Source: an optimization exercise on an open RTL-to-GDS flow (aim: small area and a short achievable clock period). Production flows keep margins and buffers that such runs may drop. Where RTL was checked, it was by simulation tests only, not by an equivalence proof against the original. The series may have gaps, and a smaller design here may also do less where the tests do not look. No functional check of the RTL was part of runs 2 to 5, 7 and 8.

File: run.sh
#!/bin/bash
# synth_recipe.tcl (not shown) runs the flow's synth.tcl, then flattens the netlist and writes it again
# the make line also repeats each setting of config.mk as NAME=value (left out here)
make -C /OpenROAD-flow-scripts/flow DESIGN_CONFIG=/design/flow/config.mk WORK_HOME=/design/flow/orfs CLKGATE_MAP_FILE= SYNTH_SCRIPT=/design/flow/synth_recipe.tcl finish
File: design.v
module IEEE754_Mult
(
	input clock,
	input resetn,
	input [31:0] a,
	input [31:0] b,
	output reg [31:0] y
);
	wire sign;
	assign sign = (a[31] ^ b[31]);
	wire [7:0] exp_;
	assign exp_ = (a[30:23] + b[30:23]) + 8'b10000001;
	wire [23:0] mnts_a, mnts_b;
	assign mnts_a = {1'b1, a[22:0]};
	assign mnts_b = {1'b1, b[22:0]};
	wire [47:0] mnts_;
	assign mnts_ = (mnts_a * mnts_b);
	wire signed [24:0] mnts;
	assign mnts = mnts_[47:23];
	wire nrm_bit = mnts[24];
	wire [7:0] exp;
	assign exp = exp_ + nrm_bit;
	wire [22:0] mnts_res;
	assign mnts_res = nrm_bit ? mnts[23:1] : mnts[22:0];
	reg [31:0] y1;
	always @(posedge clock) 
	begin
		if (!resetn) begin
			y1 <= 32'h00000000;
			y <= 32'h00000000;
		end else begin
			if (a == 32'h00000000 || b == 32'h00000000) begin
				y1 <= 32'h00000000;
			end else begin
				y1 <= {sign, exp, mnts_res};
			end
			y <= y1;
		end
	end
endmodule
File: constraint.sdc
create_clock -name core_clock -period 11.0 [get_ports {clock}]
set_input_delay 2.2000 -clock core_clock [delete_from_list [all_inputs] [get_ports {clock}]]
set_output_delay 2.2000 -clock core_clock [all_outputs]
set_load 0.01 [all_outputs]
File: config.mk
export PLATFORM = sky130hd
export DESIGN_NAME = IEEE754_Mult
export DESIGN_NICKNAME = IEEE754_Mult
export VERILOG_FILES = /design/flow/design.v
export SDC_FILE = /design/flow/constraint.sdc
export NUM_CORES = 4
export LEC_CHECK = 0
export CAP_MARGIN = 20
export CORE_MARGIN = 2
export CORE_UTILIZATION = 40
export SLEW_MARGIN = 20
**Run 1: signal metal coverage by tile**

Scale: 1.5 px per um. The die is cut into 23 by 23 equal tiles; white is low, dark blue is high, scaled to the fullest tile. Values are wire area over tile area, all layers added.
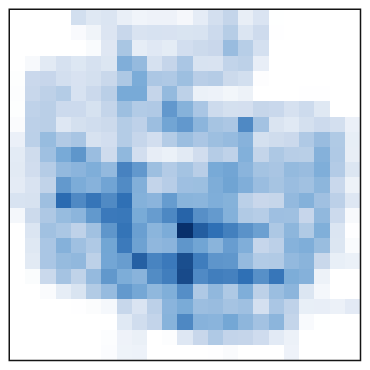
22% of the tiles are nearly empty. The emptiest ninth of the die: top right. The mean over all tiles is 0.19. The densest ninth of the die: middle. 13% of the tiles are over half the peak. The fullest tile reaches 0.71.
Tot GR Track Use: 0.237
routed wire length: 60.9 mm
vias post-DR: 16100
Wirelength per Cell: 19.3 um

**Run 1: clock wires, drivers and flops**

Scale: 2 px per um.
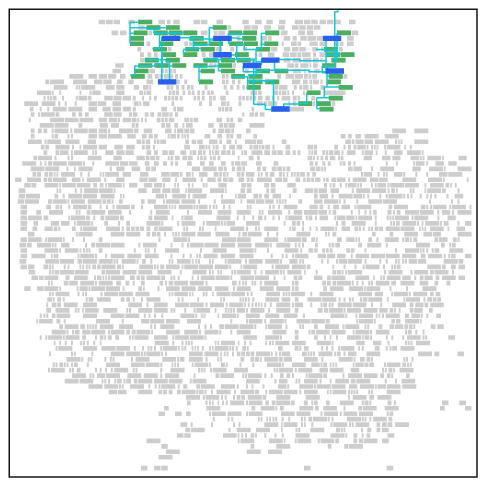
flip-flops: drawn in green, count 64. clock wires: drawn in cyan, length 698 um. clock drivers: drawn in blue, count 9.
Position of the flops: top middle.
clock latency on the worst-skew pair: 0.32 ns
Clock Skew: 0.00455 ns

**Run 1: worst path highlighted**

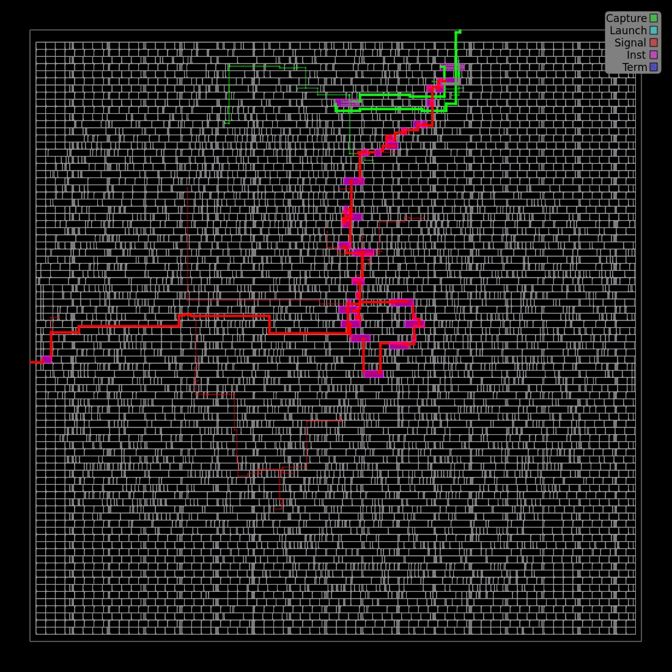
Fin Setup TNS: 0 ns
post-route setup slack: 0.538 ns

**Run 1: layout detail**

Window x 165 to 185, y 165 to 185 um. Cells in gray, sequential cells in the stronger gray; small squares are vias.
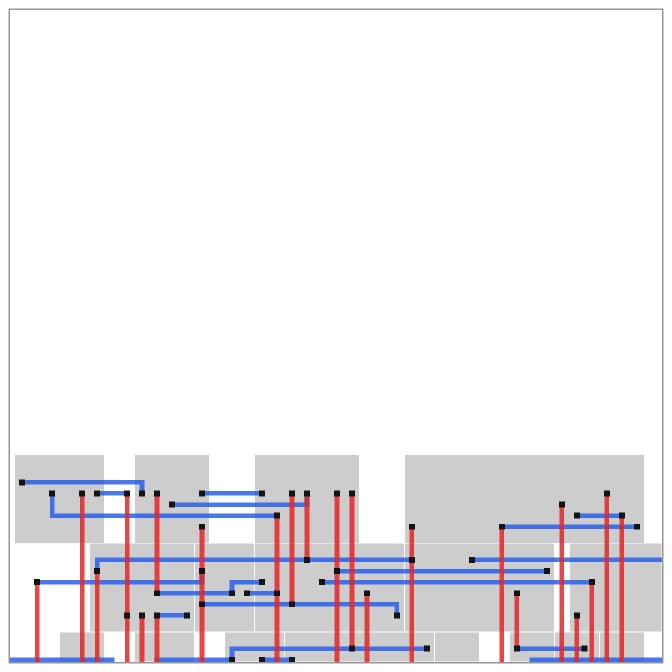
metal 1: drawn in blue. metal 2: drawn in red.
Sequential cells in the window: 0. Most frequent: ha_1 (2). 8 logic cells have their middle in the window.

==> results.sh, run 1 <==
export IMPL_grt_pass1_wl_mm=98.0
export IMPL_clock_fmax_mhz=95.6
export IMPL_inverters_excl_clock=572
export IMPL_largest_class="multi-input combinational cells"
export IMPL_dr_first_iter_drc_count=998
export IMPL_multi_input_area_share=0.723
export IMPL_grt_pass1_vias=18000
export IMPL_ys_seq_area_frac=0.0610
export IMPL_ios=98
export IMPL_syn_avg_cell_area_um2=8.85
export IMPL_reg2reg_slack_ns=10.44
export IMPL_detail_route_antenna_nets=0
export IMPL_run_status="timing/DRC/antenna clean"
export IMPL_fp_dieW_um=233
export IMPL_htree_levels=3
export IMPL_drt_pass1_iterations=6
export IMPL_gr_total_overflow=0
export IMPL_yosysMostFrequentCell="inv_1"
export IMPL_final_cell_mix="inv_1, fa_1, nand2_1, and2_1, ha_1"
export IMPL_clkTransAtPathRegs_ns=0.05
export IMPL_report_final_hold_viol_count=0
export IMPL_reg2reg_to="y[19]"
export IMPL_wl_met1_mm=24.0
export IMPL_setup_viol=0
## run 1: flip-flops by register name, summed over array words and instances, names as in the netlist
register / count
y: 32
y1: 32
## run 1: logic make-up after synthesis
| group | after synthesis | synth area share |
|---|---|---|
| and+or+nand+nor | 729 | 0.173 |
| buffers and inverters | 690 | 0.126 |
| xor gates and xnor gates | 32 | 0.0133 |
| AOI/OAI and AO/OA | 189 | 0.0575 |
| adders and majority gates | 664 | 0.568 |
| muxes | 4 | 0.00191 |
| DFF | 64 | 0.0610 |
## run 1: metal layers
metal	GRT usage	vias up
met2	0.403	584
met5	0	-
met3	0.0417	149
li1	-	7226
met4	0.101	0
met1	0.296	8109
## run 1: stage by stage
stage	util	cells	hold WS, ns	area (um2)	worst slack, ns
floorplan	-	2372	0.412	21000	1.29
global placement	0.452	3138	0.414	23300	0.199
detailed placement	0.452	3138	0.418	23300	0.197
CTS	0.458	3153	0.432	23600	0.549
global route	0.458	3153	0.448	23600	0.0875
finish	0.458	3153	0.429	23600	0.538
==> run 2: too many edits to list; what changed since run 1 <==
design.v: 40 -> 761 lines; modules unchanged: 0
  IEEE754_Mult: edited, 40 -> 757 lines
  fa: new, 4 lines
==> module fa as of run 2 <==
module fa (input a, input b, input c, output s, output co);
	assign s = a ^ b ^ c;
	assign co = (a & b) | (a & c) | (b & c);
endmodule
==> flow/run.sh (new file) <==
#!/bin/bash
set -euo pipefail
bash standard.sh SETUP_SLACK_MARGIN=7 TNS_END_PERCENT=1 "BUFFER_PORTS_ARGS=-buffer_cell sky130_fd_sc_hd__buf_2" finish > standard.log 2>&1
==> standard.sh (new file) <==
#!/bin/bash
# synth_recipe.tcl (not shown) runs the flow's synth.tcl, then flattens the netlist and writes it again
# the make line also repeats each setting of config.mk as NAME=value (left out here)
make -C /OpenROAD-flow-scripts/flow DESIGN_CONFIG=/design/flow/config.mk WORK_HOME=/design/flow/orfs CLKGATE_MAP_FILE= SYNTH_SCRIPT=/design/flow/synth_recipe.tcl "${@:-finish}"
--- a/config.mk
+++ b/config.mk
@@ -9,3 +9,6 @@
 export CORE_MARGIN = 2
 export CORE_UTILIZATION = 40
+export CTS_BUF_LIST = sky130_fd_sc_hd__clkbuf_4 sky130_fd_sc_hd__clkbuf_8
+export SETUP_SLACK_MARGIN = 5
 export SLEW_MARGIN = 20
+export SYNTH_HIERARCHICAL = 1
removed: run.sh
**Run 2: layout detail**

Window x 147 to 167, y 147 to 167 um. Cells in gray, sequential cells in the stronger gray; small squares are vias.
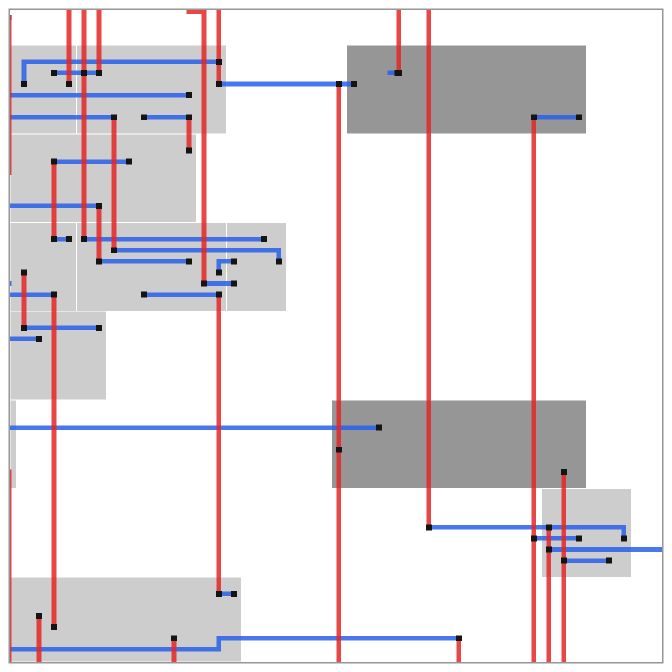
metal 2: drawn in red. metal 1: drawn in blue.
Most frequent: a21o_1 (2), ha_1 (2), fa_1 (2). Sequential cells in the window: 2. Netlist names of flops here include `lg0` (1), `lg1` (1). 9 logic cells have their middle in the window.

**Run 2: worst path highlighted**

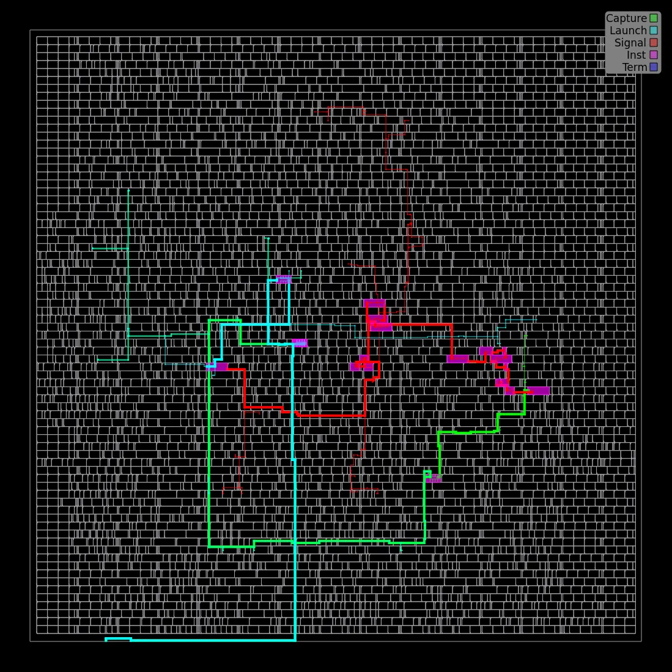
post-route setup slack: 6.17 ns
minimum clock period: 4.83 ns
fin cells: 2322
final core utilization: 0.434

==> run 2 against run 1 <==
Still clean on timing, DRC and antenna; via count decreased by 9.3%; worst setup slack better by 5.6 ns; non-clock buffer count decreased by 58; synthesized cell count fell by 24%; hold slack worse by 0.094 ns; critical path type is now reg -> reg.
==> results.sh, run 2 <==
export IMPL_top_register="t3"
export IMPL_yosysMostFrequentCell="xnor2_1"
export IMPL_detail_route_antenna_nets=0
export IMPL_grt_use_met3=0.0660
export IMPL_crit_top_cell="fa_1"
export IMPL_fin_setup_tns_ns=0
export IMPL_clock_sinks=143
export IMPL_multi_input_area_share=0.711
export IMPL_place_ws_ns=6.13
export IMPL_reg2reg_to="bs1[4]"
export IMPL_grt_pass1_vias=14400
export IMPL_stdcell_area_mm2=0.0181
export IMPL_dpl_cell_area_mm2=0.0176
export IMPL_setup_viol=0
export IMPL_antenna_found_initial=3
export IMPL_final_cell_mix="xnor2_1, a221oi_1, a22o_1, fa_1, dfxtp_1"
export IMPL_cts_root_buf="clkbuf_8"
export IMPL_dr_first_iter_drc_count=1562
export IMPL_fp_dieW_um=209
export IMPL_gr_total_overflow=0
export IMPL_crit_chain="a22o_1, a221oi_1, xnor2_1, fa_1, fa_1, fa_1, fa_1, ha_1, inv_1, fa_1, inv_1, a21o_1, a21oi_1, xnor2_1"
export IMPL_largest_register_ffs=25
export IMPL_grt_pass1_wl_mm=85.8
export IMPL_clkLatencyLatePin_ns=0.50
export IMPL_via_count=14600
export IMPL_ios=98
export IMPL_grt_setup_unrepaired="true"
export IMPL_drt_wirelength_per_cell_um=23.9
export IMPL_max_slew_margin=0.137
export IMPL_drt_pass1_iterations=6
export IMPL_dp_cells=2283
export IMPL_reg2reg_slack_ns=6.17
export IMPL_run_status="timing/DRC/antenna clean"
export IMPL_wl_met1_mm=23.6
export IMPL_inverters_excl_clock=110
export IMPL_syn_avg_cell_area_um2=9.35
export IMPL_top_usage_layer="met2"
export IMPL_n_all_buffers=146
export IMPL_report_final_hold_viol_count=0
export IMPL_clock_fmax_mhz=207
**Run 2: clock wires, drivers and flops**

Scale: 2 px per um.
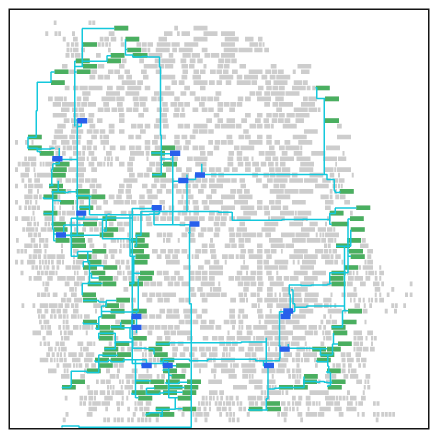
clock wires: drawn in cyan, length 2300 um. clock drivers: drawn in blue, count 17. flip-flops: drawn in green, count 143.
Position of the flops: widely spread. There are 18 routed clock nets.
Clock Skew: 0.0295 ns

**Run 2: signal metal coverage by tile**

Scale: 2 px per um. The die is cut into 21 by 21 equal tiles; white is low, dark blue is high, scaled to the fullest tile. Values are wire area over tile area, all layers added.
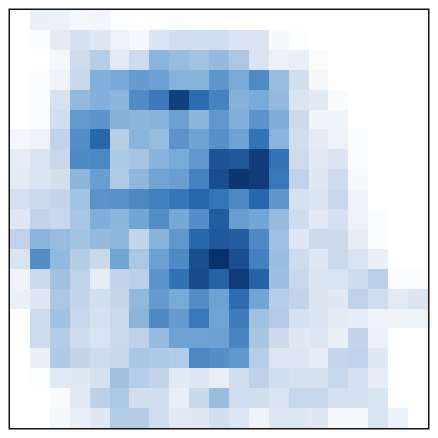
The emptiest ninth of the die: top right. 20% of the tiles are over half the peak. The mean over all tiles is 0.22. The densest ninth of the die: middle. 20% of the tiles are nearly empty. The fullest tile reaches 0.78.
Tot GR Track Use: 0.253
routed wire length: 55.5 mm

[run 2: cell count changes after synthesis, moves of 79 or more]
cell and delta:
inv_1 -460, a221oi_1 +177, nand2_1 -255, clkbuf_1 +81, dfxtp_1 +79, xnor2_1 +203, and2_1 -237, a22o_1 +168
fa_1 -315
[run 2: kinds of logic (layout without fill, tap and decap cells)]
| family | count (synthesis) | count (layout) | share of synthesized area |
|---|---|---|---|
| fa+ha+maj | 295 | 295 | 0.294 |
| xor+xnor | 253 | 253 | 0.132 |
| simple gates | 238 | 238 | 0.0704 |
| flops | 143 | 143 | 0.170 |
| mux | 4 | 4 | 0.00246 |
| compound gates | 561 | 561 | 0.262 |
| buf+inv | 305 | 288 | 0.0683 |
| other cells | 0 | 1 | 0 |
[run 2: modules after synthesis (local to each module, per instance)]
module        times used  flip-flops and latches
fa                   160                       0
IEEE754_Mult           1                     143
[run 2: how the worst max path moves through the flow]
stage	slack, ns	cells past startpoint	endpoint	from
2_1_floorplan	6.91	14	bs1[4]	bo[3]
3_3_place_gp	6.18	8	y[2]	lp1
3_5_place_dp	6.13	8	y[2]	lp1
4_1_cts	6.12	8	y[18]	bg0
5_1_grt	6.04	8	y[18]	bg0
6_report	6.17	14	bs1[4]	thr[5]
**Run 2: cells colored by class**

Scale: 2 px per um.
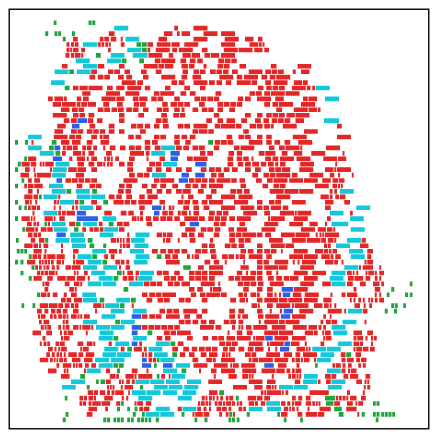

--- run 3 (diff from run 2) ---
--- a/config.mk
+++ b/config.mk
@@ -10,5 +10,5 @@
 export CORE_UTILIZATION = 40
 export CTS_BUF_LIST = sky130_fd_sc_hd__clkbuf_4 sky130_fd_sc_hd__clkbuf_8
 export SETUP_SLACK_MARGIN = 5
-export SLEW_MARGIN = 20
+export SLEW_MARGIN = 75
 export SYNTH_HIERARCHICAL = 1
**Run 3: cells colored by class**

Scale: 2 px per um.
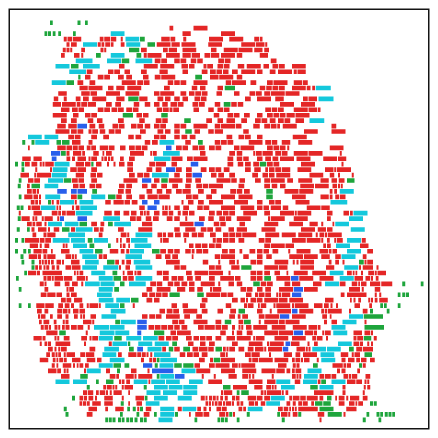
sequential cells: drawn in cyan, cells 143, share of their area 16%. combinational and other logic: drawn in red, cells 1461, share of their area 74%. clock drivers and dummy loads: drawn in blue, cells 32, share of their area 2.1%. remaining buffers and delay cells: drawn in green, cells 185, share of their area 7.7%.
Seq/total area: 0.158
Std-Cell Rows: 75
Layout Cell Area excl Fill: 0.0190 mm2

**Run 3: signal metal coverage by tile**

Scale: 2 px per um. The die is cut into 21 by 21 equal tiles; white is low, dark blue is high, scaled to the fullest tile. Values are wire area over tile area, all layers added.
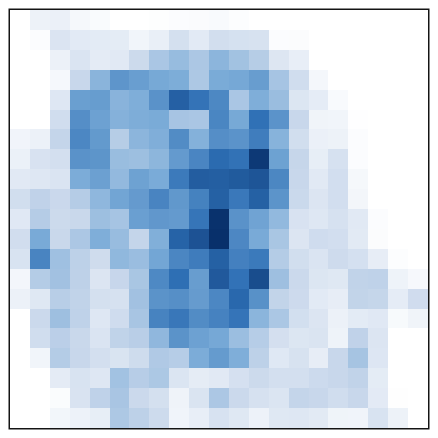
20% of the tiles are over half the peak. The fullest tile reaches 0.82. 20% of the tiles are nearly empty. The densest ninth of the die: middle. The mean over all tiles is 0.22.
Tot GR Track Use: 0.257
vias post-DR: 14800
routed wire length: 56.3 mm
Wirelength per Cell: 23.9 um

**Run 3: clock wires, drivers and flops**

Scale: 2 px per um.
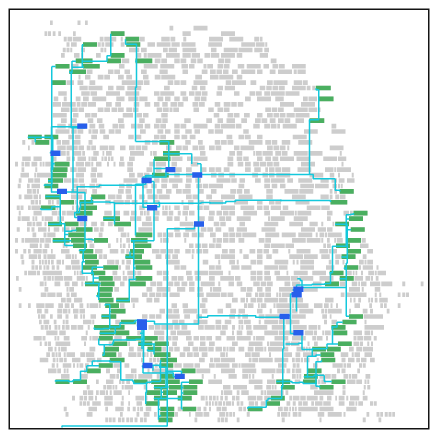
flip-flops: drawn in green, count 143. clock drivers: drawn in blue, count 17. clock wires: drawn in cyan, length 2200 um.
Position of the flops: widely spread. There are 18 routed clock nets.
Clock Skew: 0.0261 ns
clock latency on the worst-skew pair: 0.49 ns

**Run 3: layout detail**

Window x 147 to 167, y 147 to 167 um. Cells in gray, sequential cells in the stronger gray; small squares are vias.
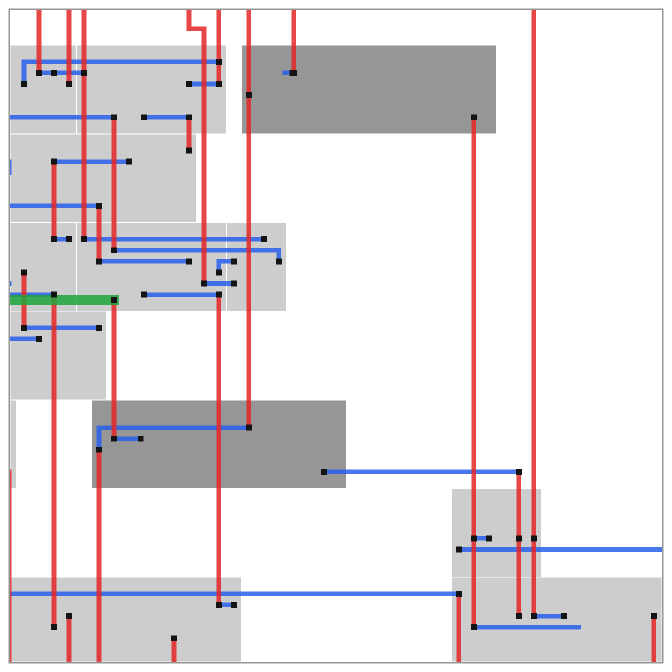
metal 2: drawn in red. metal 1: drawn in blue. metal 3: drawn in green.
Netlist names of flops here include `lg0` (1), `lg1` (1). Sequential cells in the window: 2. 10 logic cells have their middle in the window.

==> run 3 against run 2 <==
Still clean on timing, DRC and antenna; first-iteration DRC count grew 2.0%; design area grew 4.7%; critical path depth shrank 3; hold slack lost 0.0027 ns; clock skew shrank 0.0034 ns; worst setup slack better by 0.042 ns; die area stayed put; sequential share of layout area is 0.071 points lower; critical path type is now reg -> out.
==> results.sh, run 3 <==
export IMPL_finalCriticalPeriod_ns=4.79
export IMPL_detail_route_antenna_nets=0
export IMPL_post_route_util=0.455
export IMPL_wl_met1_mm=23.6
export IMPL_port_buffers=97
export IMPL_ios=98
export IMPL_clock_sinks=143
export IMPL_grt_pass1_vias=14800
export IMPL_max_slew_margin=0.716
export IMPL_run_status="timing/DRC/antenna clean"
export IMPL_antenna_found_initial=2
export IMPL_place_ws_ns=6.36
export IMPL_crit_path_end="y[27]"
export IMPL_reg2reg_to="bs1[4]"
export IMPL_setup_viol=0
export IMPL_wl_met3_mm=6.01
export IMPL_grt_use_met3=0.0598
export IMPL_drt_pass1_iterations=6
export IMPL_final_cell_mix="xnor2_1, a22o_1, a221oi_1, fa_1, ha_1"
export IMPL_grt_setup_unrepaired="true"
export IMPL_yosysMostFrequentCell="xnor2_1"
export IMPL_final_common_cell="xnor2_1"
export IMPL_dpl_cell_area_mm2=0.0181
export IMPL_startpoint="bg0"
export IMPL_report_final_hold_viol_count=0
export IMPL_cts_root_buf="clkbuf_8"
export IMPL_fp_dieW_um=209
export IMPL_cp_depth=11
export IMPL_gr_total_overflow=0
export IMPL_top_register="t3"
export IMPL_maxSlewViolCount=0
export IMPL_dp_cells=2301
export IMPL_fin_cells=2360
export IMPL_crit_top_cell="buf_6"
export IMPL_fin_ws_ns=6.21
-- run 3: changes by cell type in the layout (fill, tap and decap cells not counted), sizes merged, moves of 2 or more --
cell,delta
buf,+18
clkdlybuf4s25,+2
clkdlybuf4s50,+17
clkbuf,+2
-- run 3: cells by family (layout without fill, tap and decap cells) --
family                     count (synthesis)  count (layout)  share of synthesized area
xor gates and xnor gates                 253             253                      0.132
muxes                                      4               4                    0.00246
DFF                                      143             143                      0.170
adders and majority gates                295             295                      0.294
and+or+nand+nor                          238             238                     0.0704
buffers and inverters                    305             327                     0.0683
AOI/OAI and AO/OA                        561             561                      0.262
-- run 3: cell type report --
type	count	area share
well taps	539	0.0355
flip-flops and latches	143	0.158
inverters	110	0.0217
repair buffers	185	0.0743
multi-input cells	1351	0.690
clock buffers	18	0.0130
clock inverters	14	0.00744
--- run 4 (diff from run 3) ---
--- a/design.v
+++ b/design.v
@@ -677,27 +677,27 @@
 	wire [12:0] l0_s = {1'b0, c549, c547, c545, c543, c541, c539, c537, c535, s534, pp3, pp2, bo[0]} + {1'b0, s550, s548, s546, s544, s542, s540, s538, s536, pp28, 1'b0, 1'b0, pp1};
 	wire [11:0] l1_s = {1'b0, c571, c569, c567, c565, c563, c561, c559, c557, c555, c553, c551} + {1'b0, s572, s570, s568, s566, s564, s562, s560, s558, s556, s554, s552};
 	wire l1_ones = &({c571, c569, c567, c565, c563, c561, c559, c557, c555, c553, c551} ^ {s572, s570, s568, s566, s564, s562, s560, s558, s556, s554, s552});
-	wire [5:0] b0_s = {1'b0, c581, c579, c577, c575, c573} + {1'b0, s582, s580, s578, s576, s574};
-	wire [5:0] b1_s = {1'b0, c591, c589, c587, c585, c583} + {1'b0, s592, s590, s588, s586, s584};
-	wire [5:0] b2_s = {1'b0, c601, c599, c597, c595, c593} + {1'b0, s602, s600, s598, s596, s594};
-	wire [5:0] b3_s = {1'b0, c611, c609, c607, c605, c603} + {1'b0, s612, s610, s608, s606, s604};
-	wire [5:0] b4_s = {1'b0, c621, c619, c617, c615, c613} + {1'b0, s622, s620, s618, s616, s614};
+	wire [6:0] b0_s = {1'b0, c583, c581, c579, c577, c575, c573} + {1'b0, s584, s582, s580, s578, s576, s574};
+	wire [6:0] b1_s = {1'b0, c595, c593, c591, c589, c587, c585} + {1'b0, s596, s594, s592, s590, s588, s586};
+	wire [6:0] b2_s = {1'b0, c607, c605, c603, c601, c599, c597} + {1'b0, s608, s606, s604, s602, s600, s598};
+	wire [6:0] b3_s = {1'b0, c619, c617, c615, c613, c611, c609} + {1'b0, s620, s618, s616, s614, s612, s610};
+	wire [1:0] b4_s = {1'b0, c621} + {1'b0, s622};
 	reg        z2, s2;
 	reg [7:0]  e2;
 	reg lg0, lg1, lp1;
-	reg [4:0] bs0;
+	reg [5:0] bs0;
 	reg bg0;
 	reg bp0;
-	reg [4:0] bs1;
+	reg [5:0] bs1;
 	reg bg1;
 	reg bp1;
-	reg [4:0] bs2;
+	reg [5:0] bs2;
 	reg bg2;
 	reg bp2;
-	reg [4:0] bs3;
+	reg [5:0] bs3;
 	reg bg3;
 	reg bp3;
-	reg [4:0] bs4;
+	reg [0:0] bs4;
 	always @(posedge clock) begin
 		z2 <= !resetn || z1;
 		s2 <= s1;
@@ -705,19 +705,19 @@
 		lg0 <= l0_s[12];
 		lg1 <= l1_s[11];
 		lp1 <= l1_ones;
-		bs0 <= b0_s[4:0];
-		bg0 <= b0_s[5];
-		bp0 <= &({c581, c579, c577, c575, c573} ^ {s582, s580, s578, s576, s574});
-		bs1 <= b1_s[4:0];
-		bg1 <= b1_s[5];
-		bp1 <= &({c591, c589, c587, c585, c583} ^ {s592, s590, s588, s586, s584});
-		bs2 <= b2_s[4:0];
-		bg2 <= b2_s[5];
-		bp2 <= &({c601, c599, c597, c595, c593} ^ {s602, s600, s598, s596, s594});
-		bs3 <= b3_s[4:0];
-		bg3 <= b3_s[5];
-		bp3 <= &({c611, c609, c607, c605, c603} ^ {s612, s610, s608, s606, s604});
-		bs4 <= b4_s[4:0];
+		bs0 <= b0_s[5:0];
+		bg0 <= b0_s[6];
+		bp0 <= &({c583, c581, c579, c577, c575, c573} ^ {s584, s582, s580, s578, s576, s574});
+		bs1 <= b1_s[5:0];
+		bg1 <= b1_s[6];
+		bp1 <= &({c595, c593, c591, c589, c587, c585} ^ {s596, s594, s592, s590, s588, s586});
+		bs2 <= b2_s[5:0];
+		bg2 <= b2_s[6];
+		bp2 <= &({c607, c605, c603, c601, c599, c597} ^ {s608, s606, s604, s602, s600, s598});
+		bs3 <= b3_s[5:0];
+		bg3 <= b3_s[6];
+		bp3 <= &({c619, c617, c615, c613, c611, c609} ^ {s620, s618, s616, s614, s612, s610});
+		bs4 <= b4_s[0:0];
 	end
 	wire cb0 = lg1 | (lp1 & lg0);
 	wire r0_0 = bs0[0] ^ cb0;
@@ -725,31 +725,31 @@
 	wire r0_2 = bs0[2] ^ (cb0 & (&bs0[1:0]));
 	wire r0_3 = bs0[3] ^ (cb0 & (&bs0[2:0]));
 	wire r0_4 = bs0[4] ^ (cb0 & (&bs0[3:0]));
+	wire r0_5 = bs0[5] ^ (cb0 & (&bs0[4:0]));
 	wire cb1 = bg0 | (cb0 & bp0);
 	wire r1_0 = bs1[0] ^ cb1;
 	wire r1_1 = bs1[1] ^ (cb1 & (&bs1[0:0]));
 	wire r1_2 = bs1[2] ^ (cb1 & (&bs1[1:0]));
 	wire r1_3 = bs1[3] ^ (cb1 & (&bs1[2:0]));
 	wire r1_4 = bs1[4] ^ (cb1 & (&bs1[3:0]));
+	wire r1_5 = bs1[5] ^ (cb1 & (&bs1[4:0]));
 	wire cb2 = bg1 | (cb1 & bp1);
 	wire r2_0 = bs2[0] ^ cb2;
 	wire r2_1 = bs2[1] ^ (cb2 & (&bs2[0:0]));
 	wire r2_2 = bs2[2] ^ (cb2 & (&bs2[1:0]));
 	wire r2_3 = bs2[3] ^ (cb2 & (&bs2[2:0]));
 	wire r2_4 = bs2[4] ^ (cb2 & (&bs2[3:0]));
+	wire r2_5 = bs2[5] ^ (cb2 & (&bs2[4:0]));
 	wire cb3 = bg2 | (cb2 & bp2);
 	wire r3_0 = bs3[0] ^ cb3;
 	wire r3_1 = bs3[1] ^ (cb3 & (&bs3[0:0]));
 	wire r3_2 = bs3[2] ^ (cb3 & (&bs3[1:0]));
 	wire r3_3 = bs3[3] ^ (cb3 & (&bs3[2:0]));
 	wire r3_4 = bs3[4] ^ (cb3 & (&bs3[3:0]));
+	wire r3_5 = bs3[5] ^ (cb3 & (&bs3[4:0]));
 	wire cb4 = bg3 | (cb3 & bp3);
 	wire r4_0 = bs4[0] ^ cb4;
-	wire r4_1 = bs4[1] ^ (cb4 & (&bs4[0:0]));
-	wire r4_2 = bs4[2] ^ (cb4 & (&bs4[1:0]));
-	wire r4_3 = bs4[3] ^ (cb4 & (&bs4[2:0]));
-	wire r4_4 = bs4[4] ^ (cb4 & (&bs4[3:0]));
-	wire [24:0] m2 = {r4_4, r4_3, r4_2, r4_1, r4_0, r3_4, r3_3, r3_2, r3_1, r3_0, r2_4, r2_3, r2_2, r2_1, r2_0, r1_4, r1_3, r1_2, r1_1, r1_0, r0_4, r0_3, r0_2, r0_1, r0_0};
+	wire [24:0] m2 = {r4_0, r3_5, r3_4, r3_3, r3_2, r3_1, r3_0, r2_5, r2_4, r2_3, r2_2, r2_1, r2_0, r1_5, r1_4, r1_3, r1_2, r1_1, r1_0, r0_5, r0_4, r0_3, r0_2, r0_1, r0_0};
 	wire [7:0]  e2p1 = e2 + 8'd1;
 	wire [7:0]  ey = m2[24] ? e2p1 : e2;
 	wire [22:0] my = m2[24] ? m2[23:1] : m2[22:0];
--- a/config.mk
+++ b/config.mk
@@ -10,5 +10,5 @@
 export CORE_UTILIZATION = 40
 export CTS_BUF_LIST = sky130_fd_sc_hd__clkbuf_4 sky130_fd_sc_hd__clkbuf_8
 export SETUP_SLACK_MARGIN = 5
-export SLEW_MARGIN = 75
+export SLEW_MARGIN = 20
 export SYNTH_HIERARCHICAL = 1
**Run 4: signal metal coverage by tile**

Scale: 2 px per um. The die is cut into 21 by 21 equal tiles; white is low, dark blue is high, scaled to the fullest tile. Values are wire area over tile area, all layers added.
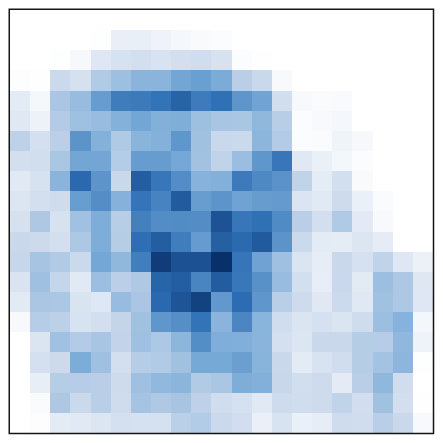
The emptiest ninth of the die: top right. The mean over all tiles is 0.22. The fullest tile reaches 0.78. The densest ninth of the die: middle. 19% of the tiles are over half the peak. 21% of the tiles are nearly empty.
Wirelength per Cell: 24.2 um
routed wire length: 57.3 mm
Tot GR Track Use: 0.257

**Run 4: clock wires, drivers and flops**

Scale: 2 px per um.
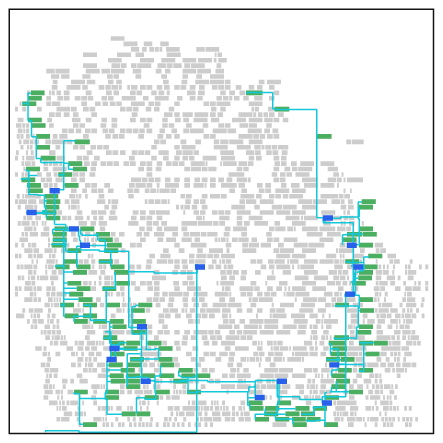
clock wires: drawn in cyan, length 1860 um. flip-flops: drawn in green, count 143. clock drivers: drawn in blue, count 17.
There are 18 routed clock nets.
Clock Skew: 0.0150 ns

==> run 4 against run 3 <==
Register-to-register slack lost 0.17 ns; fmax grew 1.9%; synthesized area grew 2.4%; flip-flop and latch count is the same; critical path type unchanged.
==> results.sh, run 4 <==
export IMPL_synth_simple_gate_area_frac=0.0658
export IMPL_grt_pass1_vias=14900
export IMPL_via_count=15000
export IMPL_synth_compound_gate_area_share=0.281
export IMPL_synth_xor_area_frac=0.126
export IMPL_crit_path_end="y[13]"
export IMPL_antenna_found_initial=0
export IMPL_cts_root_buf="clkbuf_8"
export IMPL_fp_dieW_um=211
export IMPL_dpl_cell_area_mm2=0.0183
export IMPL_port_buffers=97
export IMPL_top_register="t3"
export IMPL_run_status="timing/DRC/antenna clean"
export IMPL_max_slew_margin=0.447
export IMPL_synth_top_family_by_area="adder cells"
export IMPL_drt_pass1_iterations=6
export IMPL_startpoint="lp1"
export IMPL_maxSlewViolCount=0
export IMPL_setup_viol=0
export IMPL_grt_setup_unrepaired="true"
export IMPL_yosysMostFrequentCell="xnor2_1"
export IMPL_final_common_cell="xnor2_1"
export IMPL_final_cell_mix="xnor2_1, a22o_1, fa_1, a221oi_1, dfxtp_1"
export IMPL_gr_total_overflow=0
export IMPL_place_ws_ns=6.28
export IMPL_wl_met3_mm=5.96
export IMPL_rows=75
export IMPL_clock_sinks=143
**Run 4: local utilization**

Scale: 2 px per um. The die is cut into 21 by 21 equal tiles; white is low, dark blue is high, 0 to 100% covered.
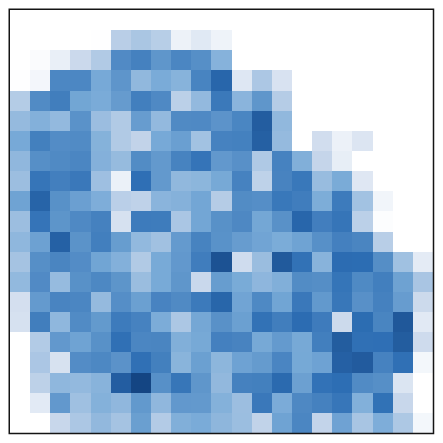
5.0% of the tiles are over 75% full. The emptiest ninth of the die: top right. 22% of the tiles are nearly empty. The mean over all tiles is 41%. The fullest tile reaches 92%.
Placeable Area: 0.0422 mm2
Initial Util: 0.408
final core utilization: 0.448

**Run 4: worst path highlighted**

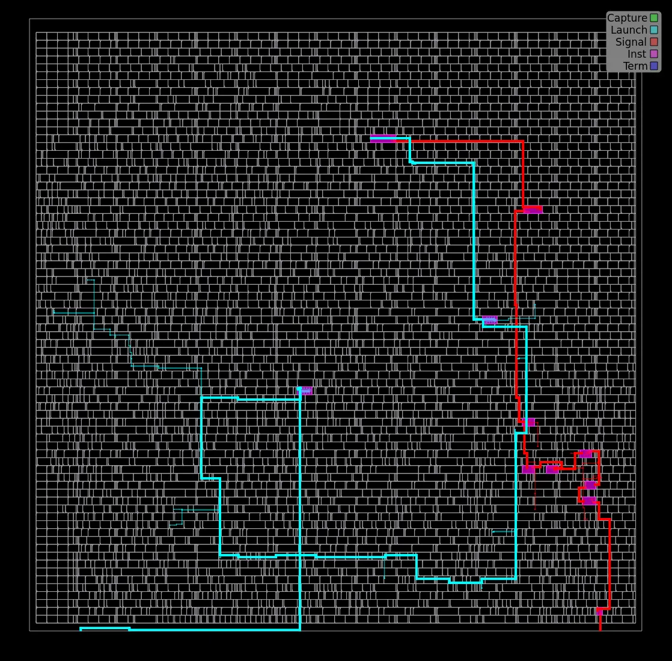
post-route setup slack: 6.30 ns
fin cells: 2366
minimum clock period: 4.70 ns

## run 4: changes by cell type after synthesis, moves of 6 or more
| cell | change |
|---|---|
| a2111oi_2 | +6 |
| a21o_1 | +14 |
| o21ai_0 | -7 |
| and3_1 | +7 |
| a211oi_1 | -7 |
| nand2b_1 | -11 |
| nor3_1 | -7 |
| xor2_1 | -7 |
| nor2_1 | -11 |
| a211oi_2 | +10 |
| nand4_1 | +6 |
| o21ai_1 | +6 |
## run 4: worst max-delay path: stages (launching register included)
cell and delay [ns]:
dfxtp_4 0.37, a211o_4 0.37, nand2_4 0.12, a221o_2 0.25, nor2_4 0.07, buf_6 0.14, a311o_1 0.28, a31oi_2 0.24
buf_2 0.17
## run 4: final cells by class
| type | count | share of cell area |
|---|---|---|
| inverters | 116 | 0.0230 |
| multi-input cells | 1370 | 0.714 |
| repair buffers | 166 | 0.0538 |
| flip-flops and latches | 143 | 0.152 |
| well taps | 539 | 0.0356 |
| clock inverters | 14 | 0.00813 |
| clock buffers | 18 | 0.0128 |
## run 4: cell families after synthesis
kind of cell,after synthesis
compound gates,598
buf+inv,314
fa+ha+maj,294
xor+xnor,248
simple gates,221
flops,143
mux,6
--- run 5 (diff from run 4) ---
--- a/design.v
+++ b/design.v
@@ -674,9 +674,7 @@
 	wire s620, c621;
 	fa us620 (.a(c531), .b(s532), .c(pp215), .s(s620), .co(c621));
 	wire s622 = ~c533;
-	wire [12:0] l0_s = {1'b0, c549, c547, c545, c543, c541, c539, c537, c535, s534, pp3, pp2, bo[0]} + {1'b0, s550, s548, s546, s544, s542, s540, s538, s536, pp28, 1'b0, 1'b0, pp1};
-	wire [11:0] l1_s = {1'b0, c571, c569, c567, c565, c563, c561, c559, c557, c555, c553, c551} + {1'b0, s572, s570, s568, s566, s564, s562, s560, s558, s556, s554, s552};
-	wire l1_ones = &({c571, c569, c567, c565, c563, c561, c559, c557, c555, c553, c551} ^ {s572, s570, s568, s566, s564, s562, s560, s558, s556, s554, s552});
+	wire [23:0] lo_s = {1'b0, c571, c569, c567, c565, c563, c561, c559, c557, c555, c553, c551, c549, c547, c545, c543, c541, c539, c537, c535, s534, pp3, pp2, bo[0]} + {1'b0, s572, s570, s568, s566, s564, s562, s560, s558, s556, s554, s552, s550, s548, s546, s544, s542, s540, s538, s536, pp28, 1'b0, 1'b0, pp1};
 	wire [6:0] b0_s = {1'b0, c583, c581, c579, c577, c575, c573} + {1'b0, s584, s582, s580, s578, s576, s574};
 	wire [6:0] b1_s = {1'b0, c595, c593, c591, c589, c587, c585} + {1'b0, s596, s594, s592, s590, s588, s586};
 	wire [6:0] b2_s = {1'b0, c607, c605, c603, c601, c599, c597} + {1'b0, s608, s606, s604, s602, s600, s598};
@@ -684,7 +682,7 @@
 	wire [1:0] b4_s = {1'b0, c621} + {1'b0, s622};
 	reg        z2, s2;
 	reg [7:0]  e2;
-	reg lg0, lg1, lp1;
+	reg c23;
 	reg [5:0] bs0;
 	reg bg0;
 	reg bp0;
@@ -702,9 +700,7 @@
 		z2 <= !resetn || z1;
 		s2 <= s1;
 		e2 <= e1;
-		lg0 <= l0_s[12];
-		lg1 <= l1_s[11];
-		lp1 <= l1_ones;
+		c23 <= lo_s[23];
 		bs0 <= b0_s[5:0];
 		bg0 <= b0_s[6];
 		bp0 <= &({c583, c581, c579, c577, c575, c573} ^ {s584, s582, s580, s578, s576, s574});
@@ -719,41 +715,48 @@
 		bp3 <= &({c619, c617, c615, c613, c611, c609} ^ {s620, s618, s616, s614, s612, s610});
 		bs4 <= b4_s[0:0];
 	end
-	wire cb0 = lg1 | (lp1 & lg0);
-	wire r0_0 = bs0[0] ^ cb0;
-	wire r0_1 = bs0[1] ^ (cb0 & (&bs0[0:0]));
-	wire r0_2 = bs0[2] ^ (cb0 & (&bs0[1:0]));
-	wire r0_3 = bs0[3] ^ (cb0 & (&bs0[2:0]));
-	wire r0_4 = bs0[4] ^ (cb0 & (&bs0[3:0]));
-	wire r0_5 = bs0[5] ^ (cb0 & (&bs0[4:0]));
+	wire cb0 = c23;
+	wire [5:0] bi0 = bs0 + 6'd1;
+	wire r0_0 = cb0 ? bi0[0] : bs0[0];
+	wire r0_1 = cb0 ? bi0[1] : bs0[1];
+	wire r0_2 = cb0 ? bi0[2] : bs0[2];
+	wire r0_3 = cb0 ? bi0[3] : bs0[3];
+	wire r0_4 = cb0 ? bi0[4] : bs0[4];
+	wire r0_5 = cb0 ? bi0[5] : bs0[5];
 	wire cb1 = bg0 | (cb0 & bp0);
-	wire r1_0 = bs1[0] ^ cb1;
-	wire r1_1 = bs1[1] ^ (cb1 & (&bs1[0:0]));
-	wire r1_2 = bs1[2] ^ (cb1 & (&bs1[1:0]));
-	wire r1_3 = bs1[3] ^ (cb1 & (&bs1[2:0]));
-	wire r1_4 = bs1[4] ^ (cb1 & (&bs1[3:0]));
-	wire r1_5 = bs1[5] ^ (cb1 & (&bs1[4:0]));
+	wire [5:0] bi1 = bs1 + 6'd1;
+	wire r1_0 = cb1 ? bi1[0] : bs1[0];
+	wire r1_1 = cb1 ? bi1[1] : bs1[1];
+	wire r1_2 = cb1 ? bi1[2] : bs1[2];
+	wire r1_3 = cb1 ? bi1[3] : bs1[3];
+	wire r1_4 = cb1 ? bi1[4] : bs1[4];
+	wire r1_5 = cb1 ? bi1[5] : bs1[5];
 	wire cb2 = bg1 | (cb1 & bp1);
-	wire r2_0 = bs2[0] ^ cb2;
-	wire r2_1 = bs2[1] ^ (cb2 & (&bs2[0:0]));
-	wire r2_2 = bs2[2] ^ (cb2 & (&bs2[1:0]));
-	wire r2_3 = bs2[3] ^ (cb2 & (&bs2[2:0]));
-	wire r2_4 = bs2[4] ^ (cb2 & (&bs2[3:0]));
-	wire r2_5 = bs2[5] ^ (cb2 & (&bs2[4:0]));
+	wire [5:0] bi2 = bs2 + 6'd1;
+	wire r2_0 = cb2 ? bi2[0] : bs2[0];
+	wire r2_1 = cb2 ? bi2[1] : bs2[1];
+	wire r2_2 = cb2 ? bi2[2] : bs2[2];
+	wire r2_3 = cb2 ? bi2[3] : bs2[3];
+	wire r2_4 = cb2 ? bi2[4] : bs2[4];
+	wire r2_5 = cb2 ? bi2[5] : bs2[5];
 	wire cb3 = bg2 | (cb2 & bp2);
-	wire r3_0 = bs3[0] ^ cb3;
-	wire r3_1 = bs3[1] ^ (cb3 & (&bs3[0:0]));
-	wire r3_2 = bs3[2] ^ (cb3 & (&bs3[1:0]));
-	wire r3_3 = bs3[3] ^ (cb3 & (&bs3[2:0]));
-	wire r3_4 = bs3[4] ^ (cb3 & (&bs3[3:0]));
-	wire r3_5 = bs3[5] ^ (cb3 & (&bs3[4:0]));
+	wire [5:0] bi3 = bs3 + 6'd1;
+	wire r3_0 = cb3 ? bi3[0] : bs3[0];
+	wire r3_1 = cb3 ? bi3[1] : bs3[1];
+	wire r3_2 = cb3 ? bi3[2] : bs3[2];
+	wire r3_3 = cb3 ? bi3[3] : bs3[3];
+	wire r3_4 = cb3 ? bi3[4] : bs3[4];
+	wire r3_5 = cb3 ? bi3[5] : bs3[5];
 	wire cb4 = bg3 | (cb3 & bp3);
-	wire r4_0 = bs4[0] ^ cb4;
+	wire [0:0] bi4 = bs4 + 1'd1;
+	wire r4_0 = cb4 ? bi4[0] : bs4[0];
 	wire [24:0] m2 = {r4_0, r3_5, r3_4, r3_3, r3_2, r3_1, r3_0, r2_5, r2_4, r2_3, r2_2, r2_1, r2_0, r1_5, r1_4, r1_3, r1_2, r1_1, r1_0, r0_5, r0_4, r0_3, r0_2, r0_1, r0_0};
 	wire [7:0]  e2p1 = e2 + 8'd1;
-	wire [7:0]  ey = m2[24] ? e2p1 : e2;
-	wire [22:0] my = m2[24] ? m2[23:1] : m2[22:0];
-	assign y = z2 ? 32'h00000000 : {s2, ey, my};
+	wire        sh = m2[24] & ~z2;
+	wire        nsh = ~m2[24] & ~z2;
+	wire [7:0]  ey = ({8{sh}} & e2p1) | ({8{nsh}} & e2);
+	wire [22:0] my = ({23{sh}} & m2[23:1]) | ({23{nsh}} & m2[22:0]);
+	assign y = {s2 & ~z2, ey, my};
 endmodule
 module fa (input a, input b, input c, output s, output co);
 	assign s = a ^ b ^ c;
==> flow/run.sh (replaced) <==
#!/bin/bash
set -euo pipefail
bash standard.sh SETUP_SLACK_MARGIN=7 TNS_END_PERCENT=1 "BUFFER_PORTS_ARGS=-buffer_cell sky130_fd_sc_hd__buf_2"  finish > standard.log 2>&1
--- a/config.mk
+++ b/config.mk
@@ -8,7 +8,7 @@
 export CAP_MARGIN = 20
 export CORE_MARGIN = 2
 export CORE_UTILIZATION = 40
-export CTS_BUF_LIST = sky130_fd_sc_hd__clkbuf_4 sky130_fd_sc_hd__clkbuf_8
+export CTS_BUF_LIST = sky130_fd_sc_hd__clkbuf_8 sky130_fd_sc_hd__clkbuf_16
 export SETUP_SLACK_MARGIN = 5
 export SLEW_MARGIN = 20
 export SYNTH_HIERARCHICAL = 1
**Run 5: worst path highlighted**

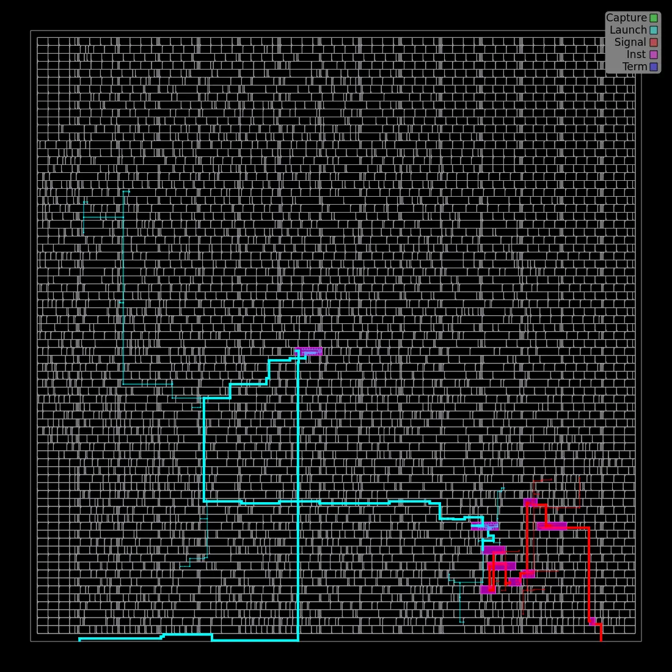
fin cells: 2326
minimum clock period: 4.55 ns
final core utilization: 0.450
post-route setup slack: 6.45 ns

**Run 5: local utilization**

Scale: 2 px per um. The die is cut into 21 by 21 equal tiles; white is low, dark blue is high, 0 to 100% covered.
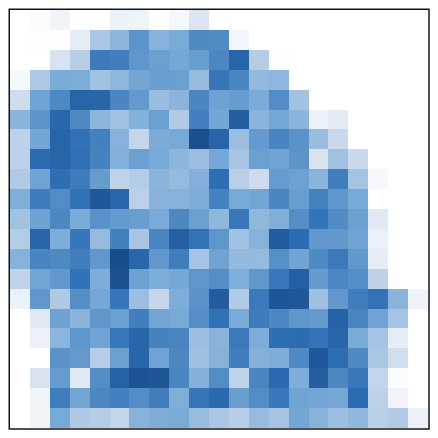
The fullest tile reaches 89%. 20% of the tiles are nearly empty. The emptiest ninth of the die: top right. The mean over all tiles is 41%. 8.4% of the tiles are over 75% full.
Initial Util: 0.403
Placeable Area: 0.0418 mm2

==> run 5 against run 4 <==
Worst setup slack improved by 0.15 ns; utilization up 0.15 points; critical path type unchanged; critical endpoint is now y[1].
==> results.sh, run 5 <==
export IMPL_max_stage_delay_ns=0.54
export IMPL_port_buffers=97
export IMPL_clock_sinks=141
export IMPL_worst_path_buf_inv=2
export IMPL_gr_total_overflow=0
export IMPL_cpMaxStageDelayCell="or4b_4"
export IMPL_run_status="timing/DRC/antenna clean"
export IMPL_routed_wl_mm=53.5
export IMPL_grt_setup_unrepaired="true"
export IMPL_max_slew_margin=0.349
export IMPL_final_common_cell="xnor2_1"
export IMPL_rows=75
export IMPL_cts_root_buf="clkbuf_16"
export IMPL_final_cell_mix="xnor2_1, a22o_1, fa_1, a221oi_1, dfxtp_1"
export IMPL_antenna_found_initial=0
export IMPL_grt_pass1_vias=14200
export IMPL_critical_path_top_delay_family="simple AND/OR/NAND/NOR gates"
export IMPL_via_count=14400
export IMPL_maxSlewViolCount=0
export IMPL_setup_viol=0
export IMPL_crit_chain="or4b_4, o2111ai_4, or3_4, buf_6, nor3b_2, a2111oi_4, buf_2"
export IMPL_drt_wirelength_per_cell_um=23.0
**Run 5: clock wires, drivers and flops**

Scale: 2 px per um.
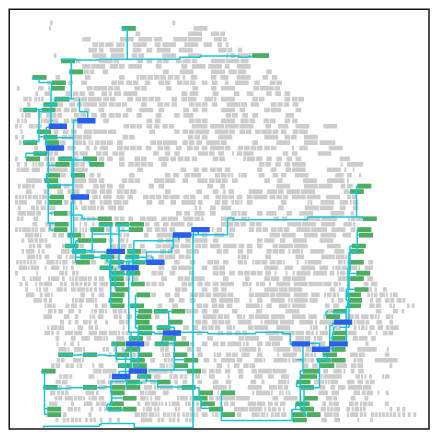
clock drivers: drawn in blue, count 17. flip-flops: drawn in green, count 141. clock wires: drawn in cyan, length 2080 um.
There are 18 routed clock nets.
Clock Skew: 0.0222 ns
clock latency on the worst-skew pair: 0.45 ns

**Run 5: cells colored by class**

Scale: 2 px per um.
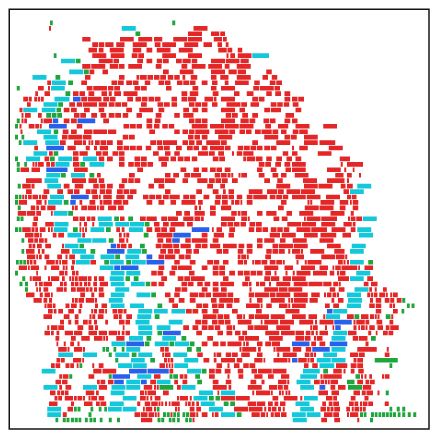
combinational and other logic: drawn in red, cells 1449, share of their area 75%. remaining buffers and delay cells: drawn in green, cells 165, share of their area 5.8%. clock drivers and dummy loads: drawn in blue, cells 32, share of their area 3.4%. sequential cells: drawn in cyan, cells 141, share of their area 16%.
Seq/total area: 0.151
Layout Cell Area excl Fill: 0.0188 mm2

## run 5: cell families after synthesis
family / Yosys count / synth area share
adders and majority gates: 294 / 0.293
buffers and inverters: 302 / 0.0683
muxes: 7 / 0.00424
AOI/OAI and AO/OA: 556 / 0.262
and+or+nand+nor: 223 / 0.0695
xor gates and xnor gates: 260 / 0.135
DFF: 141 / 0.168
## run 5: per-layer routing
metal / GRT usage / up-vias / routed length (um)
li1: - / 6505 / -
met1: 0.328 / 7150 / 22900
met2: 0.381 / 657 / 24300
met3: 0.0643 / 110 / 4760
met4: 0.0850 / 0 / 1550
met5: 0 / - / 0
## run 5: worst paths after layout
check | from | slack [ns] | depth (start not counted) | end
setup / recovery | bp2 | 6.45 | 7 | y[1]
hold / removal | e1[3] | 0.33 | 0 | e2[3]
setup reg to reg | two[0] | 6.57 | 14 | bg0
hold reg to reg | e1[3] | 0.33 | 0 | e2[3]
## run 5: modules after synthesis (local to each module, per instance)
module,times used,flops+latches
IEEE754_Mult,1,141
fa,160,0
## run 5: layout make-up
class	instances	area, um2
fillers	3918	23000
clock inverters	14	170
repair buffers	165	1050
clock buffers	18	439
inverters	108	405
flip-flops and latches	141	2840
well taps	539	674
multi-input cells	1341	13200
## Run 6: large edit since run 5, in outline
design.v: 764 -> 1183 lines; modules unchanged: 1
  IEEE754_Mult: edited, 760 -> 1179 lines
==> run.sh (new file) <==
#!/bin/bash
# synth_recipe.tcl (not shown) runs the flow's synth.tcl, then flattens the netlist and writes it again
# the make line also repeats each setting of config.mk as NAME=value (left out here)
make -C /OpenROAD-flow-scripts/flow DESIGN_CONFIG=/design/flow/config.mk WORK_HOME=/design/flow/orfs CLKGATE_MAP_FILE= SYNTH_SCRIPT=/design/flow/synth_recipe.tcl finish
--- a/config.mk
+++ b/config.mk
@@ -9,6 +9,4 @@
 export CORE_MARGIN = 2
 export CORE_UTILIZATION = 40
-export CTS_BUF_LIST = sky130_fd_sc_hd__clkbuf_8 sky130_fd_sc_hd__clkbuf_16
-export SETUP_SLACK_MARGIN = 5
 export SLEW_MARGIN = 20
 export SYNTH_HIERARCHICAL = 1
removed: flow/run.sh
removed: standard.sh
**Run 6: cells colored by class**

Scale: 2 px per um.
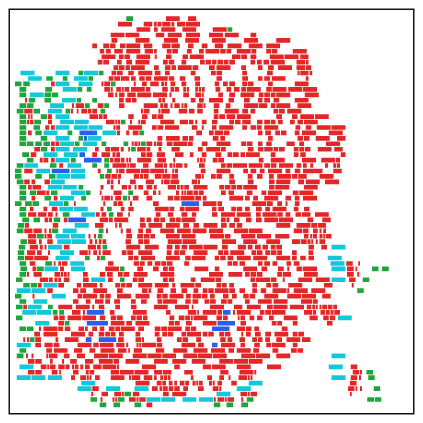
combinational and other logic: drawn in red, cells 1304, share of their area 79%. clock drivers and dummy loads: drawn in blue, cells 15, share of their area 1.8%. sequential cells: drawn in cyan, cells 91, share of their area 11%. remaining buffers and delay cells: drawn in green, cells 146, share of their area 8.0%.
Placeable Area: 0.0386 mm2
Std-Cell Rows: 72
Layout Cell Area excl Fill: 0.0174 mm2

**Run 6: worst path highlighted**

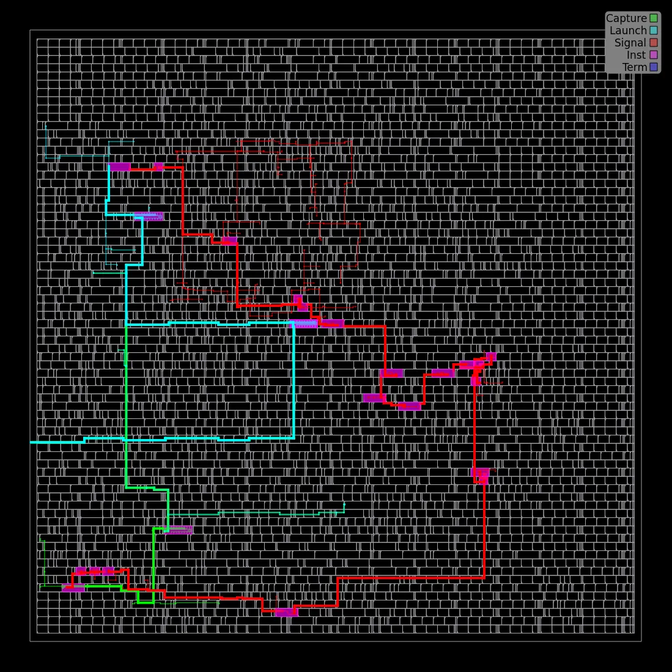
minimum clock period: 7.06 ns
post-route setup slack: 3.94 ns

**Run 6: signal metal coverage by tile**

Scale: 2 px per um. The die is cut into 20 by 20 equal tiles; white is low, dark blue is high, scaled to the fullest tile. Values are wire area over tile area, all layers added.
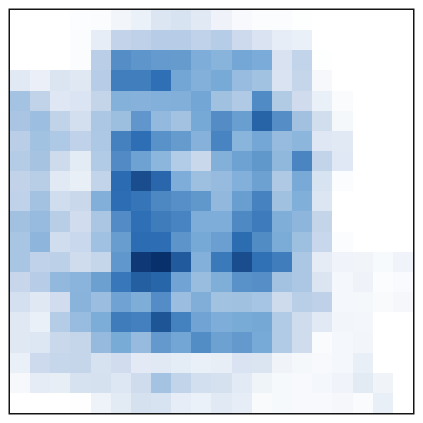
The emptiest ninth of the die: top right. The mean over all tiles is 0.21. The densest ninth of the die: middle. 19% of the tiles are nearly empty. The fullest tile reaches 0.73. 21% of the tiles are over half the peak.
Tot GR Track Use: 0.250
routed wire length: 49.8 mm
vias post-DR: 12200
Wirelength per Cell: 24.0 um

**Run 6: clock wires, drivers and flops**

Scale: 2 px per um.
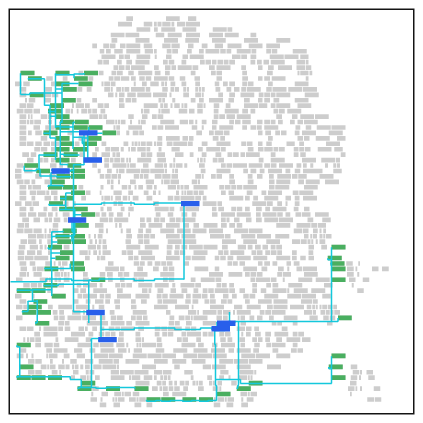
flip-flops: drawn in green, count 91. clock drivers: drawn in blue, count 9. clock wires: drawn in cyan, length 1400 um.
There are 10 routed clock nets.
clock latency on the worst-skew pair: 0.36 ns
Clock Skew: 0.00849 ns

==> run 6 against run 5 <==
Register-to-register slack lost 2.6 ns; still clean on timing, DRC and antenna; critical endpoint is now m2[23]; count of clock-buffer cells in the layout shrank 9; routed wire length shrank 6.8%; clock skew shrank 0.014 ns; hold slack gained 0.0012 ns; cell count shrank 11%; largest cell class unchanged.
==> results.sh, run 6 <==
export IMPL_run_status="timing/DRC/antenna clean"
export IMPL_nClkBuffers=9
export IMPL_top_usage_layer="met2"
export IMPL_grt_util_met1=0.322
export IMPL_grt_pass1_vias=13100
export IMPL_inverters_excl_clock=50
export IMPL_seq_area_mm2=0.00182
export IMPL_setup_viol=0
export IMPL_reg2reg_slack_ns=3.94
export IMPL_muxShareOfSynthArea=0.0148
export IMPL_final_common_cell="xnor2_1"
export IMPL_worstHoldStart="e1[1]"
export IMPL_use_met2=0.402
export IMPL_r2r_cells=19
export IMPL_fin_cells=2074
export IMPL_post_route_util=0.451
export IMPL_cts_root_buf="clkbuf_16"
export IMPL_synth_xor_area_frac=0.186
export IMPL_synth_fa_ha_area_frac=0.417
export IMPL_crit_chain="buf_4, ha_1, a22oi_1, xnor2_1, fa_1, fa_1, fa_1, fa_1, fa_1, ha_1, a21o_2, a21o_2, a221oi_1, nand3b_1, o21ai_4, o22ai_4, a211o_2, a21oi_2, xnor2_1"
export IMPL_nFillCells=3809
export IMPL_reg2reg_from="mb[1]"
export IMPL_start_util=0.405
export IMPL_maxSlewViolCount=0
export IMPL_antenna_found_initial=0
export IMPL_final_cell_mix="xnor2_1, fa_1, a22oi_1, ha_1, clkdlybuf4s50_1"
export IMPL_synth_compound_gate_area_share=0.163
export IMPL_synth_simple_gate_area_frac=0.0572
export IMPL_gr_total_overflow=0
export IMPL_clock_area_frac=0.0171
run 6: per-module statistics from Yosys (local to each module, per instance):
module	cells inside	area (um2)	flops+latches	times used
fa	1	20.0	0	257
IEEE754_Mult	1275	10500	91	1
run 6: worst max-delay path by stage:
stage                   to  slack (ns)  depth (start not counted)  start
floorplan           m2[23]        4.99                         21  mb[9]
global placement    m2[23]        4.21                         19  mb[1]
CTS                 m2[23]        4.02                         19  mb[1]
global route        m2[23]        3.69                         19  mb[1]
finish              m2[23]        3.94                         19  mb[1]
detailed placement  m2[23]        4.07                         19  mb[1]
run 6: per-layer routing:
layer / vias up / part of all wire
met1: 6053 / 0.40
met2: 657 / 0.46
met5: - / 0
li1: 5310 / -
met4: 0 / 0.042
met3: 135 / 0.094
run 6: worst max-delay path: cells and delay by family (launching register included):
family / cells / cell delay (ns)
AND/OR/NAND/NOR: 1 / 0.21
AO/OA/AOI/OAI: 8 / 2.08
XOR/XNOR: 2 / 0.38
flip-flops: 1 / 0.32
buffers and inverters: 1 / 0.42
adder cells (fa/ha/maj): 7 / 3.56
--- run 7: outline of the changes from run 6 ---
design.v: 1183 -> 1228 lines; modules unchanged: 1
  IEEE754_Mult: edited, 1179 -> 1224 lines
==> run 7 against run 6 <==
Still clean on timing, DRC and antenna; non-clock buffer count increased by 5; design area decreased by 0.45%; synthesized cell count decreased by 1.9%; worst setup slack improved by 0.67 ns; die area decreased by 0.54%; utilization decreased by 0.099 points; highest routed layer unchanged.
==> results.sh, run 7 <==
export IMPL_run_status="timing/DRC/antenna clean"
export IMPL_cp_depth=17
export IMPL_synth_xor_area_frac=0.180
export IMPL_grt_util_met1=0.332
export IMPL_worst_path_buf_inv=0
export IMPL_synth_compound_gate_area_share=0.165
export IMPL_grt_pass1_vias=13000
export IMPL_final_cell_mix="xnor2_1, a22oi_1, fa_1, dfxtp_1, clkdlybuf4s50_1"
export IMPL_routed_top_layer="met4"
export IMPL_reg2reg_slack_ns=4.61
export IMPL_cts_root_buf="clkbuf_16"
export IMPL_reg2reg_from="ma[22]"
export IMPL_start_util=0.403
export IMPL_top_usage_layer="met2"
export IMPL_worstHoldStart="e1[0]"
export IMPL_route_met2_wl_mm=21.4
export IMPL_r2r_cells=17
export IMPL_final_common_cell="xnor2_1"
export IMPL_synth_simple_gate_area_frac=0.0473
export IMPL_use_met2=0.369
export IMPL_wl_met3_mm=4.92
export IMPL_startpoint="ma[22]"
export IMPL_crit_path_end="m2[24]"
export IMPL_finalCriticalPeriod_ns=6.39
export IMPL_muxShareOfSynthArea=0.0148
export IMPL_wl_met1_mm=20.3
export IMPL_critical_path_top_delay_family="adder cells"
export IMPL_maxSlewViolCount=0
==> run 7: cell count changes after synthesis, moves of 11 or more <==
| cell | previous run | this run |
|---|---|---|
| inv_2 | 11 | 0 |
| a22oi_1 | 242 | 263 |
| nand2_1 | 51 | 24 |
| xor2_1 | 43 | 31 |
| nand2b_1 | 23 | 12 |
| dfxtp_1 | 91 | 103 |
| clkbuf_1 | 108 | 124 |
| inv_1 | 39 | 59 |
==> run 7: final cells by class <==
cell class | count | area [um2] | share of cell area
multi-input cells | 1196 | 12700 | 0.733
inverters | 59 | 221 | 0.0128
clock buffers | 11 | 243 | 0.0140
flip-flops and latches | 103 | 2060 | 0.119
clock inverters | 5 | 63.8 | 0.00369
repair buffers | 151 | 1380 | 0.0795
well taps | 518 | 648 | 0.0374
==> run 7: per-stage QoR <==
step                instance area, um2  worst slack (ns)  std cells  utilization
CTS                              17300              4.55       2043        0.450
floorplan                        15500              5.43       1503            -
detailed placement               17000              4.59       2027        0.442
global route                     17300              4.27       2043        0.450
finish                           17300              4.61       2043        0.450
global placement                 17000              4.71       2027        0.442
**Run 7: layout detail**

Window x 141 to 161, y 141 to 161 um. Cells in gray, sequential cells in the stronger gray; small squares are vias.
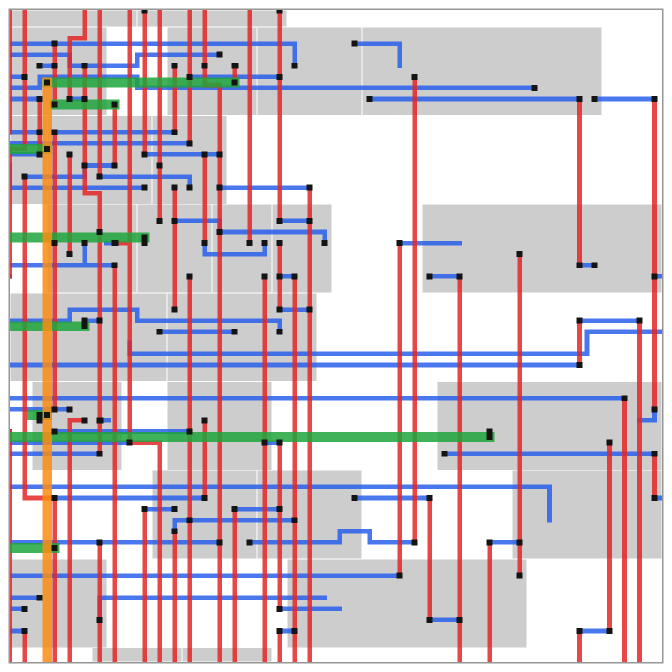
metal 1: drawn in blue. metal 4: drawn in orange. metal 3: drawn in green. metal 2: drawn in red.
Most frequent: xnor2_1 (7), fa_1 (6), a22oi_1 (3). 21 logic cells have their middle in the window. Sequential cells in the window: 0.

**Run 7: cells colored by class**

Scale: 2 px per um.
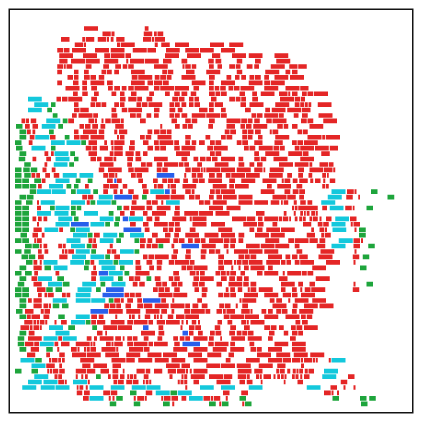
sequential cells: drawn in cyan, cells 103, share of their area 12%. remaining buffers and delay cells: drawn in green, cells 151, share of their area 8.3%. combinational and other logic: drawn in red, cells 1255, share of their area 78%. clock drivers and dummy loads: drawn in blue, cells 16, share of their area 1.8%.
final core utilization: 0.450
Layout Cell Area excl Fill: 0.0173 mm2
Seq/total area: 0.119
Placeable Area: 0.0385 mm2

**Run 7: clock wires, drivers and flops**

Scale: 2 px per um.
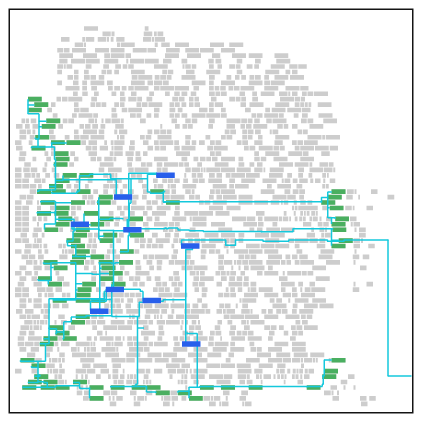
clock wires: drawn in cyan, length 1660 um. flip-flops: drawn in green, count 103. clock drivers: drawn in blue, count 9.
There are 10 routed clock nets.
clock latency on the worst-skew pair: 0.37 ns
Clock Skew: 0.0243 ns

**Run 7: signal metal coverage by tile**

Scale: 2 px per um. The die is cut into 20 by 20 equal tiles; white is low, dark blue is high, scaled to the fullest tile. Values are wire area over tile area, all layers added.
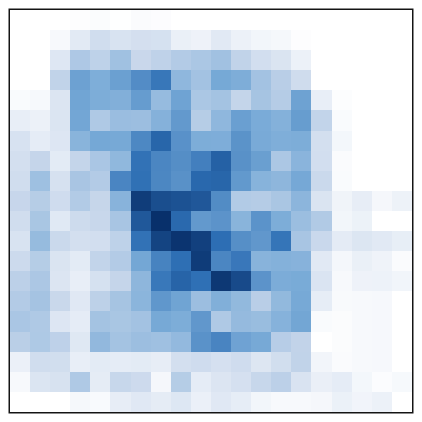
The fullest tile reaches 0.72. 18% of the tiles are nearly empty. The densest ninth of the die: middle. The mean over all tiles is 0.20. The emptiest ninth of the die: top right.
routed wire length: 47.8 mm
Tot GR Track Use: 0.240
vias post-DR: 12100
Wirelength per Cell: 23.4 um

--- run 8 (diff from run 7) ---
--- a/config.mk
+++ b/config.mk
@@ -8,5 +8,6 @@
 export CAP_MARGIN = 20
 export CORE_MARGIN = 2
 export CORE_UTILIZATION = 40
+export SETUP_SLACK_MARGIN = 5
 export SLEW_MARGIN = 20
 export SYNTH_HIERARCHICAL = 1
**Run 8: clock wires, drivers and flops**

Scale: 2 px per um.
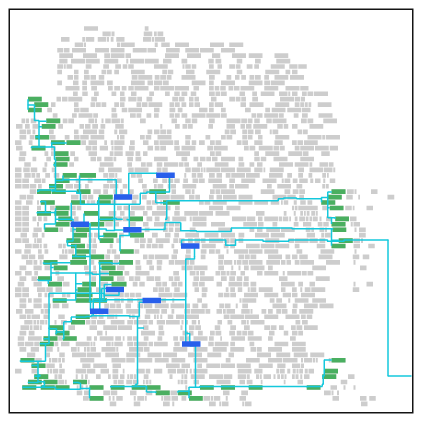
clock drivers: drawn in blue, count 9. clock wires: drawn in cyan, length 1670 um. flip-flops: drawn in green, count 103.
There are 10 routed clock nets.
Clock Skew: 0.0238 ns

**Run 8: cells colored by class**

Scale: 2 px per um.
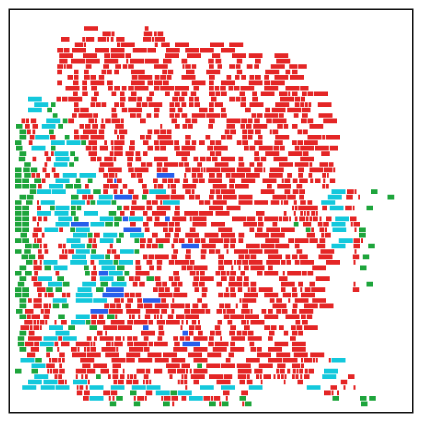
sequential cells: drawn in cyan, cells 103, share of their area 12%. clock drivers and dummy loads: drawn in blue, cells 16, share of their area 1.8%. remaining buffers and delay cells: drawn in green, cells 154, share of their area 8.7%. combinational and other logic: drawn in red, cells 1255, share of their area 77%.
final core utilization: 0.453
Seq/total area: 0.120
Layout Cell Area excl Fill: 0.0174 mm2

==> run 8 against run 7 <==
First-iteration DRC count rose by 2.2%; cell count rose by 0.15%; non-clock buffer count rose by 3; hold slack barely moved; utilization rose by 0.28 points; clock skew fell by 0.00056 ns; via count rose by 0.39%; critical path type unchanged.
==> results.sh, run 8 <==
export IMPL_whs_path_depth=0
export IMPL_end_kind="register"
export IMPL_core_area_mm2=0.0385
export IMPL_maxSlewViolCount=0
export IMPL_reg2reg_to="m2[24]"
export IMPL_r2r_cells=18
export IMPL_wl_met3_mm=5.34
export IMPL_clock_area_frac=0.0176
export IMPL_start_util=0.403
export IMPL_ctsResizeCount=9
export IMPL_inverters_excl_clock=59
export IMPL_cts_setup_buffers=0
export IMPL_cp_depth=18
export IMPL_place_ws_ns=4.59
export IMPL_run_status="timing/DRC/antenna clean"
export IMPL_grt_pass1_vias=12900
export IMPL_period_share=0.519
export IMPL_top_usage_layer="met2"
export IMPL_nNetsFinal=1943
export IMPL_largest_class="multi-input combinational cells"
export IMPL_hpwl_mm=32.0
export IMPL_multi_input_area_share=0.729
export IMPL_seq_area_mm2=0.00209
export IMPL_multiInputGateArea_mm2=0.0127
export IMPL_n_all_buffers=154
export IMPL_nClkBuffers=11
export IMPL_nFlopsAndLatches=103
export IMPL_clock_sinks=103
export IMPL_worstHoldStart="e1[0]"
export IMPL_wl_met1_mm=19.9
export IMPL_routed_top_layer="met4"
export IMPL_crit_top_cell="fa_1"
export IMPL_cts_buffers=9
export IMPL_reg2reg_slack_ns=5.29
export IMPL_htree_levels=3
export IMPL_clkLatencyLatePin_ns=0.37
export IMPL_gr_total_overflow=0
export IMPL_critical_path_top_delay_family="adder cells"
export IMPL_fin_setup_tns_ns=0
export IMPL_route_met2_wl_mm=21.3
export IMPL_cts_root_buf="clkbuf_16"
export IMPL_final_common_cell="xnor2_1"
export IMPL_reg2reg_from="ma[14]"
export IMPL_final_cell_mix="xnor2_1, a22oi_1, fa_1, clkdlybuf4s50_1"
export IMPL_use_met2=0.368
export IMPL_grt_util_met1=0.332
export IMPL_nonClkBufAreaFrac=0.0833
export IMPL_worst_path_buf_inv=2
export IMPL_taps=518
export IMPL_multi_input_cells=1196
**Run 8: signal metal coverage by tile**

Scale: 2 px per um. The die is cut into 20 by 20 equal tiles; white is low, dark blue is high, scaled to the fullest tile. Values are wire area over tile area, all layers added.
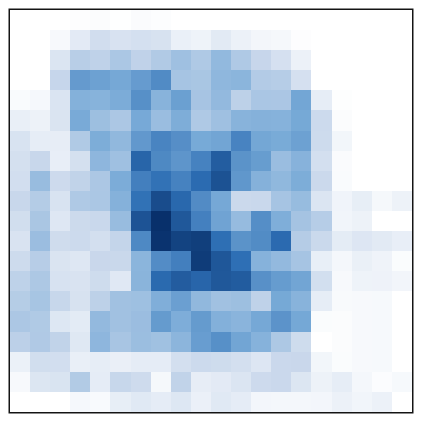
18% of the tiles are over half the peak. The densest ninth of the die: middle. 18% of the tiles are nearly empty. The mean over all tiles is 0.20.
vias post-DR: 12100
Wirelength per Cell: 23.3 um
Tot GR Track Use: 0.240
routed wire length: 47.8 mm

**Run 8: worst path highlighted**

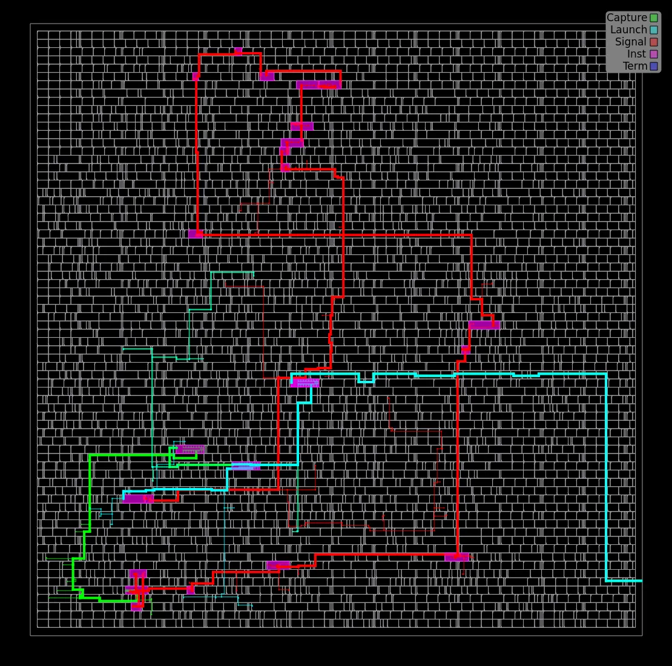
post-route setup slack: 5.29 ns
fin cells: 2046
minimum clock period: 5.71 ns

-- run 8: cell counts after synthesis --
No cell type changed its count.
-- run 8: worst max-delay path by stage --
stage / start / end / slack, ns
after floorplan: bo[2] / m2[24] / 5.43
after global placement: ma[20] / m2[24] / 4.71
after detailed placement: ma[20] / m2[24] / 4.59
after CTS: ma[16] / m2[24] / 5.04
after global routing: ma[14] / m2[24] / 4.99
final: ma[14] / m2[24] / 5.29
-- run 8: cells by family (layout without fill, tap and decap cells) --
group / Yosys count / in the layout / share of synthesized area
buf+inv: 204 / 229 / 0.0495
fa+ha+maj: 354 / 354 / 0.410
compound gates: 353 / 353 / 0.165
xor+xnor: 319 / 319 / 0.180
mux: 23 / 23 / 0.0148
simple gates: 147 / 147 / 0.0473
flops: 103 / 103 / 0.133
-- run 8: metrics by stage --
stage	instances	util	hold WS, ns	area (um2)
5_1_grt	2046	0.453	0.334	17400
3_3_place_gp	2027	0.442	0.310	17000
4_1_cts	2043	0.450	0.330	17300
2_1_floorplan	1503	-	0.310	15500
6_report	2046	0.453	0.328	17400
3_5_place_dp	2027	0.442	0.312	17000

==> static timing again, ports no longer ideal <==
No port has a modelled driver above. Below, the same layouts with a new extraction and two added sets of constraints.
Step 1 sets driving cells, clkbuf_16 on the clock port and buf_2 on the other inputs (assumed; they add their load-dependent delay and slew).
Step 2 times the ports against the registers' clock, not the clock port: input delays grow and output delays shrink by t, the midpoint of the rising clock arrivals with the driver on.
Three values: ideal, step 1, step 2; two values: the first two.
run	shift t [ns]	setup slack, ns	latest minus earliest clock arrival (ns)
run 1	0.352	0.538 / 0.549 / 0.196	0.006 / 0.007
run 2	0.534	6.172 / 6.134 / 6.172	0.029 / 0.029
run 3	0.527	6.214 / 6.166 / 6.126	0.026 / 0.026
run 4	0.522	6.302 / 6.260 / 6.396	0.017 / 0.017
run 5	0.485	6.449 / 6.398 / 6.533	0.022 / 0.022
run 6	0.406	3.939 / 3.939 / 3.939	0.009 / 0.008
run 7	0.411	4.609 / 4.609 / 4.609	0.025 / 0.026
run 8	0.413	5.286 / 5.286 / 5.286	0.024 / 0.024
After both steps setup and hold are still met in every run listed. The setup slack of run 1, which loses most, moves by +0.011 ns with the drivers and by -0.342 ns with both steps.
